Context: an optimization exercise on an open-source flow, tuned for small area, a short achievable clock period and few clock cycles per item. The choices shown serve that exercise and are no tape-out recipe. Where RTL was checked, it was by simulation tests only, not by an equivalence proof against the original. Not every run is shown, and edits may drop behaviour that the tests do not exercise. Only the layout flow was run in runs 9 and 10; the RTL was not checked for function there.

`flow/design.v`:
```
`timescale 1ns/10ps
module ELA(clk, rst, in_data, data_rd, req, wen, addr, data_wr, done);
	input				clk;
	input				rst;
	input		[7:0]	in_data;
	input		[7:0]	data_rd;
	output reg			req;
	output reg			wen;
	output reg	[9:0]	addr;
	output reg	[7:0]	data_wr;
	output reg			done;
localparam M_START = 2'd0, M_ARR = 2'd1, M_INT = 2'd2, M_FIN = 2'd3;
reg		[1:0]	mode;
reg		[3:0]	r;		 
reg		[5:0]	j;		 
reg		[1:0]	ph;		 
reg		[7:0]	t0, t1, t2, b0, b1;
reg		[7:0]	dreg, sreg;
reg		[7:0]	best;
reg				cur_r;
wire	[3:0]	rm1 = r - 4'd1;
reg		[1:0]	n_mode;
reg		[3:0]	n_r;
reg		[5:0]	n_j;
reg		[1:0]	n_ph;
reg		[5:0]	o_j;	 
reg		[1:0]	o_ph;
always @(*) begin
	n_mode = mode;
	n_r = r;
	n_j = j;
	n_ph = ph;
	o_j = j;
	o_ph = ph;
	case (mode)
	M_START: begin
		n_mode = M_ARR;
		n_j = 6'd0;
	end
	M_ARR: begin
		if (j[4:0] != 5'd31) begin
			n_j = j + 6'd1;
		end else if (r == 4'd0) begin
			n_r = 4'd1;
			n_j = 6'd0;
		end else begin
			n_mode = M_INT;
			n_j = 6'd0;
			n_ph = 2'd3;
		end
	end
	M_INT: begin
		if (ph == 2'd3) begin
			n_ph = 2'd0;
		end else if (ph == 2'd2) begin
			n_ph = 2'd0;
			n_j = j + 6'd1;
		end else begin
			n_ph = ph + 2'd1;
		end
		o_j = n_j;
		o_ph = n_ph;
		if (j == 6'd33 && ph == 2'd1) begin
			n_j = 6'd0;
			if (r == 4'd15) begin
				n_mode = M_FIN;
			end else begin
				n_mode = M_ARR;
				n_r = r + 4'd1;
			end
		end
	end
	default: ;
	endcase
end
always @(posedge clk or posedge rst) begin
	if (rst) begin
		mode <= M_START;
		r <= 4'd0;
		j <= 6'd0;
		ph <= 2'd0;
		req <= 1'b0;
		wen <= 1'b0;
		done <= 1'b0;
	end else begin
		mode <= n_mode;
		r <= n_r;
		j <= n_j;
		ph <= n_ph;
		req <= (n_mode == M_ARR) && (n_j == 6'd0) && !(mode == M_INT && n_mode == M_INT);
		done <= (mode == M_FIN);
		case (mode)
		M_ARR:   wen <= 1'b1;
		M_INT:   wen <= (o_ph == 2'd2) && (o_j >= 6'd2);
		default: wen <= 1'b0;
		endcase
	end
end
always @(posedge clk) begin
	if (mode == M_ARR)
		addr <= {r, 1'b0, j[4:0]};
	else if (o_ph == 2'd0)
		addr <= {rm1, 1'b0, o_j[4:0]};
	else if (o_ph == 2'd1)
		addr <= {r, 1'b0, o_j[4:0]};
	else
		addr <= {rm1, 1'b1, o_j[4:0] - 5'd2};
end
always @(posedge clk) begin
	if (ph == 2'd1) begin
		t0 <= data_rd;
		t1 <= t0;
		t2 <= t1;
	end
	if (ph == 2'd2) begin
		b0 <= data_rd;
		b1 <= b0;
	end
end
wire	[7:0]	opa = (ph == 2'd0) ? t2 : t0;
wire	[7:0]	opb = (ph == 2'd2) ? b1 : b0;
wire	[8:0]	dif = {1'b0, opa} - {1'b0, opb};
wire	[8:0]	sum = {1'b0, opa} + {1'b0, opb};
always @(posedge clk) begin
	dreg <= dif[8] ? (opb - opa) : dif[7:0];
	sreg <= sum[8:1];
end
wire			edge_px = (j == 6'd2) || (j == 6'd33);
wire			lt = dreg < best;
wire			eq = dreg == best;
always @(posedge clk) begin
	if (mode == M_ARR) begin
		data_wr <= in_data;
	end else if (mode == M_INT) begin
		if (ph == 2'd2) begin
			best <= dreg;
			data_wr <= sreg;
			cur_r <= 1'b0;
		end else if (ph == 2'd0) begin
			if (!edge_px && lt) begin
				best <= dreg;
				data_wr <= sreg;
				cur_r <= 1'b1;
			end
		end else if (ph == 2'd1) begin
			if (!edge_px && (lt || (cur_r && eq)))
				data_wr <= sreg;
		end
	end
end
endmodule
```
`flow/run.sh`:
```
#!/bin/bash
# synth_recipe.tcl (not shown) runs the flow's synth.tcl, then flattens the netlist and writes it again
# the make line also repeats each setting of config.mk as NAME=value (left out here)
make -C /OpenROAD-flow-scripts/flow DESIGN_CONFIG=/design/flow/config.mk WORK_HOME=/design/flow/orfs CLKGATE_MAP_FILE= SYNTH_SCRIPT=/design/flow/synth_recipe.tcl finish
```
`flow/config.mk`:
```
export PLATFORM = sky130hd
export DESIGN_NAME = ELA
export DESIGN_NICKNAME = ELA
export VERILOG_FILES = /design/flow/design.v
export SDC_FILE = /design/flow/constraint.sdc
export NUM_CORES = 4
export LEC_CHECK = 0
export CAP_MARGIN = 20
export CORE_MARGIN = 2
export CORE_UTILIZATION = 40
export SLEW_MARGIN = 20
```
`flow/constraint.sdc`:
```
create_clock -name core_clock -period 5.5 [get_ports {clk}]
set_input_delay 1.1000 -clock core_clock [delete_from_list [all_inputs] [get_ports {clk}]]
set_output_delay 1.1000 -clock core_clock [all_outputs]
set_load 0.01 [all_outputs]
```
run_1/detail.png
Region (49, 73) to (69, 93) um. Cells in grey, sequential cells in the stronger grey; small squares are vias.
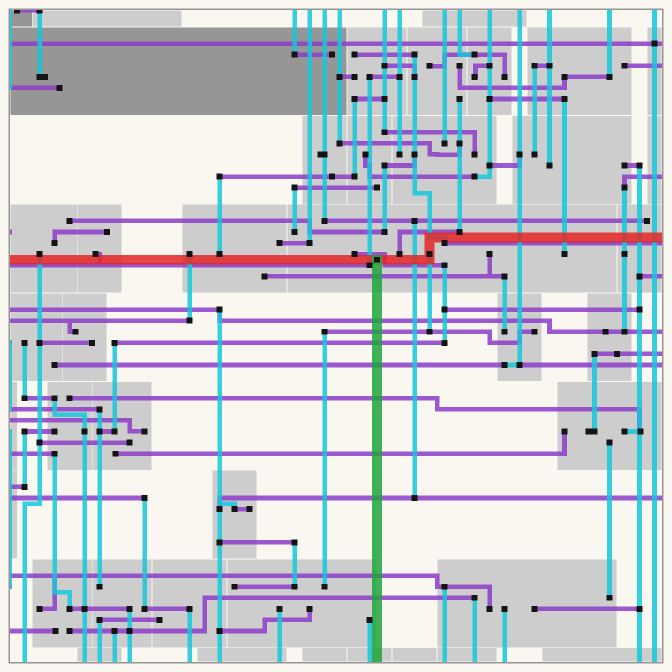
Cyan is metal 2. Purple is metal 1. Green is metal 4. Red is metal 3.
Sequential cells in the window: 1. Most frequent: inv_1 (5), a21oi_1 (4). 26 logic cells have their middle in the window. Netlist names of flops here include t2 (1).

run_1/io_placement.png
Drawn at 4 px/um. Pins as bars across the die edge, other pins in grey.
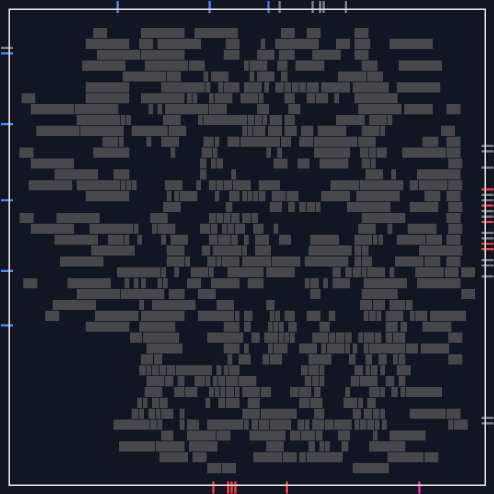
Blue is data_rd, pins 8, direction input, edge 5 left, 3 top. Red is addr, pins 10, direction output, edge 5 right, 5 bottom. Magenta is done, pins 1, direction output, edge bottom.
All pins by edge: 19 right, 8 top, 6 bottom, 6 left.
DIE WIDTH: 119 um
Die Y: 119 um

==> results_dict.tcl, run 1 <==
set metrics [dict create \
    yosysSeqAreaShare_pct 50.6 \
    synth.largest_area_cell "edfxtp_1" \
    antenna_found_initial 0 \
    drt_pass1_iterations 4 \
    start_kind "flip-flop" \
    wl_per_cell_um 14.7 \
    drive_gt1_share_pct 8.27 \
    hold_viol_final 0 \
    top_layer_used "met4" \
    drc 0 \
    cts_resized 0 \
    synth_cells 483 \
    synth-main-ff-cell "edfxtp_1" \
    place_congestion 0.858 \
    cp-end-kind "flip-flop" \
    post_synth_num_cell_types 61 \
    hpwlAfterDp_mm 7.47 \
    nets 579 \
    wl_met3_um 370 \
    layout_commonest_cell "edfxtp_1" \
    port_buffers 38 \
    setup_viol 0 \
    tightestPinTransition_ns 0.871 \
    grt_use_total_pct 15.4 \
    clk_pin_slew_ns 0.06 \
    syn_avg_cell_area_sq_um 10.9 \
    rsz0062_at_grt "no" \
    grt_pass1_vias 3304 \
    synth_warnings 1 \
    clockBufferDepth 2 \
    synth_seq_cells 100 \
    worstHoldStart "t1[5]" \
    r2r-start "ph[1]" \
    synth_top_area_share_pct 32.6 \
    cts_made_buffers 9 \
    fmax_mhz 250 \
    h-tree-depth 3 \
    cts_root_buffer "clkbuf_16" \
    fin_skew_ns 0.00549 \
    grt_pass1_wl_mm 17.2 \
    tns_ns 0 \
    synth_area_leaders "edfxtp_1 (33%), ha_1 (10%), dfxtp_1 (9.9%)" \
    syn_area_sq_mm 0.00526 \
    die-area_sq_mm 0.0141 \
    synth_edf_count 57 \
    ant_nets 0 \
    r2r_slack_ns 1.51 \
    wl_met2_mm 4.40 \
    vias 3427 \
    cts_setup_buffers 0 \
    grt_max_degree 29 \
    clk_latency_ns 0.34 \
    hold_class "reg -> reg" \
    min_period_ns 3.99 \
    via_per_inst 4.95 \
    clock_sinks 100 \
    cts_tree "built" \
    wl_met1_mm 5.30 \
    gr-total-overflow 0 \
    drv_slew 0 \
    synth_nets 546 \
    cp_max_fo 25 \
    synth-async-reset-ratio_pct 17.0 \
    row_count 41 \
    max_flop_register "addr" \
    area_delta_synth_final_pct 15.5 \
    arrival_ns 4.21 \
    largest_reg_flops 10 \
    crit_path_start "ph[1]" \
    crit_required_ns 5.72 \
    initial_core_util_pct 41.3 \
    n_fill_cell 1190 \
    crit_type "reg -> reg" \
    relSlewSlack_pct 41.7 \
    status "complete, no violations" \
    drt-initial-drc-count 185 \
    post-route-period-util_pct 72.6 \
    drv_cap 0 \
    cts.hold.buffers_added 0 \
    core_sq_mm 0.0127 \
    antennaDiodeCount 0 \
    final_cell_mix "edfxtp_1 (57), inv_1 (47), nand2_1 (46), ha_1 (42), clkdlybuf4s50_1 (38)" \
]
Testbench counts for the RTL of run 1, summed over its fixed seeds: cycles 65,408, images 32.
run_1/chip.png
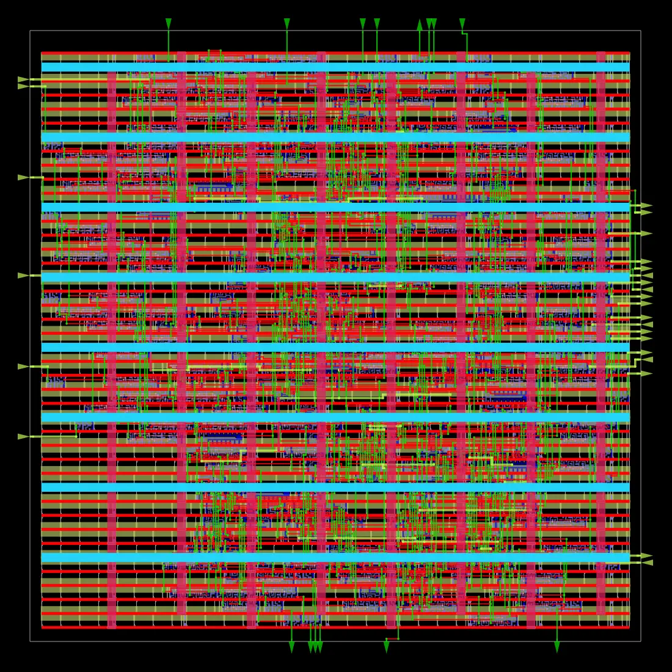
Total Wirelength: 10.2 mm
Final Instance Area: 0.00607 sq mm
Post-Layout Cell Count: 692
io pins: 39
post-layout util: 47.7%

-- run 1: logic make-up (layout without fill, tap and decap cells) --
family	Yosys count	after routing	share of synthesized area, %
mux	29	29	6.07
compound gates	96	96	12.0
fa+ha+maj	45	45	11.1
simple gates	126	126	11.8
buf+inv	66	103	4.83
xor+xnor	21	21	3.50
flops	100	100	50.6
-- run 1: cell usage after synthesis (3+ instances only) --
master,n
o21bai_1,5
and3_1,3
inv_1,47
mux2_2,19
nor2b_1,10
dfxtp_1,26
nand2b_1,7
nor3_1,4
xnor2_1,14
nand3_1,7
xor2_1,7
clkbuf_1,10
mux2i_1,9
nor2_1,29
o21ai_0,20
nand2_1,46
o21ai_1,5
nor4_1,3
fa_1,3
edfxtp_1,57
buf_2,5
dfrtp_1,17
a21oi_1,30
nand3b_1,3
nand4_1,3
a221oi_1,3
ha_1,42
a21o_1,7
-- run 1: worst paths after layout --
check	endpoint	depth (start not counted)
setup / recovery	dreg[5]	13
hold / removal	t2[5]	0
setup reg to reg	dreg[5]	13
hold reg to reg	t2[5]	0
max in group asynchronous	ph[0]	2
min in group asynchronous	j[4]	2
-- run 1: per-stage QoR --
stage | setup slack (ns) | hold WS (ns) | instance area (sq um) | instances
2_1_floorplan | 2.05 | 0.400 | 5260 | 483
3_3_place_gp | 1.66 | 0.400 | 5790 | 677
3_5_place_dp | 1.51 | 0.405 | 5790 | 677
4_1_cts | 1.50 | 0.420 | 6070 | 692
5_1_grt | 1.18 | 0.423 | 6070 | 692
6_report | 1.51 | 0.420 | 6070 | 692
-- run 1: worst max-delay path, stage by stage, from the launching register on --
cell	delay [ns]
dfrtp_1	0.58
nand2b_1	0.45
inv_2	0.55
nand2_1	0.11
nand2_1	0.13
ha_1	0.19
inv_1	0.06
fa_1	0.38
nor2b_1	0.16
o211ai_2	0.24
a32oi_4	0.24
mux2_4	0.35
a221o_1	0.30
xnor2_1	0.12
-- run 1: area by class of cell --
| cell class | instances | area (sq um) | area share [%] |
|---|---|---|---|
| timing repair buffer | 39 | 388 | 6.39 |
| clock buffer | 9 | 225 | 3.71 |
| clock inverter | 6 | 56.3 | 0.928 |
| tap | 172 | 215 | 3.55 |
| inverter | 49 | 184 | 3.03 |
| multi-input combinational | 317 | 2340 | 38.6 |
| sequential | 100 | 2660 | 43.8 |
-- run 1: layer usage --
metal / track usage [%] / up-vias
met1: 22.6 / 1619
met3: 3.76 / 6
met5: 0 / -
li1: - / 1746
met2: 22.2 / 56
met4: 4.54 / 0
run_1/flops_by_reg.png
Drawn at 6 px/um.
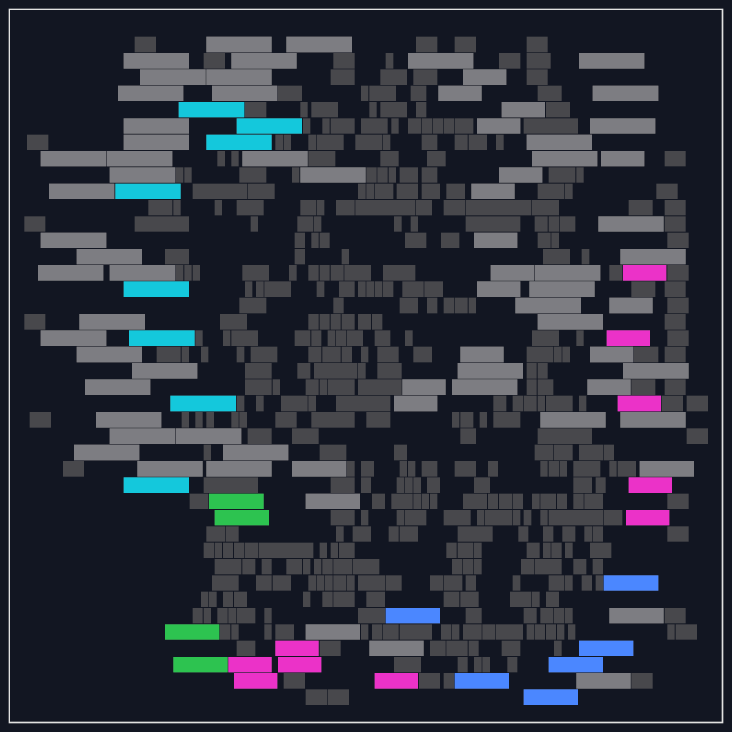

==> run 1 -> run 2 <==
--- a/flow/config.mk
+++ b/flow/config.mk
@@ -7,2 +7,3 @@
 export LEC_CHECK = 0
+export ABC_CLOCK_PERIOD_IN_PS = 2500
 export CAP_MARGIN = 20
@@ -10,2 +11,3 @@
 export CORE_UTILIZATION = 40
+export SETUP_SLACK_MARGIN = 2.5
 export SLEW_MARGIN = 20
run_2/flops_by_reg.png
Drawn at 6 px/um.
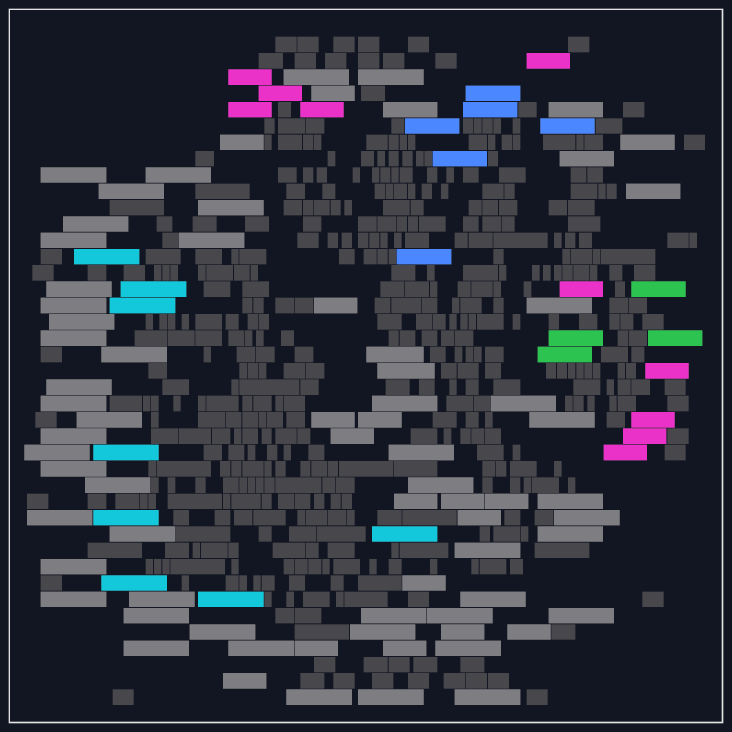
Cyan is b1, sequential cells 8. Magenta is addr, sequential cells 10. Green is r, sequential cells 4, where middle right. Blue is j, sequential cells 6.

run_2/chip.png
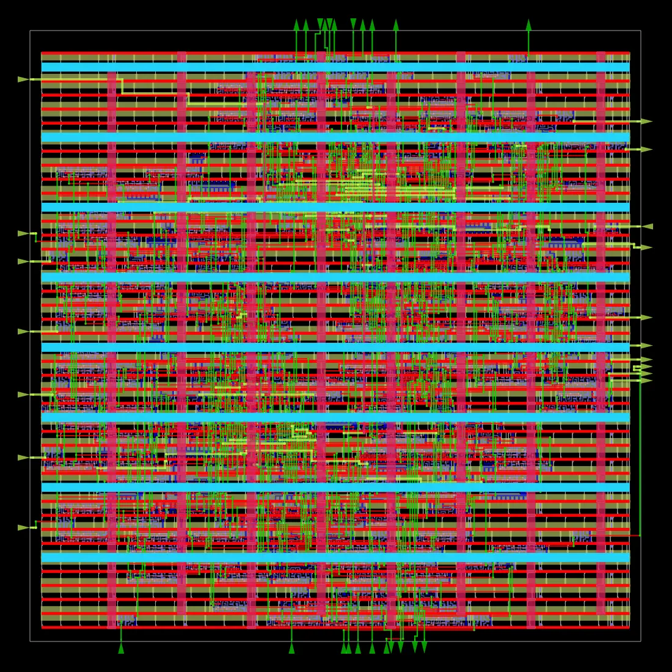
die area: 0.0141 sq mm
post-layout util: 50.0%
Cell Rows: 41
Post-Layout Cell Count: 709
Final Instance Area: 0.00636 sq mm

run_2/io_placement.png
Drawn at 4 px/um. Pins as bars across the die edge, other pins in grey.
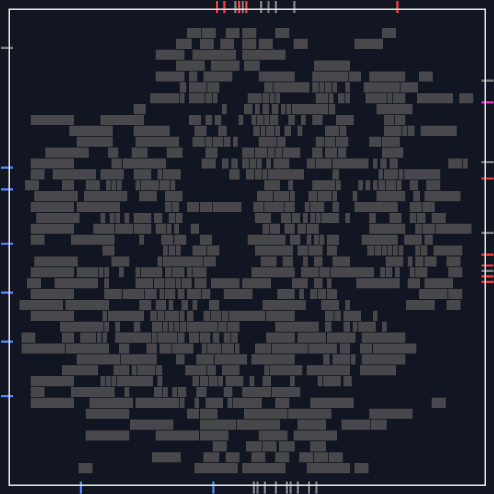
Red is addr, pins 10, direction output, edge 5 top, 5 right. Blue is data_rd, pins 8, direction input, edge 6 left, 2 bottom. Magenta is done, pins 1, direction output, edge right.
I/O Buffers: 38

run_2/placement_by_type.png
Drawn at 6 px/um.
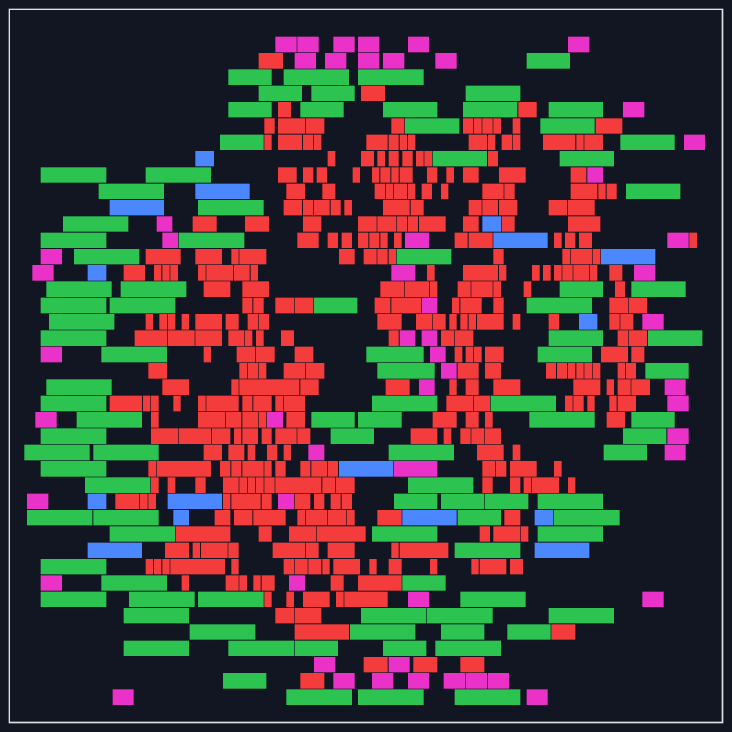
Red is combinational and other logic, cells 367, share of their area 44%. Blue is clock drivers and dummy loads, cells 16, share of their area 4.6%. Green is sequential cells, cells 100, share of their area 43%. Magenta is remaining buffers and delay cells, cells 54, share of their area 8.5%.

==> run 2 against run 1 <==
Still clean. Worst setup slack better by 1.0 ns. Synthesized area unchanged. Via count up 5.0%. Fmax up 34%. Global-route usage up 0.65 points. Cell area up 4.8%. Critical path type unchanged.
==> results_dict.tcl, run 2 <==
set metrics [dict create \
    synth.largest_area_cell "edfxtp_1" \
    critical-path-max-stage-delay_ns 0.44 \
    via_per_inst 5.08 \
    fin_ws_ns 2.53 \
    yosys.cell_count.top_type "edfxtp_1" \
    synth_area_leaders "edfxtp_1 (33%), ha_1 (10%), dfxtp_1 (9.9%)" \
    place_congestion 0.846 \
    cts_made_buffers 9 \
    drv_cap 0 \
    rsz0062_at_grt "yes" \
    synth_warnings 1 \
    hold_viol_final 0 \
    post_synth_num_cell_types 61 \
    drt_pass1_iterations 6 \
    grt_pass1_vias 3547 \
    layout_commonest_cell "edfxtp_1" \
    max_flop_register "addr" \
    cts_tree "built" \
    die_width_um 119 \
    grt_use_total_pct 16.0 \
    syn_avg_cell_area_sq_um 10.9 \
    cp_slowest_cell "dfrtp_2" \
    grt_pass1_wl_mm 17.6 \
    vias 3600 \
    synth_seq_cells 100 \
    yosysSeqAreaShare_pct 50.6 \
    r2r_slack_ns 2.53 \
    synth_top_area_share_pct 32.6 \
    netlist_top_cells_count "edfxtp_1 (57), inv_1 (47), nand2_1 (46), ha_1 (42), a21oi_1 (30)" \
    worstHoldStart "t1[7]" \
    pin_count 39 \
    drive_gt1_share_pct 15.6 \
    timing.rr.end "dreg[5]" \
    wl_mm 10.9 \
    antennaDiodeCount 0 \
    clk_latency_ns 0.35 \
    post-route-period-util_pct 54.0 \
    syn_area_sq_mm 0.00526 \
    hold_end "t2[7]" \
    ant_nets 0 \
    synth-main-ff-cell "edfxtp_1" \
    hold_depth 0 \
    relSlewSlack_pct 54.8 \
    cp-end-kind "flip-flop" \
    grt_max_degree 29 \
    clock_sinks 100 \
    arrival_ns 3.20 \
    path_cells "nor2_4 > buf_6 > buf_4 > mux2_2 > ha_4 > or2b_1 > o211ai_4 > a32oi_4 > mux2_4 > a221o_1 > xnor2_1" \
    min_period_ns 2.97 \
    crit_type "reg -> reg" \
    cts_root_buffer "clkbuf_16" \
    fmax_mhz 337 \
    largest_reg_flops 10 \
    wl_per_cell_um 15.4 \
    status "complete, no violations" \
    tns_ns 0 \
    tightestPinTransition_ns 0.677 \
    path_buf_inv 2 \
    setup_viol 0 \
    drt-initial-drc-count 270 \
    post-place-ws_ns 2.02 \
    drc 0 \
    synth_nets 546 \
    synth-async-reset-ratio_pct 17.0 \
    hpwlAfterDp_mm 7.40 \
    initial_core_util_pct 41.3 \
    clk_pin_slew_ns 0.08 \
    cp_max_fo 6 \
    start_kind "flip-flop" \
    synth_cells 483 \
    final_cell_mix "edfxtp_1 (57), nand2_1 (44), inv_1 (44), clkdlybuf4s50_1 (38), ha_1 (35)" \
    cp_top_family "multiplexers" \
    h-tree-depth 3 \
    die_height_um 119 \
    gr-total-overflow 0 \
    area_delta_synth_final_pct 21.0 \
    clockBufferDepth 2 \
    core_sq_mm 0.0127 \
    synth_edf_count 57 \
    antenna_found_initial 0 \
    crit_required_ns 5.73 \
    worstRegToRegCells 11 \
    hold_class "reg -> reg" \
    fin_skew_ns 0.00978 \
    nets 595 \
    r2r-start "ph[1]" \
    drv_slew 0 \
]
==> run 2: cell count changes in the layout (fill, tap and decap cells not counted), sizes merged <==
cell / delta
buf: +15
inv: +4
bufinv: -1
clkinvlp: -1
==> run 2: worst register-to-register path: stages (launching register included) <==
cell and delay [ns]:
dfrtp_2 0.44, nor2_4 0.13, buf_6 0.13, buf_4 0.13, mux2_2 0.38, ha_4 0.28, or2b_1 0.21, o211ai_4 0.11
a32oi_4 0.28, mux2_4 0.32, a221o_1 0.30, xnor2_1 0.13
==> run 2: area by class of cell <==
cell class | instances | area (sq um)
fill | 1179 | 6360
sequential | 100 | 2660
multi-input combinational | 317 | 2470
timing repair buffer | 54 | 520
clock buffer | 9 | 225
tap | 172 | 215
inverter | 49 | 199
clock inverter | 7 | 60.1
timing repair inverter | 1 | 8.76
==> run 2: cell families after synthesis <==
logic type	Yosys count	share of synthesized area [%]
fa+ha+maj	45	11.1
xor+xnor	21	3.50
mux	29	6.07
compound gates	96	12.0
flops	100	50.6
simple gates	126	11.8
buf+inv	66	4.83
==> run 2: worst max path at each step <==
| stage | to | start | slack (ns) | cells after the start |
|---|---|---|---|---|
| after floorplan | dreg[5] | ph[1] | 2.37 | 13 |
| after global placement | dreg[5] | ph[1] | 2.13 | 9 |
| after detailed placement | dreg[5] | ph[1] | 2.02 | 10 |
| after CTS | dreg[5] | ph[0] | 2.50 | 13 |
| after global routing | dreg[5] | ph[1] | 2.45 | 10 |
| final | dreg[5] | ph[1] | 2.53 | 11 |
==> run 2: per-layer routing <==
| metal | share of wire (%) | wire (um) | vias to the layer above | global-route usage, % |
|---|---|---|---|---|
| li1 | - | - | 1777 | - |
| met3 | 5.4 | 590 | 11 | 4.63 |
| met5 | 0 | 0 | - | 0 |
| met1 | 46 | 5030 | 1724 | 20.5 |
| met2 | 47 | 5090 | 88 | 26.0 |
| met4 | 1.6 | 179 | 0 | 5.36 |
==> run 2: metrics by stage <==
step	utilization, %	area (sq um)	cells	hold slack (ns)
after CTS	49.4	6280	709	0.419
after global routing	50.0	6360	709	0.434
after global placement	45.9	5840	677	0.401
final	50.0	6360	709	0.418
after detailed placement	45.9	5840	677	0.407
after floorplan	-	5320	483	0.400
==> run 2: what timing repair did <==
action,in CTS,in global routing
hold endpoints to repair,0,0
gates resized for setup,10,15
endpoints found under the setup margin,10,4
pin swaps,7,5
buffers inserted,15,0
gates cloned,1,0
hold buffers,0,0
==> run 2 -> run 3 <==
--- a/flow/config.mk
+++ b/flow/config.mk
@@ -11,3 +11,2 @@
 export CORE_UTILIZATION = 40
-export SETUP_SLACK_MARGIN = 2.5
 export SLEW_MARGIN = 20
run_3/placement_by_type.png
Drawn at 6 px/um.
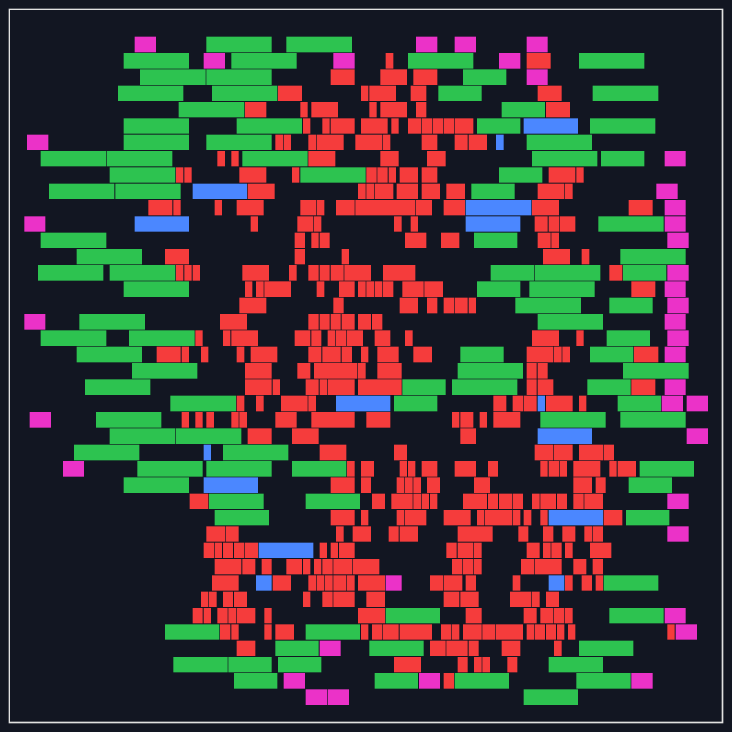
Magenta is remaining buffers and delay cells, cells 39, share of their area 6.6%. Red is combinational and other logic, cells 366, share of their area 43%. Blue is clock drivers and dummy loads, cells 15, share of their area 4.8%. Green is sequential cells, cells 100, share of their area 45%.
core area: 0.0127 sq mm
post-layout util: 47.7%
fraction of area in registers: 43.8%
Final Instance Area: 0.00607 sq mm

==> run 3 against run 2 <==
Still clean. Worst setup slack lost 1.0 ns. Flip-flop and latch count is the same. Die area stayed put. Core utilization is 2.3 points lower. Register-to-register slack got worse by 1.0 ns. Sequential share of layout area rose by 2.0 points. Via count is 4.8% lower. Non-clock buffer count down 15. First-iteration DRC count shrank 31%. Critical path type unchanged.
==> results_dict.tcl, run 3 <==
set metrics [dict create \
    drc 0 \
    clock_sinks 100 \
    cts.hold.buffers_added 0 \
    grt_pass1_wl_mm 17.2 \
    clk_pin_slew_ns 0.06 \
    rsz0062_at_grt "no" \
    tns_ns 0 \
    synth_cells 483 \
    port_buffers 38 \
    grt_max_degree 29 \
    cp-end-kind "flip-flop" \
    synth_area_leaders "edfxtp_1 (33%), ha_1 (10%), dfxtp_1 (9.9%)" \
    largest_reg_flops 10 \
    yosysSeqAreaShare_pct 50.6 \
    synth-async-reset-ratio_pct 17.0 \
    crit_required_ns 5.72 \
    min_period_ns 3.99 \
    arrival_ns 4.21 \
    setup_viol 0 \
    tightestPinTransition_ns 0.871 \
    hold_depth 0 \
    synth.largest_area_cell "edfxtp_1" \
    die_width_um 119 \
    cts_tree "built" \
    gr-total-overflow 0 \
    netlist_top_cells_count "edfxtp_1 (57), inv_1 (47), nand2_1 (46), ha_1 (42), a21oi_1 (30)" \
    pin_count 39 \
    n_fill_cell 1190 \
    antennaDiodeCount 0 \
    worstRegToRegCells 13 \
    layout_commonest_cell "edfxtp_1" \
    row_count 41 \
    ant_nets 0 \
    final_cell_mix "edfxtp_1 (57), inv_1 (47), nand2_1 (46), ha_1 (42), clkdlybuf4s50_1 (38)" \
    initial_core_util_pct 41.3 \
    synth-main-ff-cell "edfxtp_1" \
    drv_slew 0 \
    fin_skew_ns 0.00549 \
    post-route-period-util_pct 72.6 \
    die_height_um 119 \
    syn_avg_cell_area_sq_um 10.9 \
    cts_resized 0 \
    clk_latency_ns 0.34 \
    whs_ns 0.420 \
    area_delta_synth_final_pct 15.5 \
    vias 3427 \
    antenna_found_initial 0 \
    synth_edf_count 57 \
    status "complete, no violations" \
    hpwlAfterDp_mm 7.47 \
    fmax_mhz 250 \
    synth_nets 546 \
    cts_setup_buffers 0 \
    drv_cap 0 \
    drt_pass1_iterations 4 \
    nets 579 \
    grt_pass1_vias 3304 \
    hold_viol_final 0 \
    start_kind "flip-flop" \
    yosys.cell_count.top_type "edfxtp_1" \
    h-tree-depth 3 \
    grt_use_total_pct 15.4 \
    cp_max_fo 25 \
    synth_top_area_share_pct 32.6 \
    wl_per_cell_um 14.7 \
    cts_made_buffers 9 \
    drive_gt1_share_pct 8.27 \
    synth_seq_cells 100 \
    via_per_inst 4.95 \
    syn_area_sq_mm 0.00526 \
    die-area_sq_mm 0.0141 \
    crit_type "reg -> reg" \
    clockBufferDepth 2 \
    relSlewSlack_pct 41.7 \
    max_flop_register "addr" \
    cts_root_buffer "clkbuf_16" \
    hold_class "reg -> reg" \
    post_synth_num_cell_types 61 \
    wl_mm 10.2 \
    synth_warnings 1 \
    place_congestion 0.858 \
    drt-initial-drc-count 185 \
]
[run 3: cell counts after synthesis]
Identical to the previous run, type by type.
[run 3: path summary, 6_finish.rpt]
path	slack (ns)	start	end
setup / recovery	1.51	ph[1]	dreg[5]
setup reg to reg	1.51	ph[1]	dreg[5]
min in group asynchronous	1.17	rst	j[4]
max in group asynchronous	3.89	rst	ph[0]
hold reg to reg	0.42	t1[5]	t2[5]
hold / removal	0.42	t1[5]	t2[5]
[run 3: area by class of cell]
type                            count  area [sq um]  share of cell area, %
Clock buffer                        9           225                   3.71
Clock inverter                      6          56.3                  0.928
Inverter                           49           184                   3.03
Multi-Input combinational cell    317          2340                   38.6
Sequential cell                   100          2660                   43.8
Tap cell                          172           215                   3.55
Timing Repair Buffer               39           388                   6.39
[run 3: logic make-up (layout without fill, tap and decap cells)]
group	after synthesis	in the layout	synth area share (%)
XOR/XNOR	21	21	3.50
adder cells (fa/ha/maj)	45	45	11.1
AND/OR/NAND/NOR	126	126	11.8
flip-flops	100	100	50.6
AO/OA/AOI/OAI	96	96	12.0
multiplexers	29	29	6.07
buffers and inverters	66	103	4.83
[run 3: per-layer routing]
metal	share of wire (%)	track usage, %	up-vias	routed length (um)
met4	0.97	4.54	0	99
met5	0	0	-	0
li1	-	-	1746	-
met1	52	22.6	1619	5300
met3	3.6	3.76	6	370
met2	43	22.2	56	4400
[run 3: per-stage QoR]
stage               worst slack, ns  cells  util (%)  instance area [sq um]
floorplan                      2.05    483         -                   5260
global placement               1.66    677      45.5                   5790
detailed placement             1.51    677      45.5                   5790
CTS                            1.50    692      47.7                   6070
global route                   1.18    692      47.7                   6070
finish                         1.51    692      47.7                   6070
[run 3: worst max-delay path, cell delays in order (launching register included)]
cell and delay (ns):
dfrtp_1 0.58, nand2b_1 0.45, inv_2 0.55, nand2_1 0.11
nand2_1 0.13, ha_1 0.19, inv_1 0.06, fa_1 0.38
nor2b_1 0.16, o211ai_2 0.24, a32oi_4 0.24, mux2_4 0.35
a221o_1 0.30, xnor2_1 0.12
==> run 3 -> run 4 <==
==> flow/design.v (replaced) <==
`timescale 1ns/10ps
module ELA(clk, rst, in_data, data_rd, req, wen, addr, data_wr, done);
	input				clk;
	input				rst;
	input		[7:0]	in_data;
	input		[7:0]	data_rd;
	output reg			req;
	output reg			wen;
	output reg	[9:0]	addr;
	output reg	[7:0]	data_wr;
	output reg			done;
reg				s_start;	 
reg				s_arr;		 
reg				s_wo;		 
reg				s_rt;		 
reg				s_rb;		 
reg				s_w;		 
reg				s_fin;		 
reg		[3:0]	r;			 
reg				head;		 
reg		[7:0]	t0, t1, t2, b0, b1;
reg		[7:0]	dreg, sreg;	 
reg		[7:0]	best;		 
reg				cur_r;		 
wire	[4:0]	col = addr[4:0];
wire	[3:0]	rm1 = r - 4'd1;
wire			arr_end = s_arr && !req && (col == 5'd30);
wire			tail = s_w && !head && (col == 5'd30);
always @(posedge clk or posedge rst) begin
	if (rst) begin
		s_start <= 1'b1;
		s_arr <= 1'b0;
		s_wo <= 1'b0;
		s_rt <= 1'b0;
		s_rb <= 1'b0;
		s_w <= 1'b0;
		s_fin <= 1'b0;
	end else begin
		s_start <= 1'b0;
		s_arr <= s_start || (s_arr && !(arr_end && r != 4'd0)) || (tail && r != 4'd15);
		s_wo <= arr_end && r != 4'd0;
		s_rt <= s_wo || (s_w && !tail);
		s_rb <= s_rt;
		s_w <= s_rb;
		s_fin <= s_fin || (tail && r == 4'd15);
	end
end
always @(posedge clk) begin
	done <= s_fin;
	req <= s_start || (arr_end && r == 4'd0) || (tail && r != 4'd15);
	if (s_start)
		r <= 4'd0;
	else if ((arr_end && r == 4'd0) || tail)
		r <= r + 4'd1;
	if (s_wo)
		head <= 1'b1;
	else if (s_rb && col == 5'd1)
		head <= 1'b0;
	wen <= s_arr || (s_rb && !head) || tail;
end
always @(posedge clk) begin
	if (s_arr) begin
		addr[9:5] <= {r, 1'b0};
		addr[4:0] <= req ? 5'd0 : col + 5'd1;
	end else if (s_wo) begin
		addr[9:5] <= {rm1, 1'b0};
		addr[4:0] <= col + 5'd1;
	end else if (s_rt) begin
		addr[9:5] <= {r, 1'b0};
	end else if (s_rb) begin
		addr[9:5] <= {rm1, 1'b1};
		addr[4:0] <= col - 5'd2;
	end else if (s_w) begin
		if (tail) begin
			addr[4:0] <= col + 5'd1;
		end else begin
			addr[9:5] <= {rm1, 1'b0};
			addr[4:0] <= col + 5'd3;
		end
	end
end
always @(posedge clk) begin
	if (s_rb) begin
		t0 <= data_rd;
		t1 <= t0;
		t2 <= t1;
	end
	if (s_w) begin
		b0 <= data_rd;
		b1 <= b0;
	end
end
wire	[7:0]	opa = s_rt ? t2 : t0;
wire	[7:0]	opb = s_w ? b1 : b0;
wire	[8:0]	sum = {1'b0, opa} + {1'b0, opb};
always @(posedge clk) begin
	dreg <= (opa >= opb) ? (opa - opb) : (opb - opa);
	sreg <= sum[8:1];
end
wire			edge_px = (col == 5'd2);
wire			lt = dreg < best;
wire			eq = dreg == best;
always @(posedge clk) begin
	if (s_w || (s_rt && !edge_px && lt)) begin
		best <= dreg;
		cur_r <= s_rt;
	end
	if (s_arr)
		data_wr <= in_data;
	else if (s_w || (s_rt && !edge_px && lt) || (s_rb && !edge_px && (lt || (cur_r && eq))))
		data_wr <= sreg;
end
endmodule
--- a/flow/config.mk
+++ b/flow/config.mk
@@ -7,3 +7,2 @@
 export LEC_CHECK = 0
-export ABC_CLOCK_PERIOD_IN_PS = 2500
 export CAP_MARGIN = 20
@@ -11,2 +10,3 @@
 export CORE_UTILIZATION = 40
+export SETUP_SLACK_MARGIN = 3.5
 export SLEW_MARGIN = 20
==> run 4 against run 3 <==
Largest cell class unchanged. Critical endpoint is now dreg[7]. Synthesized area fell by 8.7%. Hold slack got worse by 0.035 ns. Critical path depth fell by 3. Die area fell by 8.4%. Still clean. Via count fell by 9.0%.
==> results_dict.tcl, run 4 <==
set metrics [dict create \
    drive_gt1_share_pct 35.5 \
    multi_input_area_sq_mm 0.00233 \
    initial_core_util_pct 40.5 \
    cts_root_buffer "clkbuf_16" \
    die-area_sq_mm 0.0129 \
    clock_sinks 98 \
    fin_skew_ns 0.00528 \
    r2r-start "s_w" \
    arrival_ns 2.68 \
    crit_path_start "s_w" \
    worstRegToRegCells 10 \
    cp_max_fo 7 \
    hold_depth 0 \
    min_period_ns 2.44 \
    area_delta_synth_final_pct 32.0 \
    grt_pass1_wl_mm 15.2 \
    place_congestion 0.803 \
    gr-total-overflow 0 \
    start_kind "flip-flop" \
    synth_warnings 1 \
    relSlewSlack_pct 52.7 \
    yosysSeqAreaShare_pct 55.4 \
    ant_nets 0 \
    synth_nets 450 \
    port_buffers 38 \
    path_cells "mux2i_4 > inv_2 > ha_4 > fa_2 > o211ai_1 > a211oi_4 > buf_6 > a211oi_2 > a21oi_2 > xnor2_1" \
    die_width_um 114 \
    syn_area_sq_mm 0.00480 \
    n_fill_cell 979 \
    final_cell_mix "edfxtp_1 (66), inv_1 (33), buf_4 (30), ha_1 (25), dfxtp_1 (23)" \
    max_flop_register "addr" \
    fmax_mhz 410 \
    drt_pass1_iterations 4 \
    post-route-period-util_pct 44.3 \
    clk_pin_slew_ns 0.06 \
    cts_made_buffers 9 \
    clk_latency_ns 0.34 \
    antennaDiodeCount 0 \
    synth_top_area_share_pct 41.3 \
    synth-main-ff-cell "edfxtp_1" \
    die_height_um 114 \
    setup_viol 0 \
    seq_area_sq_mm 0.00268 \
    netlist_top_cells_count "edfxtp_1 (66), inv_1 (42), ha_1 (40), dfxtp_1 (25), mux2i_1 (23)" \
    grt_max_degree 39 \
    yosys.cell_count.top_type "edfxtp_1" \
    post_synth_num_cell_types 54 \
    syn_avg_cell_area_sq_um 12.3 \
    cts.hold.buffers_added 0 \
    via_per_inst 5.01 \
    critical-path-max-stage-delay_ns 0.53 \
    row_count 40 \
    synth_cells 389 \
    layout_commonest_cell "edfxtp_1" \
    timing.rr.end "dreg[7]" \
    grt_pass1_vias 3050 \
    worstHoldStart "s_fin" \
    crit_required_ns 5.74 \
    cp-end-kind "flip-flop" \
    h-tree-depth 3 \
    hpwlAfterDp_mm 5.95 \
    crit_type "reg -> reg" \
    pin_count 39 \
    rsz0062_at_grt "yes" \
    synth_area_leaders "edfxtp_1 (41%), dfxtp_1 (10%), ha_1 (10%)" \
    wl_per_cell_um 15.3 \
    hold_class "reg -> reg" \
    antenna_found_initial 0 \
    core_sq_mm 0.0119 \
    drt-initial-drc-count 146 \
    tightestPinTransition_ns 0.702 \
    r2r_slack_ns 3.06 \
    nets 532 \
    drc 0 \
    grt_use_total_pct 15.3 \
    drv_cap 0 \
    synth-async-reset-ratio_pct 7.14 \
    tns_ns 0 \
    status "complete, no violations" \
    hold_end "done" \
    drv_slew 0 \
]
Testbench counts for the RTL of run 4, summed over its fixed seeds: cycles 64,448, images 32.
[run 4: cell count changes in the layout (fill, tap and decap cells not counted), moves of 10 or more]
cell             change
mux2_2              -10
nand2_1             -31
a21oi_1             -19
inv_1               -14
dfrtp_1             -14
buf_4               +29
o21ai_0             -14
clkdlybuf4s50_1     -21
buf_2               +19
ha_1                -17
nor2_1              -15
buf_6               +13
[run 4: final cells by class]
class	instances	area share, %
repair buffers	83	10.8
clock inverters	5	0.810
clock buffers	11	3.99
well taps	147	2.90
inverters	42	2.53
flip-flops and latches	98	42.2
multi-input cells	237	36.7
[run 4: kinds of logic (layout without fill, tap and decap cells)]
family | after synthesis | in the layout | synth area share, %
other cells | 1 | 1 | 0.0781
fa+ha+maj | 43 | 43 | 11.7
buf+inv | 55 | 141 | 4.77
xor+xnor | 25 | 25 | 4.56
mux | 32 | 32 | 6.91
compound gates | 66 | 67 | 9.31
simple gates | 69 | 69 | 7.30
flops | 98 | 98 | 55.4
[run 4: per-layer routing]
metal / wire length [um] / global-route usage, % / vias to the layer above
met5: 0 / 0 / -
met4: 171 / 7.56 / 0
met3: 279 / 3.13 / 13
met2: 4660 / 24.1 / 52
met1: 4430 / 20.1 / 1517
li1: - / - / 1538
[run 4: worst max-delay path by stage]
stage | to | slack [ns] | depth (start not counted)
6_report | dreg[7] | 3.06 | 10
5_1_grt | dreg[6] | 2.95 | 11
4_1_cts | dreg[7] | 3.13 | 10
3_5_place_dp | dreg[4] | 2.58 | 8
3_3_place_gp | dreg[2] | 2.65 | 8
2_1_floorplan | dreg[2] | 2.95 | 10
[run 4: what timing repair did]
action                     in CTS  in global routing
buffers inserted               38                  7
pin swaps                      21                 14
gates cloned                    1                  0
gates resized for setup       151                 30
setup endpoints to repair      64                 46
[run 4: stage by stage]
step	worst slack (ns)	area [sq um]	hold slack, ns	cells
after floorplan	2.95	4880	0.349	389
after global placement	2.65	5360	0.364	561
after detailed placement	2.58	5360	0.363	561
after CTS	3.13	6140	0.378	616
after global routing	2.95	6340	0.419	623
final	3.06	6340	0.385	623
[run 4: worst max-delay path, delay by kind of cell, from the launching register on]
kind	cells	cell delay, ns
AO/OA/AOI/OAI	4	0.66
flip-flops	1	0.53
adder cells (fa/ha/maj)	2	0.52
multiplexers	1	0.27
buffers and inverters	2	0.22
XOR/XNOR	1	0.12
run_4/chip.png
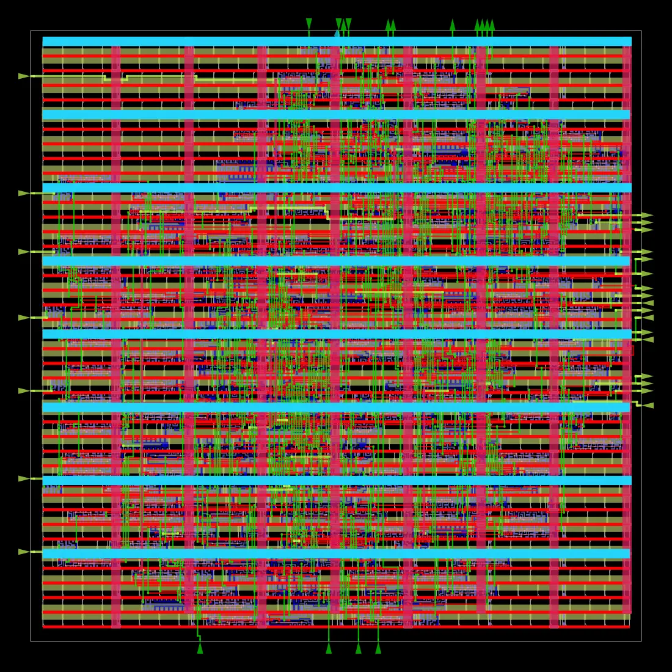
post-layout util: 53.4%
Total Wirelength: 9.54 mm

run_4/io_placement.png
Drawn at 4 px/um. Pins as bars across the die edge, other pins in grey.
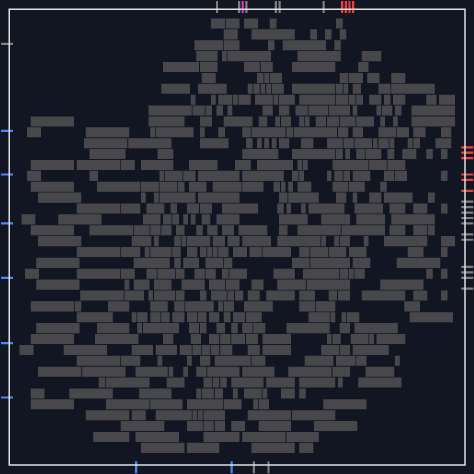
Blue is data_rd, pins 8, direction input, edge 6 left, 2 bottom. Red is addr, pins 10, direction output, edge 6 right, 4 top. Magenta is done, pins 1, direction output, edge top.

run_4/placement_by_type.png
Drawn at 6 px/um.
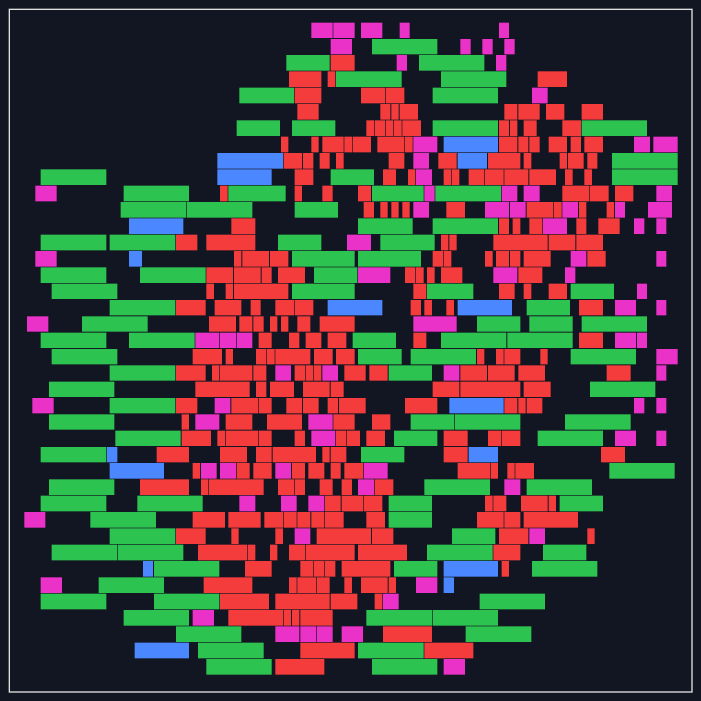
Magenta is remaining buffers and delay cells, cells 83, share of their area 11%. Green is sequential cells, cells 98, share of their area 43%. Blue is clock drivers and dummy loads, cells 16, share of their area 4.9%. Red is combinational and other logic, cells 279, share of their area 40%.

run_4/detail.png
Region (47, 69) to (67, 89) um. Cells in grey, sequential cells in the stronger grey; small squares are vias.
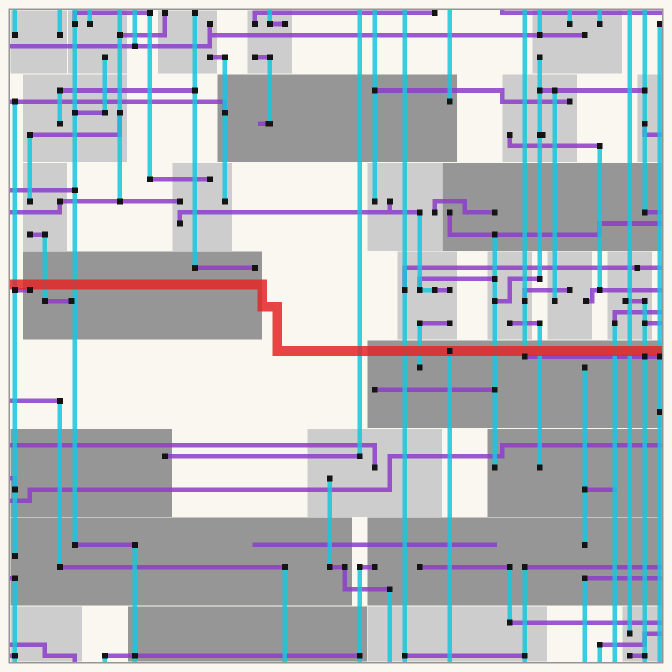
Purple is metal 1. Red is metal 3. Cyan is metal 2.
27 logic cells have their middle in the window. Netlist names of flops here include r (2), sreg (2). Most frequent: nor2_1 (4), dfxtp_1 (4). Sequential cells in the window: 9.

run_4/logic_types.png
Drawn at 4 px/um.
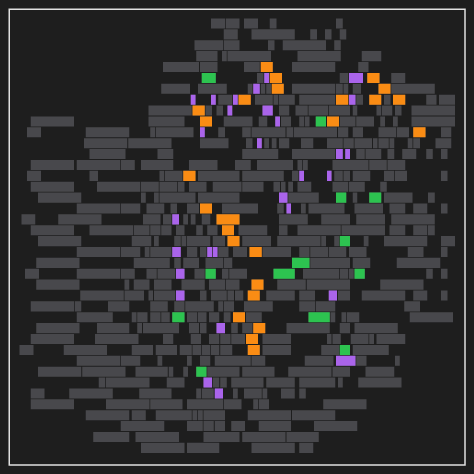

==> run 4 -> run 5 <==
--- a/flow/config.mk
+++ b/flow/config.mk
@@ -9,4 +9,4 @@
 export CORE_MARGIN = 2
-export CORE_UTILIZATION = 40
-export SETUP_SLACK_MARGIN = 3.5
+export CORE_UTILIZATION = 70
+export SETUP_SLACK_MARGIN = 2.5
 export SLEW_MARGIN = 20
run_5/logic_types.png
Drawn at 6 px/um.
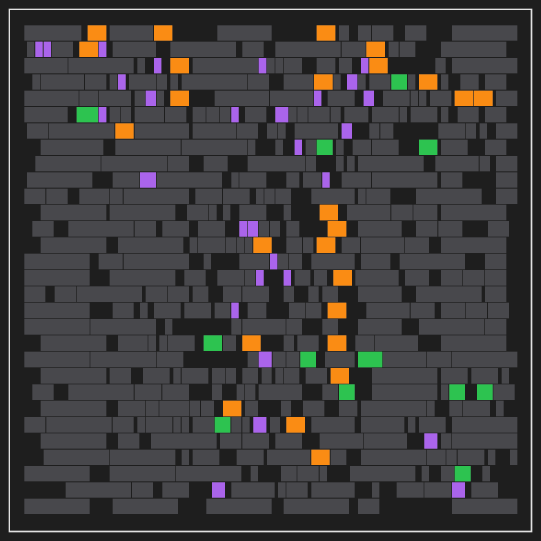
Orange is xor and xnor cells, cells 25. Purple is nor cells, cells 29. Green is non-inverting ao/oa cells, cells 12.

run_5/detail.png
Region (33, 51) to (53, 71) um. Cells in grey, sequential cells in the stronger grey; small squares are vias.
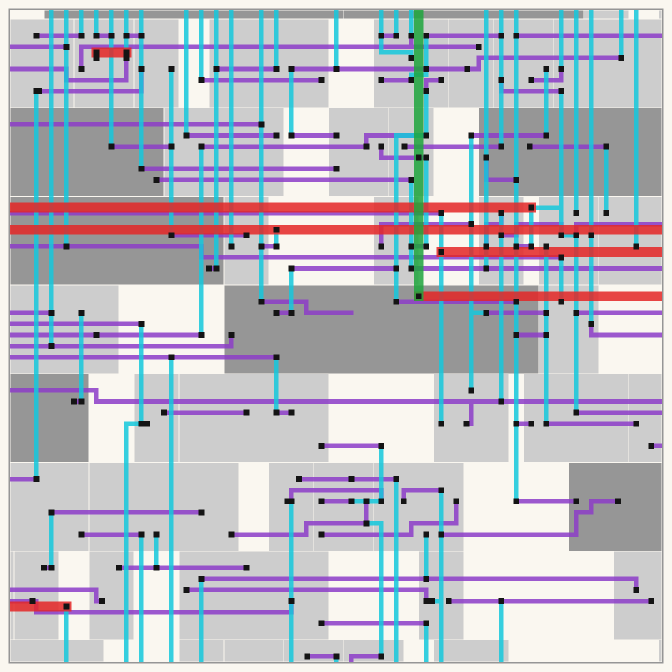
Red is metal 3. Green is metal 4. Cyan is metal 2. Purple is metal 1.
36 logic cells have their middle in the window. Sequential cells in the window: 4. Most frequent: inv_1 (7), ha_1 (4).

==> run 5 against run 4 <==
First-iteration DRC count rose by 40%. Core utilization rose by 28 points. Wire length decreased by 9.3%. Flip-flop and latch count is the same. Cell area decreased by 14%. Synthesized area stayed put. Critical endpoint is now dreg[3].
==> results_dict.tcl, run 5 <==
set metrics [dict create \
    drc 0 \
    final_cell_mix "edfxtp_1 (66), inv_1 (42), ha_1 (40), clkdlybuf4s50_1 (38), dfxtp_1 (25)" \
    synth_cells 389 \
    grt_pass1_vias 2885 \
    fin_ws_ns 2.73 \
    setup_viol 0 \
    drv_cap 0 \
    h-tree-depth 3 \
    fmax_mhz 361 \
    cp-end-kind "flip-flop" \
    synth_seq_cells 98 \
    layout_commonest_cell "edfxtp_1" \
    die_width_um 86.8 \
    rsz0062_at_grt "no" \
    synth_edf_count 66 \
    netlist_top_cells_count "edfxtp_1 (66), inv_1 (42), ha_1 (40), dfxtp_1 (25), mux2i_1 (23)" \
    synth_top_area_share_pct 41.3 \
    post-place-ws_ns 2.38 \
    synth-main-ff-cell "edfxtp_1" \
    crit_required_ns 5.80 \
    via_per_inst 5.75 \
    hold_viol_final 0 \
    gr-total-overflow 0 \
    area_delta_synth_final_pct 13.5 \
    vias 2968 \
    synth_nets 450 \
    pin_count 39 \
    post-route-period-util_pct 50.4 \
    hpwlAfterDp_mm 6.26 \
    cts_root_buffer "clkbuf_8" \
    relSlewSlack_pct 51.5 \
    grt_max_degree 31 \
    grt_pass1_wl_mm 13.9 \
    hold_class "reg -> reg" \
    status "complete, no violations" \
    yosysSeqAreaShare_pct 55.4 \
    place_congestion 0.878 \
    yosys.cell_count.top_type "edfxtp_1" \
    antennaDiodeCount 0 \
    min_period_ns 2.77 \
    synth_area_leaders "edfxtp_1 (41%), dfxtp_1 (10%), ha_1 (10%)" \
    synth.largest_area_cell "edfxtp_1" \
    row_count 30 \
    crit_type "reg -> reg" \
    max_flop_register "addr" \
    grt_use_total_pct 24.3 \
    cts_tree "built" \
    synth_warnings 1 \
    tightestPinTransition_ns 0.710 \
    fin_skew_ns 0.0133 \
    syn_avg_cell_area_sq_um 12.3 \
    arrival_ns 3.07 \
    antenna_found_initial 0 \
    drv_slew 0 \
    port_buffers 38 \
    initial_core_util_pct 71.4 \
    syn_area_sq_mm 0.00480 \
    clockBufferDepth 2 \
    largest_reg_flops 10 \
    drt_pass1_iterations 4 \
    core_sq_mm 0.00672 \
    synth-async-reset-ratio_pct 7.14 \
    clk_pin_slew_ns 0.10 \
    nets 492 \
    cp_max_fo 16 \
    cts_made_buffers 9 \
    clk_latency_ns 0.37 \
    wl_per_cell_um 16.8 \
    clock_sinks 98 \
    drive_gt1_share_pct 8.72 \
    tns_ns 0 \
    ant_nets 0 \
    drt-initial-drc-count 204 \
    start_kind "flip-flop" \
    post_synth_num_cell_types 54 \
    cts.hold.buffers_added 0 \
]
run_5/chip.png
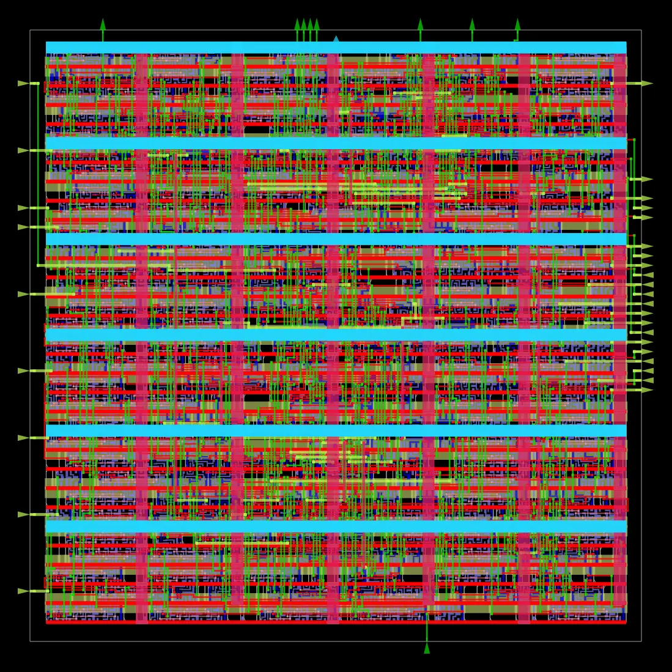
Die Y: 86.8 um
die area: 0.00754 sq mm
Total Wirelength: 8.65 mm
Final Instance Area: 0.00545 sq mm

run_5/placement_by_type.png
Drawn at 8 px/um.
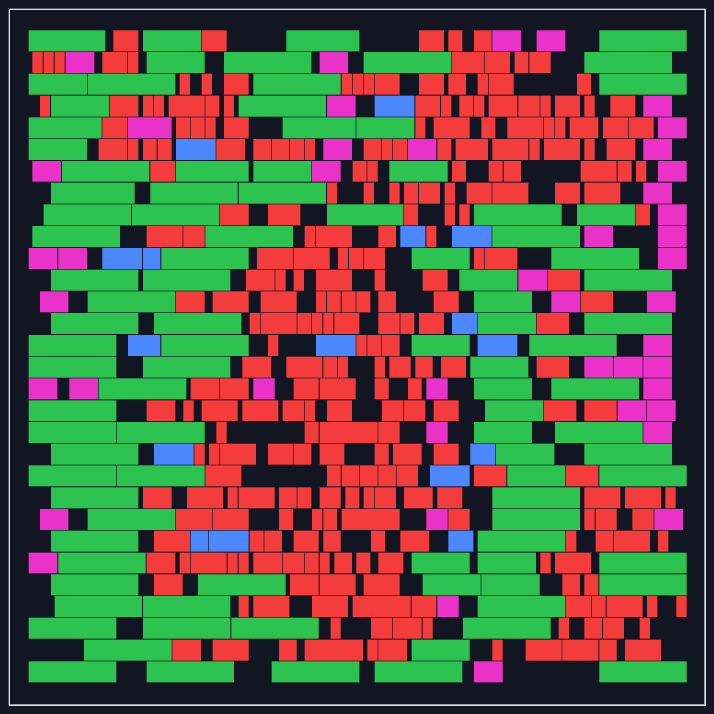
Blue is clock drivers and dummy loads, cells 16, share of their area 3.4%. Red is combinational and other logic, cells 278, share of their area 39%. Green is sequential cells, cells 98, share of their area 50%. Magenta is remaining buffers and delay cells, cells 44, share of their area 8.1%.

[run 5: layout make-up]
type	instances	area [sq um]
multi-input cells	236	1910
clock buffers	9	124
repair buffers	44	433
flip-flops and latches	98	2660
clock inverters	7	58.8
inverters	42	158
fillers	423	1270
well taps	80	100
[run 5: cells by family after synthesis]
family,share of synthesized area (%)
simple gates,7.30
other cells,0.0781
mux,6.91
xor+xnor,4.56
flops,55.4
compound gates,9.31
buf+inv,4.77
fa+ha+maj,11.7
[run 5: repair_timing]
| item | CTS | global route |
|---|---|---|
| gates resized for setup | 2 | 0 |
| pin swaps | 0 | 1 |
| setup buffers | 0 | 5 |
| setup endpoints to repair | 6 | 6 |
[run 5: metal layers]
metal	GRT usage (%)	wire (um)
met5	0	0
met2	38.1	4020
met1	33.5	4080
met4	10.4	168
met3	4.67	391
[run 5: worst max-delay path, stage by stage, from the launching register on]
cell and delay (ns):
dfrtp_4 0.61, mux2i_1 0.30, inv_1 0.09, ha_1 0.47
and4_1 0.32, a211oi_4 0.33, buf_4 0.20, nand3b_1 0.10
o21ai_1 0.14, xnor2_1 0.13
[run 5: path summary, 6_finish.rpt]
path                            startpoint       to  slack (ns)  depth (start not counted)
worst max register to register         s_w  dreg[3]        2.73                          9
max in group asynchronous              rst  s_start        4.24                          2
worst min-delay path                 s_fin     done        0.39                          0
worst max-delay path                   s_w  dreg[3]        2.73                          9
min in group asynchronous              rst    s_arr        0.97                          2
worst min register to register       s_fin     done        0.39                          0
[run 5: per-stage QoR]
stage | utilization [%] | area [sq um] | hold slack, ns | instances
after global placement | 77.7 | 5220 | 0.375 | 495
after CTS | 80.4 | 5400 | 0.389 | 511
after floorplan | - | 4800 | 0.349 | 389
after global routing | 81.1 | 5450 | 0.406 | 516
final | 81.1 | 5450 | 0.387 | 516
after detailed placement | 77.7 | 5220 | 0.367 | 495
run_5/io_placement.png
Drawn at 6 px/um. Pins as bars across the die edge, other pins in grey.
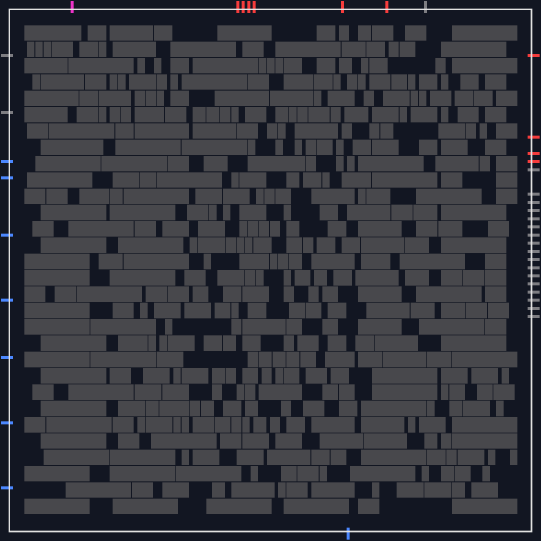

==> run 5 -> run 6 <==
--- a/flow/config.mk
+++ b/flow/config.mk
@@ -10,3 +10,4 @@
 export CORE_UTILIZATION = 70
-export SETUP_SLACK_MARGIN = 2.5
+export SETUP_SLACK_MARGIN = 3.0
 export SLEW_MARGIN = 20
+export TNS_END_PERCENT = 5
run_6/io_placement.png
Drawn at 6 px/um. Pins as bars across the die edge, other pins in grey.
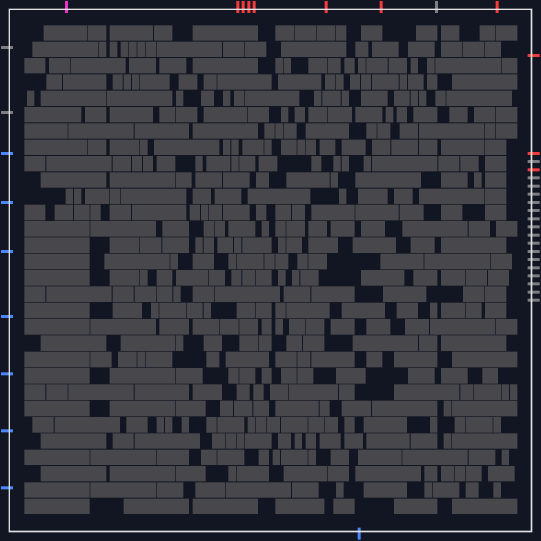
Magenta is done, pins 1, direction output, edge top. Blue is data_rd, pins 8, direction input, edge 7 left, 1 bottom. Red is addr, pins 10, direction output, edge 7 top, 3 right.
All pins by edge: 20 right, 9 top, 9 left, 1 bottom.
DIE WIDTH: 86.8 um

run_6/placement_by_type.png
Drawn at 8 px/um.
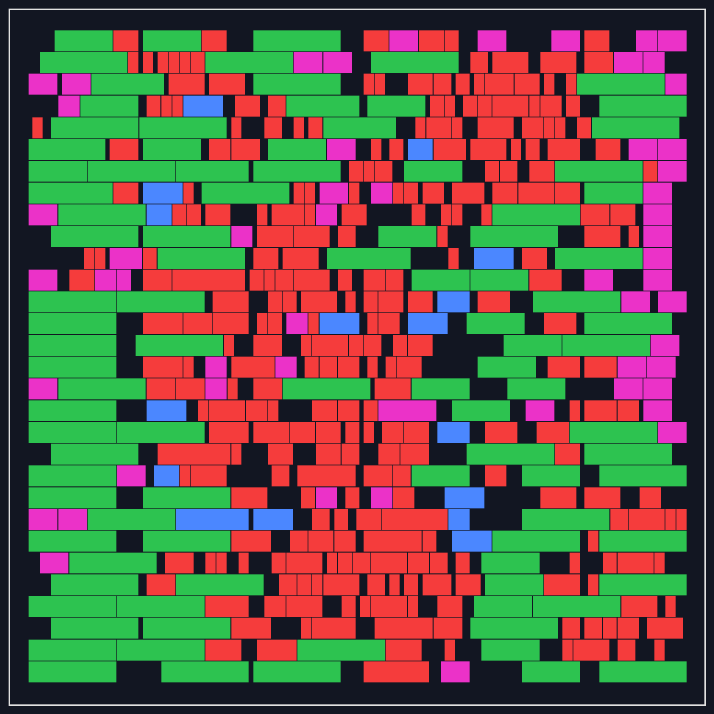
Magenta is remaining buffers and delay cells, cells 55, share of their area 9.4%. Red is combinational and other logic, cells 278, share of their area 39%. Green is sequential cells, cells 98, share of their area 48%. Blue is clock drivers and dummy loads, cells 16, share of their area 3.7%.

==> run 6 against run 5 <==
Hold slack better by 0.025 ns. Fmax up 4.1%. Cell area up 3.5%.
==> results_dict.tcl, run 6 <==
set metrics [dict create \
    post_synth_num_cell_types 54 \
    drv_slew 0 \
    via_per_inst 5.88 \
    area_delta_synth_final_pct 17.5 \
    drt_pass1_iterations 4 \
    layout_commonest_cell "edfxtp_1" \
    relSlewSlack_pct 54.7 \
    synth_top_area_share_pct 41.3 \
    cts_tree "built" \
    grt_max_degree 26 \
    drive_gt1_share_pct 14.3 \
    post-route-period-util_pct 48.4 \
    drt-initial-drc-count 212 \
    synth_warnings 1 \
    place_congestion 0.892 \
    synth_cells 389 \
    wl_per_cell_um 18.8 \
    path_cells "buf_2 > buf_4 > mux2i_1 > ha_1 > and4_1 > a211oi_4 > buf_12 > mux2i_1 > xnor2_1" \
    cts_root_buffer "clkbuf_8" \
    cp_max_fo 10 \
    syn_avg_cell_area_sq_um 12.3 \
    pin_count 39 \
    fin_skew_ns 0.0151 \
    antenna_found_initial 0 \
    drv_cap 0 \
    clockBufferDepth 2 \
    hpwlAfterDp_mm 6.59 \
    gr-total-overflow 0 \
    hold_class "reg -> reg" \
    cp_slowest_cell "dfrtp_4" \
    die-area_sq_mm 0.00754 \
    status "complete, no violations" \
    crit_type "reg -> reg" \
    fmax_mhz 376 \
    largest_reg_flops 10 \
    synth_edf_count 66 \
    cts_made_buffers 9 \
    clk_latency_ns 0.36 \
    whs_ns 0.413 \
    tightestPinTransition_ns 0.672 \
    cp_top_family "buffers and inverters" \
    crit_path_frequent_cell "mux2i_1" \
    wl_mm 9.90 \
    tns_ns 0 \
    critical-path-max-stage-delay_ns 0.53 \
    grt_pass1_wl_mm 15.6 \
    yosys.cell_count.top_type "edfxtp_1" \
    start_kind "flip-flop" \
    netlist_top_cells_count "edfxtp_1 (66), inv_1 (42), ha_1 (40), dfxtp_1 (25), mux2i_1 (23)" \
    ant_nets 0 \
    yosysSeqAreaShare_pct 55.4 \
    antennaDiodeCount 0 \
    synth-main-ff-cell "edfxtp_1" \
    core_sq_mm 0.00672 \
    setup_viol 0 \
    cp-end-kind "flip-flop" \
    grt_use_total_pct 27.5 \
    initial_core_util_pct 71.4 \
    nets 503 \
    port_buffers 38 \
    arrival_ns 2.94 \
    synth-async-reset-ratio_pct 7.14 \
    crit_required_ns 5.78 \
    max_flop_register "addr" \
    row_count 30 \
    syn_area_sq_mm 0.00480 \
    hold_viol_final 0 \
    rsz0062_at_grt "yes" \
    fin_util_pct 83.9 \
    synth_seq_cells 98 \
    h-tree-depth 3 \
    min_period_ns 2.66 \
    clk_pin_slew_ns 0.11 \
    synth.largest_area_cell "edfxtp_1" \
    final_cell_mix "edfxtp_1 (66), inv_1 (42), clkdlybuf4s50_1 (38), ha_1 (35), dfxtp_1 (25)" \
    synth_nets 450 \
    r2r_slack_ns 2.84 \
    drc 0 \
    vias 3097 \
    path_buf_inv 3 \
    grt_pass1_vias 3114 \
    synth_area_leaders "edfxtp_1 (41%), dfxtp_1 (10%), ha_1 (10%)" \
    clock_sinks 98 \
]
run_6/logic_types.png
Drawn at 6 px/um.
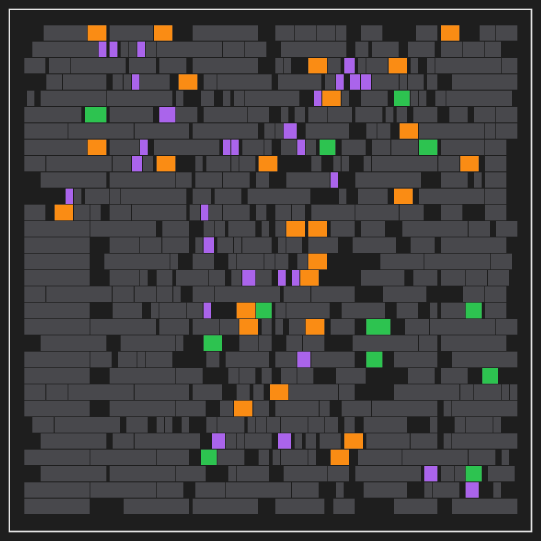
Purple is nor cells, cells 29. Green is non-inverting ao/oa cells, cells 12. Orange is xor and xnor cells, cells 25.

run_6/detail.png
Region (33, 51) to (53, 71) um. Cells in grey, sequential cells in the stronger grey; small squares are vias.
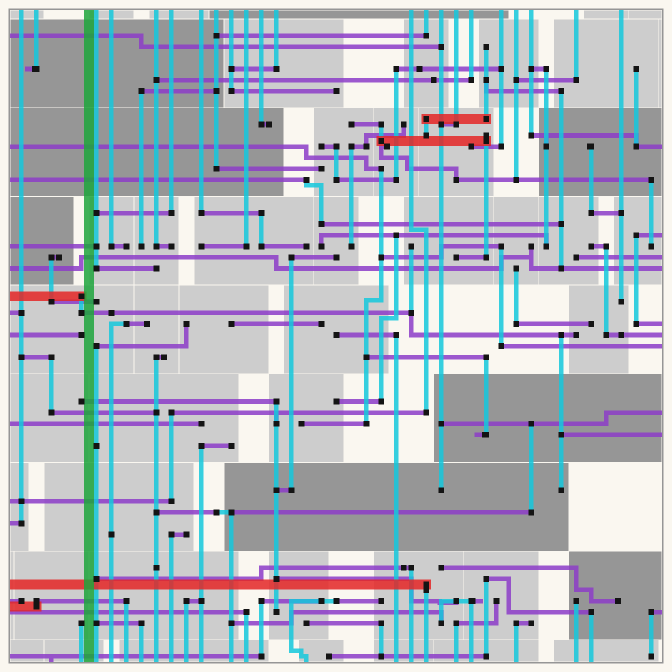
Cyan is metal 2. Green is metal 4. Red is metal 3. Purple is metal 1.
Sequential cells in the window: 5. Most frequent: ha_1 (4). 34 logic cells have their middle in the window.

-- run 6: cell count changes in the layout (fill, tap and decap cells not counted), moves of 2 or more --
| cell | previous run | this run |
|---|---|---|
| mux2i_1 | 23 | 16 |
| ha_1 | 40 | 35 |
| mux2i_2 | 0 | 6 |
| ha_4 | 0 | 2 |
| ha_2 | 0 | 3 |
| buf_4 | 5 | 14 |
| inv_4 | 2 | 0 |
-- run 6: layout make-up --
class,count,area [sq um]
Sequential cell,98,2670
Multi-Input combinational cell,236,1990
Fill cell,358,1080
Timing Repair Buffer,55,522
Inverter,42,158
Clock buffer,10,149
Tap cell,80,100
Clock inverter,6,56.3
-- run 6: repair_timing --
action | in CTS | in global routing
pin swaps | 1 | 2
endpoints found under the setup margin | 18 | 34
hold buffers | 0 | 0
gates resized for setup | 2 | 13
setup buffers | 3 | 13
-- run 6: metal layers --
metal	vias to the layer above	track usage [%]	part of all wire (%)	wire length, um
li1	1476	-	-	-
met1	1493	37.4	45	4430
met2	112	42.9	49	4820
met3	16	5.81	5.2	511
met4	0	12.2	1.4	140
met5	-	0	0	0
-- run 6: logic make-up (layout without fill, tap and decap cells) --
logic type / count (synthesis) / after routing / synth area share [%]
multiplexers: 32 / 32 / 6.91
buffers and inverters: 55 / 113 / 4.77
flip-flops: 98 / 98 / 55.4
XOR/XNOR: 25 / 25 / 4.56
adder cells (fa/ha/maj): 43 / 43 / 11.7
other: 1 / 1 / 0.0781
AND/OR/NAND/NOR: 69 / 69 / 7.30
AO/OA/AOI/OAI: 66 / 66 / 9.31
-- run 6: worst paths after layout --
path                       startpoint       to  cells after the start
min in group asynchronous         rst    s_fin                      2
max in group asynchronous         rst  s_start                      2
max reg2reg                       s_w  dreg[5]                      9
min                             s_fin     done                      0
max                               s_w  dreg[5]                      9
min reg2reg                     s_fin     done                      0
-- run 6: through the flow --
step / cell area, sq um / worst slack, ns / cells
5_1_grt: 5640 / 2.79 / 527
2_1_floorplan: 4840 / 2.90 / 389
6_report: 5640 / 2.84 / 527
3_3_place_gp: 5250 / 2.51 / 495
3_5_place_dp: 5250 / 2.39 / 495
4_1_cts: 5500 / 2.78 / 514
run_6/chip.png
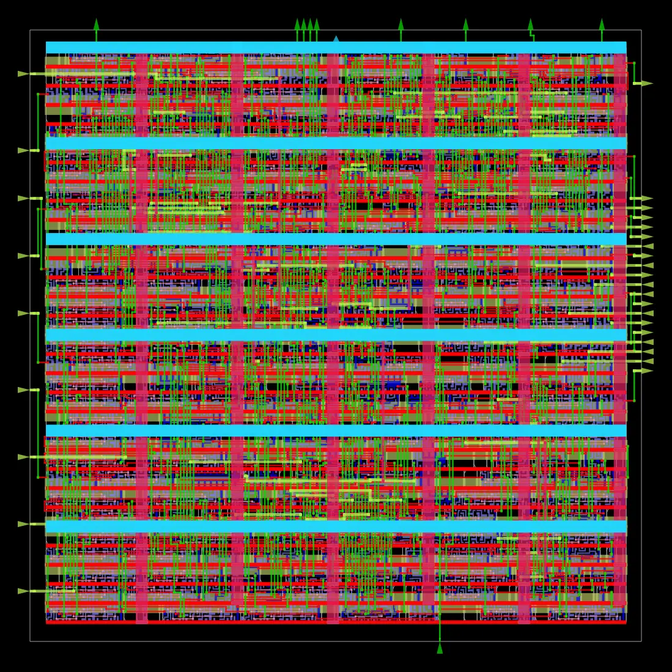

==> run 6 -> run 7 <==
--- a/flow/config.mk
+++ b/flow/config.mk
@@ -10,2 +10,4 @@
 export CORE_UTILIZATION = 70
+export CTS_BUF_LIST = sky130_fd_sc_hd__clkbuf_8
+export CTS_CLUSTER_SIZE = 30
 export SETUP_SLACK_MARGIN = 3.0
run_7/chip.png
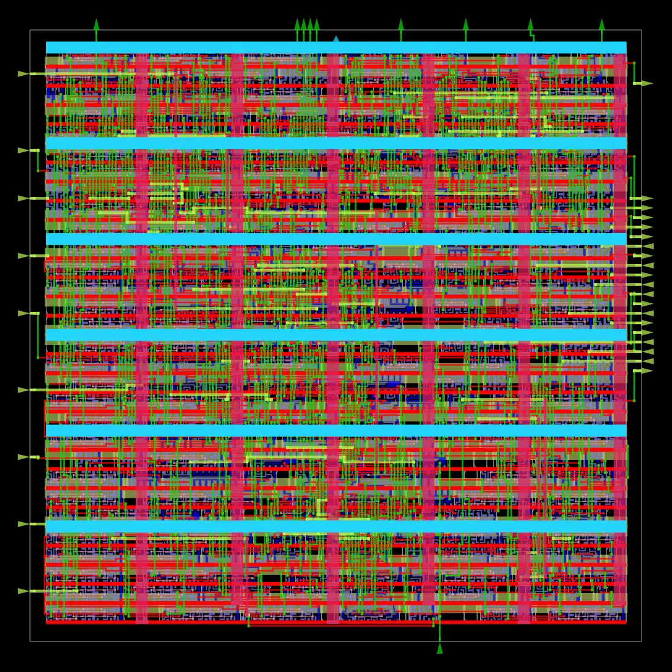
Total Wirelength: 10.0 mm
Post-Layout Cell Count: 527

run_7/logic_types.png
Drawn at 6 px/um.
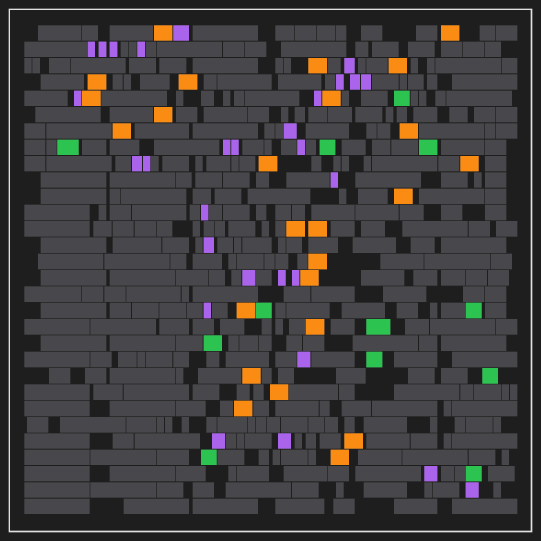
Orange is xor and xnor cells, cells 25. Purple is nor cells, cells 29. Green is non-inverting ao/oa cells, cells 12.

==> run 7 against run 6 <==
Still clean on timing, DRC and antenna. Final cell count unchanged. Core utilization increased by 0.47 points. Flip-flop and latch count unchanged. Synthesized area did not move. Count of clock-buffer cells in the layout decreased by 1. Critical endpoint unchanged.
==> results_dict.tcl, run 7 <==
set metrics [dict create \
    grt_pass1_vias 3134 \
    synth_edf_count 66 \
    met2_usage_pct 42.6 \
    h-tree-depth 3 \
    drt_pass1_iterations 5 \
    start_kind "flip-flop" \
    synth_top_area_share_pct 41.3 \
    synth_area_leaders "edfxtp_1 (41%), dfxtp_1 (10%), ha_1 (10%)" \
    hpwlAfterDp_mm 6.59 \
    min_period_ns 2.66 \
    vias 3095 \
    synth-main-ff-cell "edfxtp_1" \
    syn_area_sq_mm 0.00480 \
    via_per_inst 5.87 \
    core_sq_mm 0.00672 \
    cts_tree "built" \
    cts_made_buffers 9 \
    drc 0 \
    relSlewSlack_pct 51.8 \
    clk_pin_slew_ns 0.11 \
    post-place-ws_ns 2.39 \
    fin_ws_ns 2.84 \
    grt_pass1_wl_mm 15.4 \
    fin_skew_ns 0.0164 \
    drv_cap 0 \
    tightestPinTransition_ns 0.715 \
    cp_top_family "buffers and inverters" \
    nets 503 \
    port_buffers 38 \
    hold_viol_final 0 \
    synth-xor-area-share_pct 4.56 \
    synthAdderAreaFrac_pct 11.7 \
    synth_top_family_by_area "adder cells" \
    yosysSeqAreaShare_pct 55.4 \
    place_congestion 0.892 \
    ant_nets 0 \
    crit_type "reg -> reg" \
    synth.largest_area_cell "edfxtp_1" \
    layout_commonest_cell "edfxtp_1" \
    synth_cells 389 \
    setup_viol 0 \
    cp_slowest_cell "dfrtp_4" \
    grt_max_degree 26 \
    path_cells "clkbuf_4 > buf_4 > mux2i_4 > inv_2 > ha_4 > a211oi_2 > nor2_2 > a211oi_4 > buf_12 > mux2i_1 > xnor2_1" \
    final_cell_mix "edfxtp_1 (66), inv_1 (40), clkdlybuf4s50_1 (38), ha_1 (35), dfxtp_1 (25)" \
    antennaDiodeCount 0 \
    clock_sinks 98 \
    path_buf_inv 4 \
    wl_per_cell_um 19.0 \
    pin_count 39 \
    use_met3_pct 6.86 \
    drive_gt1_share_pct 15.0 \
    hold_class "reg -> reg" \
    row_count 30 \
    post_synth_num_cell_types 54 \
    gr-total-overflow 0 \
    initial_core_util_pct 71.4 \
    netlist_top_cells_count "edfxtp_1 (66), inv_1 (42), ha_1 (40), dfxtp_1 (25), mux2i_1 (23)" \
    placed_cells 495 \
    synth_seq_cells 98 \
    multi_input_area_sq_mm 0.00200 \
    area_delta_synth_final_pct 18.2 \
    cts_root_buffer "clkbuf_8" \
    seq_area_sq_mm 0.00267 \
    fmax_mhz 376 \
    n_fill_cell 352 \
    synth_nets 450 \
    use_met1_pct 36.7 \
    yosys.cell_count.top_type "edfxtp_1" \
    clockBufferDepth 2 \
    grt.busiest_layer "met2" \
    tns_ns 0 \
    largest_reg_flops 10 \
    drv_slew 0 \
    rsz0062_at_grt "yes" \
    die_height_um 86.8 \
    die_width_um 86.8 \
    die-area_sq_mm 0.00754 \
    synth-compound-area-share_pct 9.31 \
    synth_warnings 1 \
    grt_use_total_pct 27.2 \
    critical-path-max-stage-delay_ns 0.53 \
    syn_avg_cell_area_sq_um 12.3 \
    antenna_found_initial 0 \
    max_flop_register "addr" \
    synth-async-reset-ratio_pct 7.14 \
    post-route-period-util_pct 48.4 \
    clk_latency_ns 0.37 \
    cp_max_fo 11 \
    drt-initial-drc-count 197 \
    crit_required_ns 5.78 \
    arrival_ns 2.94 \
    muxShareOfSynthArea_pct 6.91 \
    cp-end-kind "flip-flop" \
    status "complete, no violations" \
    cts.hold.buffers_added 0 \
    yosys.area_share.simple_pct 7.30 \
]
run_7/io_placement.png
Drawn at 6 px/um. Pins as bars across the die edge, other pins in grey.
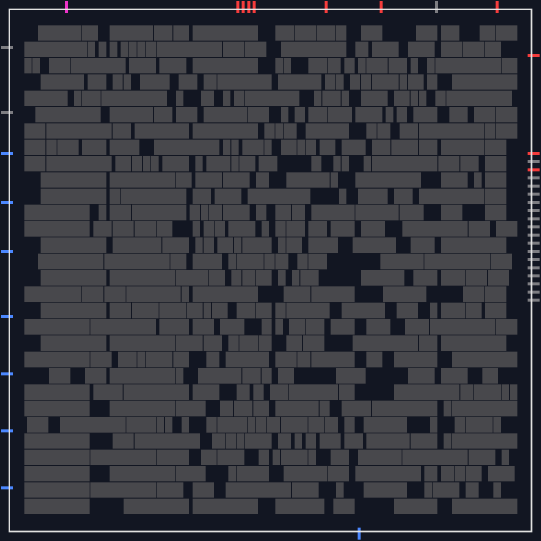
Magenta is done, pins 1, direction output, edge top. Blue is data_rd, pins 8, direction input, edge 7 left, 1 bottom. Red is addr, pins 10, direction output, edge 7 top, 3 right.

run_7/detail.png
Region (33, 51) to (53, 71) um. Cells in grey, sequential cells in the stronger grey; small squares are vias.
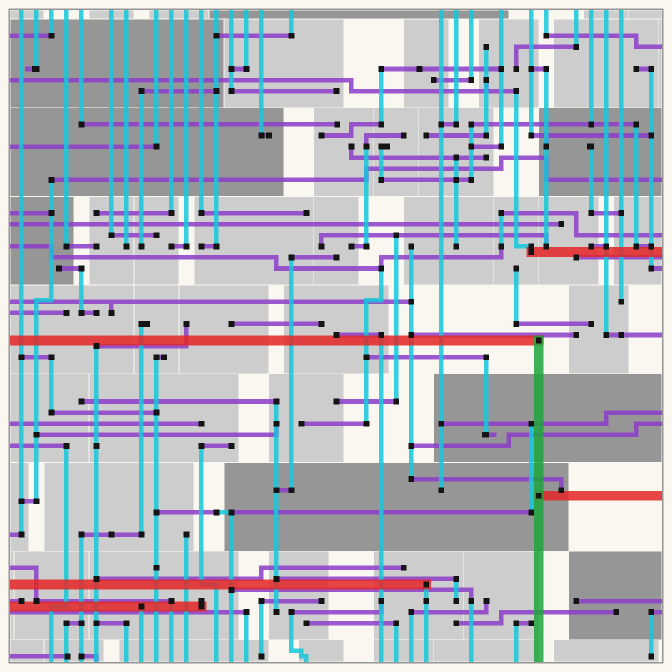
Cyan is metal 2. Green is metal 4. Purple is metal 1. Red is metal 3.
Most frequent: ha_1 (4). 34 logic cells have their middle in the window. Sequential cells in the window: 5.

-- run 7: cell count changes in the layout (fill, tap and decap cells not counted) --
| cell | delta |
|---|---|
| clkbuf_16 | -1 |
| mux2i_4 | +1 |
| inv_1 | -2 |
| and4_4 | +1 |
| buf_12 | +1 |
| buf_2 | -1 |
| inv_2 | +2 |
| and4_1 | -1 |
| bufinv_16 | +1 |
| buf_4 | -1 |
| clkbuf_4 | +1 |
| mux2i_2 | -1 |
-- run 7: worst paths after layout --
| kind | to | slack (ns) | start | cells past startpoint |
|---|---|---|---|---|
| worst max-delay path | dreg[5] | 2.84 | s_w | 11 |
| worst min-delay path | done | 0.42 | s_fin | 0 |
| worst max register to register | dreg[5] | 2.84 | s_w | 11 |
| worst min register to register | done | 0.42 | s_fin | 0 |
| max in group asynchronous | s_start | 4.21 | rst | 2 |
| min in group asynchronous | s_fin | 0.99 | rst | 2 |
-- run 7: per-stage QoR --
step,util [%],hold WS [ns],instance area [sq um]
4_1_cts,81.9,0.414,5500
3_3_place_gp,78.1,0.371,5250
2_1_floorplan,-,0.349,4840
3_5_place_dp,78.1,0.376,5250
5_1_grt,84.4,0.422,5670
6_report,84.4,0.417,5670
-- run 7: routing by layer --
metal / routed length (um) / vias up
met4: 155 / 0
met3: 597 / 16
li1: - / 1476
met1: 4400 / 1479
met2: 4870 / 124
met5: 0 / -
-- run 7: cell type report --
class | instances | area share (%)
inverters | 42 | 2.78
repair buffers | 55 | 9.46
clock buffers | 9 | 2.18
flip-flops and latches | 98 | 47.0
well taps | 80 | 1.76
clock inverters | 7 | 1.52
multi-input cells | 236 | 35.3
-- run 7: cells by family (layout without fill, tap and decap cells) --
group                    after synthesis  count (layout)
flip-flops                            98              98
other                                  1               1
multiplexers                          32              32
XOR/XNOR                              25              25
AND/OR/NAND/NOR                       69              69
buffers and inverters                 55             113
adder cells (fa/ha/maj)               43              43
AO/OA/AOI/OAI                         66              66
-- run 7: repair_timing --
action,CTS,global route
resized for setup,2,18
setup endpoints to repair,18,34
pin swaps,1,3
buffers inserted,3,13
==> run 7 -> run 8 <==
--- a/flow/config.mk
+++ b/flow/config.mk
@@ -9,7 +9,4 @@
 export CORE_MARGIN = 2
-export CORE_UTILIZATION = 70
-export CTS_BUF_LIST = sky130_fd_sc_hd__clkbuf_8
-export CTS_CLUSTER_SIZE = 30
-export SETUP_SLACK_MARGIN = 3.0
+export CORE_UTILIZATION = 40
+export SETUP_SLACK_MARGIN = 2.5
 export SLEW_MARGIN = 20
-export TNS_END_PERCENT = 5
run_8/detail.png
Region (47, 69) to (67, 89) um. Cells in grey, sequential cells in the stronger grey; small squares are vias.
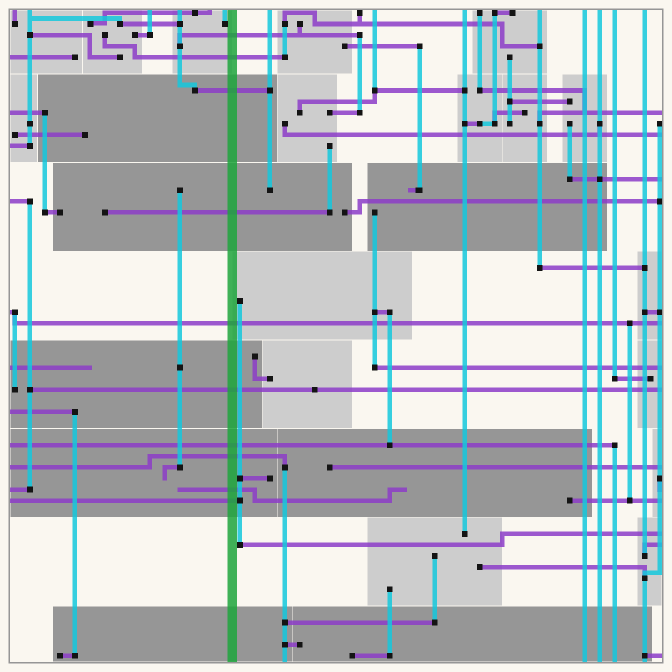
Green is metal 4. Purple is metal 1. Cyan is metal 2.
Most frequent: nor2_1 (3), dfxtp_1 (3). Sequential cells in the window: 8. 22 logic cells have their middle in the window.

run_8/placement_by_type.png
Drawn at 6 px/um.
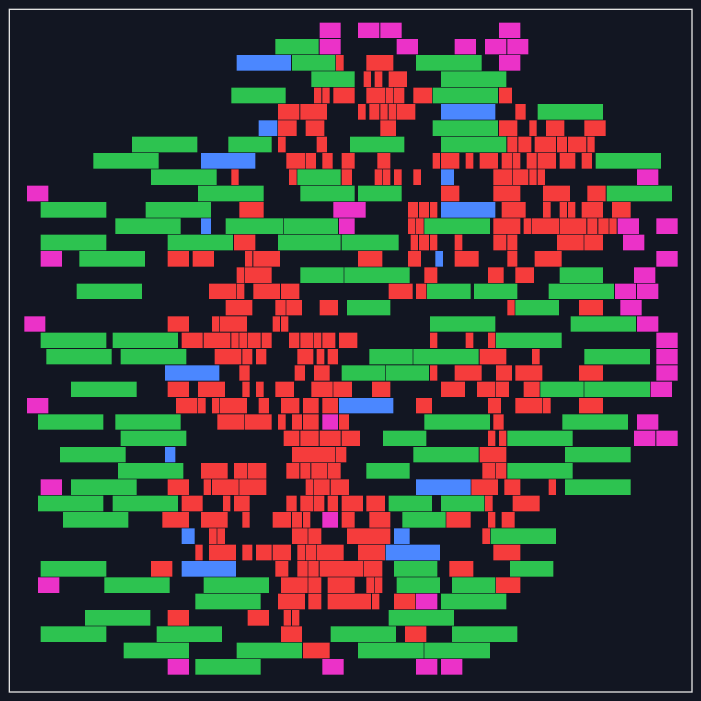
Green is sequential cells, cells 98, share of their area 49%. Red is combinational and other logic, cells 278, share of their area 38%. Magenta is remaining buffers and delay cells, cells 42, share of their area 7.7%. Blue is clock drivers and dummy loads, cells 16, share of their area 4.9%.

==> run 8 against run 7 <==
Die area increased by 71%. Highest routed layer unchanged. Worst setup slack got worse by 0.099 ns. Critical path depth decreased by 2. Register-to-register slack got worse by 0.099 ns. Final cell count increased by 10%. Fmax decreased by 3.6%. Critical path type unchanged. Core utilization decreased by 37 points. Largest cell class unchanged.
==> results_dict.tcl, run 8 <==
set metrics [dict create \
    tns_ns 0 \
    synth_edf_count 66 \
    drc 0 \
    synth_seq_cells 98 \
    core_sq_mm 0.0119 \
    placed_cells 562 \
    synth_warnings 1 \
    grt_pass1_wl_mm 14.4 \
    antenna_found_initial 0 \
    cts_made_buffers 9 \
    yosysSeqAreaShare_pct 55.4 \
    wl_mm 8.70 \
    syn_avg_cell_area_sq_um 12.3 \
    r2r-start "s_w" \
    drive_gt1_share_pct 8.06 \
    initial_core_util_pct 40.5 \
    synth_top_area_share_pct 41.3 \
    grt_pass1_vias 2872 \
    cts.hold.buffers_added 0 \
    synth_area_leaders "edfxtp_1 (41%), dfxtp_1 (10%), ha_1 (10%)" \
    vias 2907 \
    setup_viol 0 \
    hold_class "reg -> reg" \
    fmax_mhz 362 \
    drt-initial-drc-count 238 \
    fin_ws_ns 2.74 \
    post_synth_num_cell_types 54 \
    via_per_inst 5.00 \
    worstHoldStart "s_fin" \
    crit_path_start "s_w" \
    drv_cap 0 \
    clock_sinks 98 \
    h-tree-depth 3 \
    wl_per_cell_um 15.0 \
    min_period_ns 2.76 \
    netlist_top_cells_count "edfxtp_1 (66), inv_1 (42), ha_1 (40), dfxtp_1 (25), mux2i_1 (23)" \
    crit_required_ns 5.74 \
    synth_nets 450 \
    arrival_ns 3.00 \
    start_kind "flip-flop" \
    yosys.cell_count.top_type "edfxtp_1" \
    nets 490 \
    final_cell_mix "edfxtp_1 (66), inv_1 (42), ha_1 (40), clkdlybuf4s50_1 (38), dfxtp_1 (25)" \
    cp-end-kind "flip-flop" \
    synth_cells 389 \
    clockBufferDepth 2 \
    synth-async-reset-ratio_pct 7.14 \
    syn_area_sq_mm 0.00480 \
    post-route-period-util_pct 50.2 \
    rsz0062_at_grt "no" \
    place_congestion 0.830 \
    post-place-ws_ns 2.34 \
    hold_viol_final 0 \
    gr-total-overflow 0 \
    port_buffers 38 \
    status "complete, no violations" \
    crit_type "reg -> reg" \
    pin_count 39 \
    relSlewSlack_pct 51.8 \
    ant_nets 0 \
    whs_ns 0.372 \
    tightestPinTransition_ns 0.715 \
    grt_use_total_pct 14.5 \
    clk_pin_slew_ns 0.07 \
    synth.largest_area_cell "edfxtp_1" \
    cts_tree "built" \
    drt_pass1_iterations 4 \
    largest_reg_flops 10 \
    hpwlAfterDp_mm 6.01 \
    max_flop_register "addr" \
    grt_max_degree 39 \
    synth-main-ff-cell "edfxtp_1" \
    drv_slew 0 \
    fin_skew_ns 0.0123 \
    cts_root_buffer "clkbuf_16" \
    clk_latency_ns 0.35 \
    antennaDiodeCount 0 \
    cp_max_fo 16 \
    area_delta_synth_final_pct 16.7 \
]
run_8/chip.png
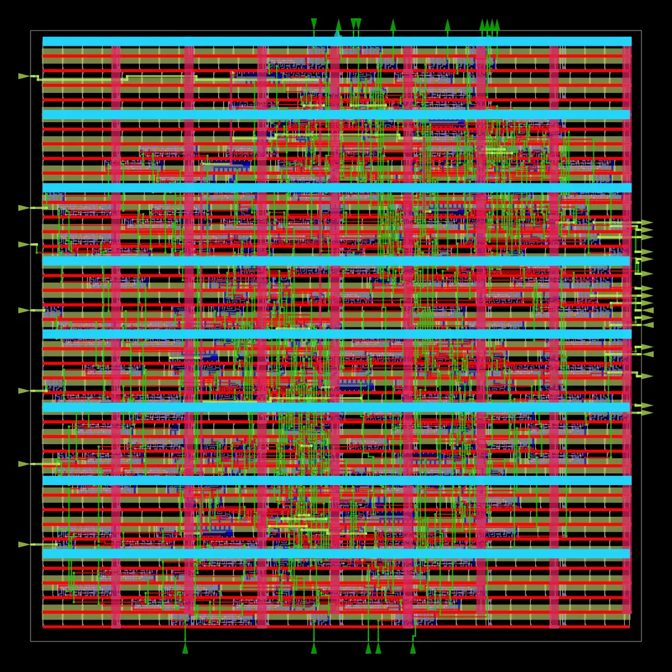
Final Instance Area: 0.00560 sq mm
post-layout util: 47.2%
die area: 0.0129 sq mm
Cell Rows: 40
DIE WIDTH: 114 um

run_8/logic_types.png
Drawn at 4 px/um.
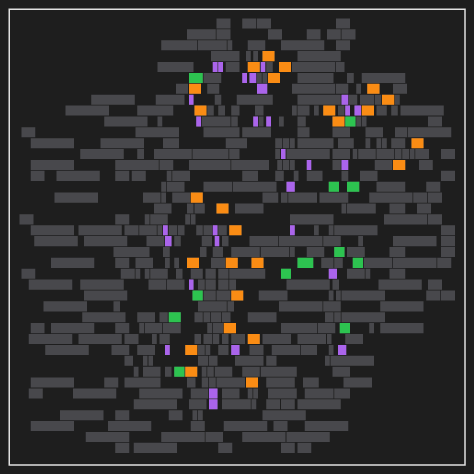
Orange is xor and xnor cells, cells 25. Purple is nor cells, cells 29. Green is non-inverting ao/oa cells, cells 12.
fraction of area in multi-input gates: 34.1%
most common cell after layout, fill and taps aside: edfxtp_1
Post-Layout Cell Count: 581

[run 8: cell count changes in the layout (fill, tap and decap cells not counted), sizes merged]
cell and change:
buf -12, bufinv -1
[run 8: critical path, stage by stage (launching register included)]
cell and delay [ns]:
dfrtp_4 0.60, mux2i_1 0.39, inv_1 0.18, fa_1 0.47
o211ai_1 0.33, a211oi_4 0.13, buf_4 0.17, a211oi_1 0.16
a21oi_1 0.08, xnor2_1 0.13
[run 8: final timing paths]
kind / slack (ns) / end / depth (start not counted)
max: 2.74 / dreg[7] / 9
min: 0.37 / done / 0
max reg2reg: 2.74 / dreg[7] / 9
min reg2reg: 0.37 / done / 0
max in group asynchronous: 4.24 / s_start / 2
min in group asynchronous: 0.98 / s_w / 2
[run 8: what timing repair did]
action,4_1_cts,5_1_grt
setup buffers,1,2
pin swaps,0,1
cloned,0,0
gates resized for setup,2,0
setup endpoints to repair,6,6
[run 8: cell type report]
type                    instances  area (sq um)
well taps                     147           184
flip-flops and latches         98          2660
inverters                      42           158
repair buffers                 42           418
clock buffers                  10           229
clock inverters                 6          38.8
multi-input cells             236          1910
fillers                      1061          6260
[run 8: routing by layer]
layer / GRT usage, % / part of all wire, % / routed length [um]
met5: 0 / 0 / 0
met4: 6.91 / 1.8 / 156
met3: 3.13 / 3.2 / 281
met2: 22.0 / 45 / 3900
met1: 19.7 / 50 / 4360
[run 8: logic make-up after synthesis]
kind of cell             after synthesis  share of synthesized area [%]
flip-flops                            98                           55.4
AND/OR/NAND/NOR                       69                           7.30
AO/OA/AOI/OAI                         66                           9.31
buffers and inverters                 55                           4.77
adder cells (fa/ha/maj)               43                           11.7
multiplexers                          32                           6.91
XOR/XNOR                              25                           4.56
other                                  1                         0.0781
[run 8: metrics by stage]
stage / area (sq um) / util (%)
4_1_cts: 5590 / 47.1
2_1_floorplan: 4800 / -
3_3_place_gp: 5300 / 44.7
6_report: 5600 / 47.2
3_5_place_dp: 5300 / 44.7
5_1_grt: 5600 / 47.2
run_8/io_placement.png
Drawn at 4 px/um. Pins as bars across the die edge, other pins in grey.
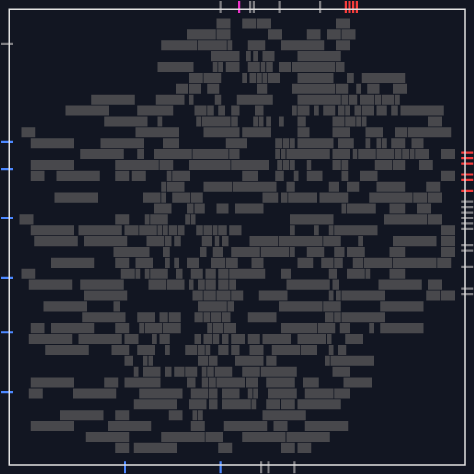

==> run 8 -> run 9 <==
--- a/flow/design.v
+++ b/flow/design.v
@@ -20,2 +20,4 @@
 reg				head;		 
+reg				sel_t2;		 
+reg				sel_b1;		 
 reg		[7:0]	t0, t1, t2, b0, b1;
@@ -48,2 +50,4 @@
 always @(posedge clk) begin
+	sel_t2 <= s_wo || (s_w && !tail);
+	sel_b1 <= s_rb;
 	done <= s_fin;
@@ -60,22 +64,17 @@
 end
+reg		[4:0]	col_inc;
+always @(*) begin
+	if (s_rt)
+		col_inc = 5'd0;
+	else if (s_rb)
+		col_inc = 5'd30;
+	else if (s_w && !tail)
+		col_inc = 5'd3;
+	else
+		col_inc = 5'd1;
+end
 always @(posedge clk) begin
-	if (s_arr) begin
-		addr[9:5] <= {r, 1'b0};
-		addr[4:0] <= req ? 5'd0 : col + 5'd1;
-	end else if (s_wo) begin
-		addr[9:5] <= {rm1, 1'b0};
-		addr[4:0] <= col + 5'd1;
-	end else if (s_rt) begin
-		addr[9:5] <= {r, 1'b0};
-	end else if (s_rb) begin
-		addr[9:5] <= {rm1, 1'b1};
-		addr[4:0] <= col - 5'd2;
-	end else if (s_w) begin
-		if (tail) begin
-			addr[4:0] <= col + 5'd1;
-		end else begin
-			addr[9:5] <= {rm1, 1'b0};
-			addr[4:0] <= col + 5'd3;
-		end
-	end
+	addr[4:0] <= (s_arr && req) ? 5'd0 : col + col_inc;
+	addr[5] <= s_rb || tail;
+	addr[9:6] <= (s_arr || s_rt) ? r : rm1;
 end
@@ -92,7 +91,8 @@
 end
-wire	[7:0]	opa = s_rt ? t2 : t0;
-wire	[7:0]	opb = s_w ? b1 : b0;
+wire	[7:0]	opa = sel_t2 ? t2 : t0;
+wire	[7:0]	opb = sel_b1 ? b1 : b0;
 wire	[8:0]	sum = {1'b0, opa} + {1'b0, opb};
+wire	[8:0]	dif = {1'b0, opa} - {1'b0, opb};
 always @(posedge clk) begin
-	dreg <= (opa >= opb) ? (opa - opb) : (opb - opa);
+	dreg <= (dif[7:0] ^ {8{dif[8]}}) + {7'd0, dif[8]};
 	sreg <= sum[8:1];
--- a/flow/config.mk
+++ b/flow/config.mk
@@ -9,4 +9,5 @@
 export CORE_MARGIN = 2
-export CORE_UTILIZATION = 40
-export SETUP_SLACK_MARGIN = 2.5
+export CORE_UTILIZATION = 70
+export SETUP_SLACK_MARGIN = 3.0
 export SLEW_MARGIN = 20
+export TNS_END_PERCENT = 5
run_9/io_placement.png
Drawn at 6 px/um. Pins as bars across the die edge, other pins in grey.
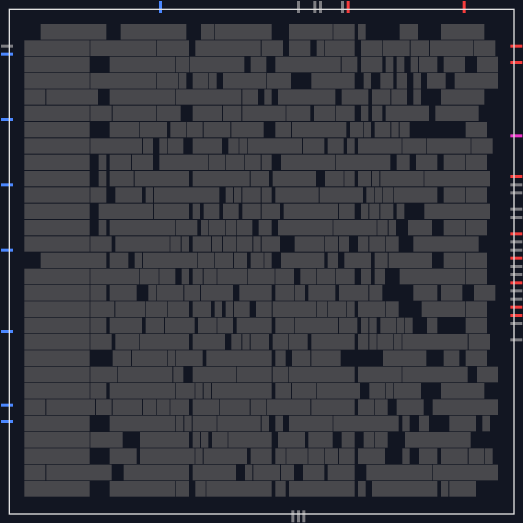
Blue is data_rd, pins 8, direction input, edge 7 left, 1 top. Magenta is done, pins 1, direction output, edge right. Red is addr, pins 10, direction output, edge 8 right, 2 top.
DIE WIDTH: 83.9 um
Die Y: 83.9 um

run_9/chip.png
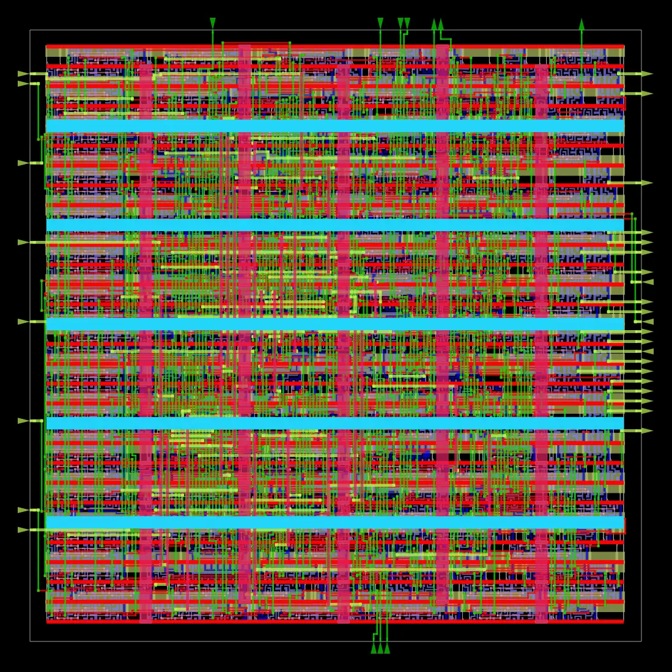
die area: 0.00703 sq mm
post-layout util: 89.0%
Total Wirelength: 10.8 mm

==> run 9 against run 8 <==
Still clean on timing, DRC and antenna. Critical endpoint unchanged. Via count increased by 4.1%. Clock skew increased by 0.0027 ns. Worst setup slack got worse by 0.31 ns.
==> results_dict.tcl, run 9 <==
set metrics [dict create \
    whs_ns 0.418 \
    yosys.cell_count.top_type "edfxtp_1" \
    cts_made_buffers 9 \
    drv_cap 0 \
    layout_commonest_cell "edfxtp_1" \
    clk_latency_ns 0.37 \
    synth-main-ff-cell "edfxtp_1" \
    synth_warnings 1 \
    cts_root_buffer "clkbuf_8" \
    post_synth_num_cell_types 49 \
    crit_type "reg -> reg" \
    final_cell_mix "edfxtp_1 (57), clkdlybuf4s50_1 (38), inv_1 (36), dfxtp_1 (34)" \
    relSlewSlack_pct 40.5 \
    antennaDiodeCount 0 \
    synth.largest_area_cell "edfxtp_1" \
    setup_viol 0 \
    syn_area_sq_mm 0.00447 \
    path_cells "mux2_4 > ha_4 > fa_2 > buf_4 > xor2_2 > nand3_1 > or3_1 > o31ai_2 > xnor2_1" \
    fmax_mhz 325 \
    path_buf_inv 1 \
    synth-async-reset-ratio_pct 7.00 \
    clockBufferDepth 2 \
    synth_seq_cells 100 \
    min_period_ns 3.07 \
    netlist_top_cells_count "edfxtp_1 (57), inv_1 (37), dfxtp_1 (36), ha_1 (31)" \
    status "complete, no violations" \
    critical-path-max-stage-delay_ns 0.46 \
    clk_pin_slew_ns 0.11 \
    tightestPinTransition_ns 0.888 \
    cp_top_family "simple AND/OR/NAND/NOR gates" \
    clock_sinks 100 \
    grt_max_degree 29 \
    placement.cell_area_sq_mm 0.00505 \
    ant_nets 0 \
    crit_path_start "sel_b1" \
    synth_edf_count 57 \
    drt_pass1_iterations 5 \
    hold_viol_final 0 \
    tns_ns 0 \
    nets 470 \
    area_delta_synth_final_pct 24.4 \
    synth_area_leaders "edfxtp_1 (38%), dfxtp_1 (16%), ha_1 (8.7%)" \
    cp_max_fo 6 \
    synth_top_area_share_pct 38.3 \
    antenna_found_initial 0 \
    port_buffers 38 \
    synth_nets 404 \
    max_flop_register "addr" \
    core_sq_mm 0.00624 \
    place_congestion 0.887 \
    r2r-start "sel_b1" \
    cts.hold.buffers_added 0 \
    cp-end-kind "flip-flop" \
    vias 3027 \
    arrival_ns 3.35 \
    cts_tree "built" \
    yosysSeqAreaShare_pct 58.4 \
    row_count 29 \
    worstHoldStart "s_fin" \
    grt_pass1_vias 3036 \
    pin_count 39 \
    synth_cells 352 \
    hpwlAfterDp_mm 5.81 \
    rsz0062_at_grt "yes" \
    drive_gt1_share_pct 21.3 \
    fin_skew_ns 0.0150 \
    drt-initial-drc-count 215 \
    syn_avg_cell_area_sq_um 12.7 \
    h-tree-depth 3 \
    gr-total-overflow 0 \
    hold_class "reg -> reg" \
    post-route-period-util_pct 55.9 \
    drc 0 \
    final_area_sq_mm 0.00556 \
    start_kind "flip-flop" \
    drv_slew 0 \
    wl_per_cell_um 21.6 \
    initial_core_util_pct 71.6 \
    grt_use_total_pct 29.6 \
    crit_required_ns 5.78 \
    largest_reg_flops 10 \
    grt_pass1_wl_mm 15.7 \
    via_per_inst 6.05 \
    cp_slowest_cell "or3_1" \
]
run_9/detail.png
Region (32, 49) to (52, 69) um. Cells in grey, sequential cells in the stronger grey; small squares are vias.
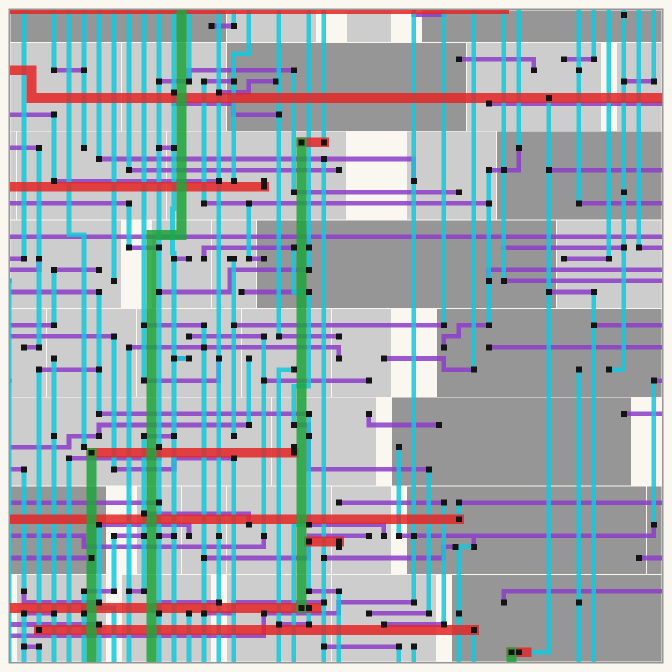
Green is metal 4. Purple is metal 1. Red is metal 3. Cyan is metal 2.
31 logic cells have their middle in the window. Sequential cells in the window: 7. Most frequent: dfrtp_1 (4). Netlist names of flops here include sreg (3).

run_9/placement_by_type.png
Drawn at 8 px/um.
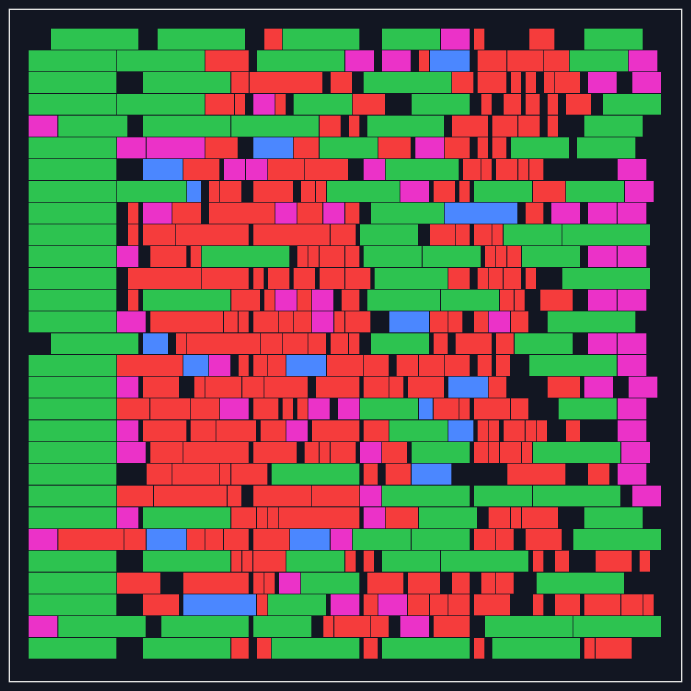
Green is sequential cells, cells 100, share of their area 48%. Magenta is remaining buffers and delay cells, cells 62, share of their area 10%. Blue is clock drivers and dummy loads, cells 16, share of their area 3.8%. Red is combinational and other logic, cells 245, share of their area 38%.

## run 9: kinds of logic (layout without fill, tap and decap cells)
kind of cell,count (synthesis),in the layout,synth area share [%]
flops,100,100,58.4
simple gates,64,64,7.31
compound gates,55,55,8.55
buf+inv,44,115,3.70
fa+ha+maj,34,34,10.0
xor+xnor,28,28,5.66
mux,26,26,6.25
other cells,1,1,0.0840
## run 9: timing repair
item,4_1_cts,5_1_grt
hold endpoints to repair,0,0
setup endpoints to repair,22,19
pin swaps,10,8
gates resized for setup,12,9
setup buffers,19,4
## run 9: path summary, 6_finish.rpt
check | to | slack [ns] | cells past startpoint
min in group asynchronous | s_rt | 0.98 | 2
min | done | 0.42 | 0
max in group asynchronous | s_start | 4.25 | 2
max | dreg[7] | 2.43 | 9
min reg2reg | done | 0.42 | 0
max reg2reg | dreg[7] | 2.43 | 9
## run 9: cell type report
type | instances | area [sq um]
fill | 259 | 684
sequential | 100 | 2620
clock inverter | 5 | 36.3
tap | 77 | 96.3
clock buffer | 11 | 174
timing repair buffer | 62 | 573
multi-input combinational | 208 | 1920
inverter | 37 | 139
## run 9: per-stage QoR
stage	worst slack, ns	std cells	util [%]
2_1_floorplan	2.68	352	-
3_3_place_gp	2.36	461	81.0
3_5_place_dp	2.21	461	81.0
4_1_cts	2.68	496	87.5
5_1_grt	2.31	500	89.0
6_report	2.43	500	89.0
## run 9: layer usage
layer | track usage [%] | wire length, um | vias to the layer above | share of wire (%)
met3 | 5.84 | 713 | 46 | 6.6
li1 | - | - | 1359 | -
met5 | 0 | 0 | - | 0
met4 | 14.7 | 449 | 0 | 4.2
met2 | 50.5 | 5390 | 154 | 50
met1 | 36.1 | 4250 | 1468 | 39
==> run 9 -> run 10 <==
==> flow/flow/run.sh (new file) <==
#!/bin/bash
# Standard layout, with the port buffers made from buf_2 cells instead of
# the delay buffers buffer_ports picks by default.
set -euo pipefail
export BUFFER_PORTS_ARGS="-buffer_cell sky130_fd_sc_hd__buf_2"
bash standard.sh > standard.log 2>&1
==> flow/standard.sh (new file) <==
#!/bin/bash
# synth_recipe.tcl (not shown) runs the flow's synth.tcl, then flattens the netlist and writes it again
# the make line also repeats each setting of config.mk as NAME=value (left out here)
make -C /OpenROAD-flow-scripts/flow DESIGN_CONFIG=/design/flow/config.mk WORK_HOME=/design/flow/orfs CLKGATE_MAP_FILE= SYNTH_SCRIPT=/design/flow/synth_recipe.tcl "${@:-finish}"
removed: flow/run.sh
==> run 10 against run 9 <==
Still clean. Non-clock buffer count is 16 lower. Cell area down 7.5%. Register-to-register slack better by 0.17 ns. Critical path type unchanged. Critical endpoint is now dreg[6]. Largest cell class unchanged. Highest routed layer unchanged.
==> results_dict.tcl, run 10 <==
set metrics [dict create \
    die_height_um 83.9 \
    cp-end-kind "flip-flop" \
    wl_mm 7.74 \
    crit_type "reg -> reg" \
    clk_pin_slew_ns 0.10 \
    synth_top_area_share_pct 38.3 \
    clock_sinks 100 \
    synth_seq_cells 100 \
    relSlewSlack_pct 40.6 \
    yosysSeqAreaShare_pct 58.4 \
    stdcell_count 484 \
    port_buffers 38 \
    grt_max_degree 29 \
    drive_gt1_share_pct 26.3 \
    ant_nets 0 \
    hold_depth 0 \
    grt_pass1_vias 2741 \
    grt_pass1_wl_mm 13.0 \
    clockBufferDepth 2 \
    hold_viol_final 0 \
    drt_pass1_iterations 4 \
    place_congestion 0.820 \
    drc 0 \
    cts_tree "built" \
    initial_core_util_pct 71.6 \
    rsz0062_at_grt "yes" \
    synth-main-ff-cell "edfxtp_1" \
    cts_setup_buffers 7 \
    post-route-period-util_pct 52.9 \
    yosys.cell_count.top_type "edfxtp_1" \
    tightestPinTransition_ns 0.891 \
    synth_warnings 1 \
    drt-initial-drc-count 106 \
    syn_area_sq_mm 0.00447 \
    antenna_found_initial 0 \
    fmax_mhz 344 \
    h-tree-depth 3 \
    synth-async-reset-ratio_pct 7.00 \
    gr-total-overflow 0 \
    synth.largest_area_cell "edfxtp_1" \
    status "complete, no violations" \
    nets 454 \
    hold_class "reg -> reg" \
    whs_ns 0.411 \
    cts_made_buffers 9 \
]
[run 10: cell types whose count changed in the layout (fill, tap and decap cells not counted), sizes merged]
cell / before / now
clkinvlp: 0 / 1
buf: 24 / 46
clkdlybuf4s50: 38 / 0
inv: 40 / 42
clkinv: 2 / 1
clkbuf: 11 / 9
[run 10: cell type report]
cell class / count / area (sq um) / area share (%)
inverters: 37 / 139 / 2.70
clock buffers: 9 / 124 / 2.41
flip-flops and latches: 100 / 2620 / 50.9
repair buffers: 46 / 250 / 4.87
clock inverters: 7 / 53.8 / 1.05
multi-input cells: 208 / 1860 / 36.2
well taps: 77 / 96.3 / 1.87
[run 10: layer usage]
| layer | part of all wire, % | track usage (%) |
|---|---|---|
| met3 | 4.2 | 4.06 |
| met2 | 49 | 38.8 |
| met4 | 3.2 | 11.6 |
| met5 | 0 | 0 |
| met1 | 44 | 32.0 |
[run 10: final timing paths]
check | start | endpoint | slack [ns]
min | t1[7] | t2[7] | 0.41
min reg2reg | t1[7] | t2[7] | 0.41
max | sel_t2 | dreg[6] | 2.59
min in group asynchronous | rst | s_rt | 0.64
max in group asynchronous | rst | s_start | 4.60
max reg2reg | sel_t2 | dreg[6] | 2.59
[run 10: worst max-delay path, cell delays in order (launching register included)]
cell       delay (ns)
dfxtp_4          0.45
mux2_4           0.34
ha_4             0.25
a21o_1           0.17
a21o_1           0.19
a221oi_4         0.37
xnor2_1          0.17
ha_2             0.21
nand2_1          0.08
a2111oi_4        0.26
a2bb2oi_2        0.21
xnor2_1          0.08
[run 10: cell families after synthesis]
kind of cell	Yosys count	synth area share, %
flip-flops	100	58.4
AND/OR/NAND/NOR	64	7.31
AO/OA/AOI/OAI	55	8.55
buffers and inverters	44	3.70
adder cells (fa/ha/maj)	34	10.0
XOR/XNOR	28	5.66
multiplexers	26	6.25
other	1	0.0840
run_10/detail.png
Region (32, 49) to (52, 69) um. Cells in grey, sequential cells in the stronger grey; small squares are vias.
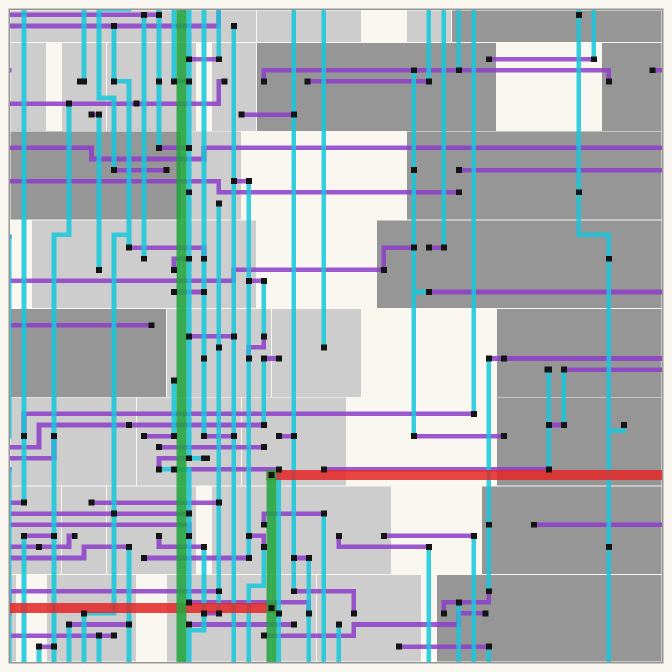
Cyan is metal 2. Purple is metal 1. Green is metal 4. Red is metal 3.
Sequential cells in the window: 7. Most frequent: dfrtp_1 (4). Netlist names of flops here include sreg (3). 26 logic cells have their middle in the window.

run_10/chip.png
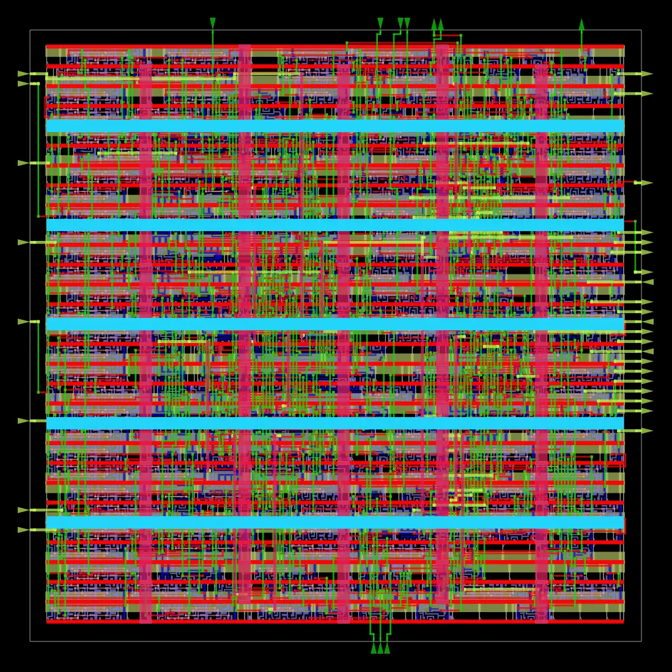
post-layout util: 82.4%
Cell Rows: 29
Final Instance Area: 0.00514 sq mm

run_10/io_placement.png
Drawn at 6 px/um. Pins as bars across the die edge, other pins in grey.
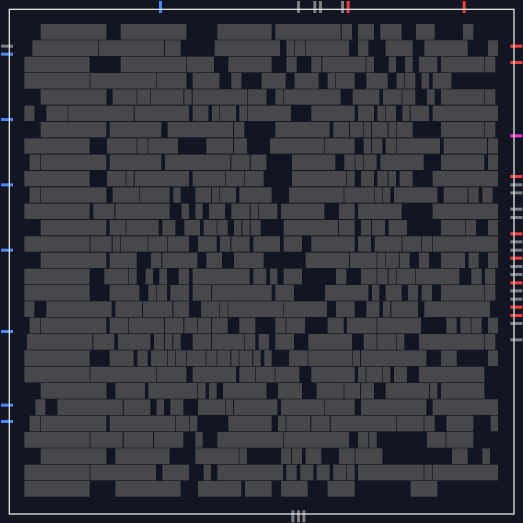
Blue is data_rd, pins 8, direction input, edge 7 left, 1 top. Magenta is done, pins 1, direction output, edge right. Red is addr, pins 10, direction output, edge 8 right, 2 top.
All pins by edge: 21 right, 8 left, 7 top, 3 bottom.

run_10/placement_by_type.png
Drawn at 8 px/um.
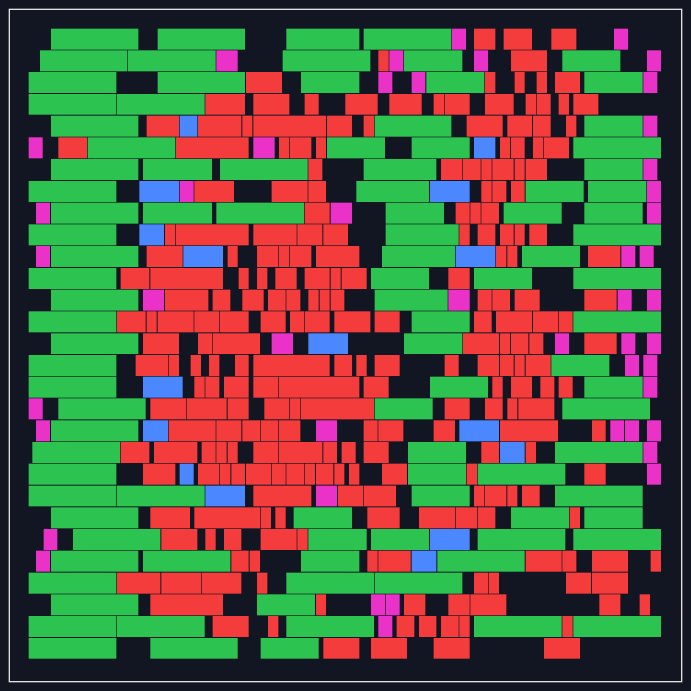
Red is combinational and other logic, cells 245, share of their area 40%. Green is sequential cells, cells 100, share of their area 52%. Magenta is remaining buffers and delay cells, cells 46, share of their area 5.0%. Blue is clock drivers and dummy loads, cells 16, share of their area 3.5%.
core area: 0.00624 sq mm
fraction of area in registers: 50.9%

## separate check: timing with driven ports
The results above use ideal ports. As a check the final layouts listed here were re-extracted and re-timed, cells and wires unchanged. Step 1 sets driving cells, clkbuf_16 on the clock port and buf_2 on the other inputs (assumed; they add their load-dependent delay and slew). Step 2 times the ports against the registers' clock, not the clock port: input delays grow and output delays shrink by t, the midpoint of the rising clock arrivals with the driver on. Slacks: ideal / step 1 / step 2; pairs: ideal / step 1.
run	t (ns)	setup WS [ns]	worst setup path at the end	worst register clock-pin slew, ns	pins driven straight from the clock port
run 1	0.379	1.507 / 1.507 / 1.507	register to register	0.06 / 0.06	1
run 2	0.393	2.529 / 2.529 / 2.529	register to register	0.08 / 0.08	1
run 3	0.379	1.507 / 1.507 / 1.507	register to register	0.06 / 0.06	1
run 4	0.378	3.062 / 3.062 / 3.062	register to register	0.07 / 0.07	1
run 5	0.390	2.731 / 2.731 / 2.731	register to register	0.10 / 0.10	1
run 6	0.389	2.841 / 2.841 / 2.841	register to register	0.11 / 0.11	1
run 7	0.392	2.837 / 2.837 / 2.837	register to register	0.11 / 0.11	1
run 8	0.379	2.738 / 2.738 / 2.738	register to register	0.07 / 0.07	1
run 9	0.392	2.427 / 2.427 / 2.427	register to register	0.11 / 0.11	1
run 10	0.383	2.592 / 2.592 / 2.592	register to register	0.10 / 0.10	1
After both steps setup and hold are still met in every run listed.
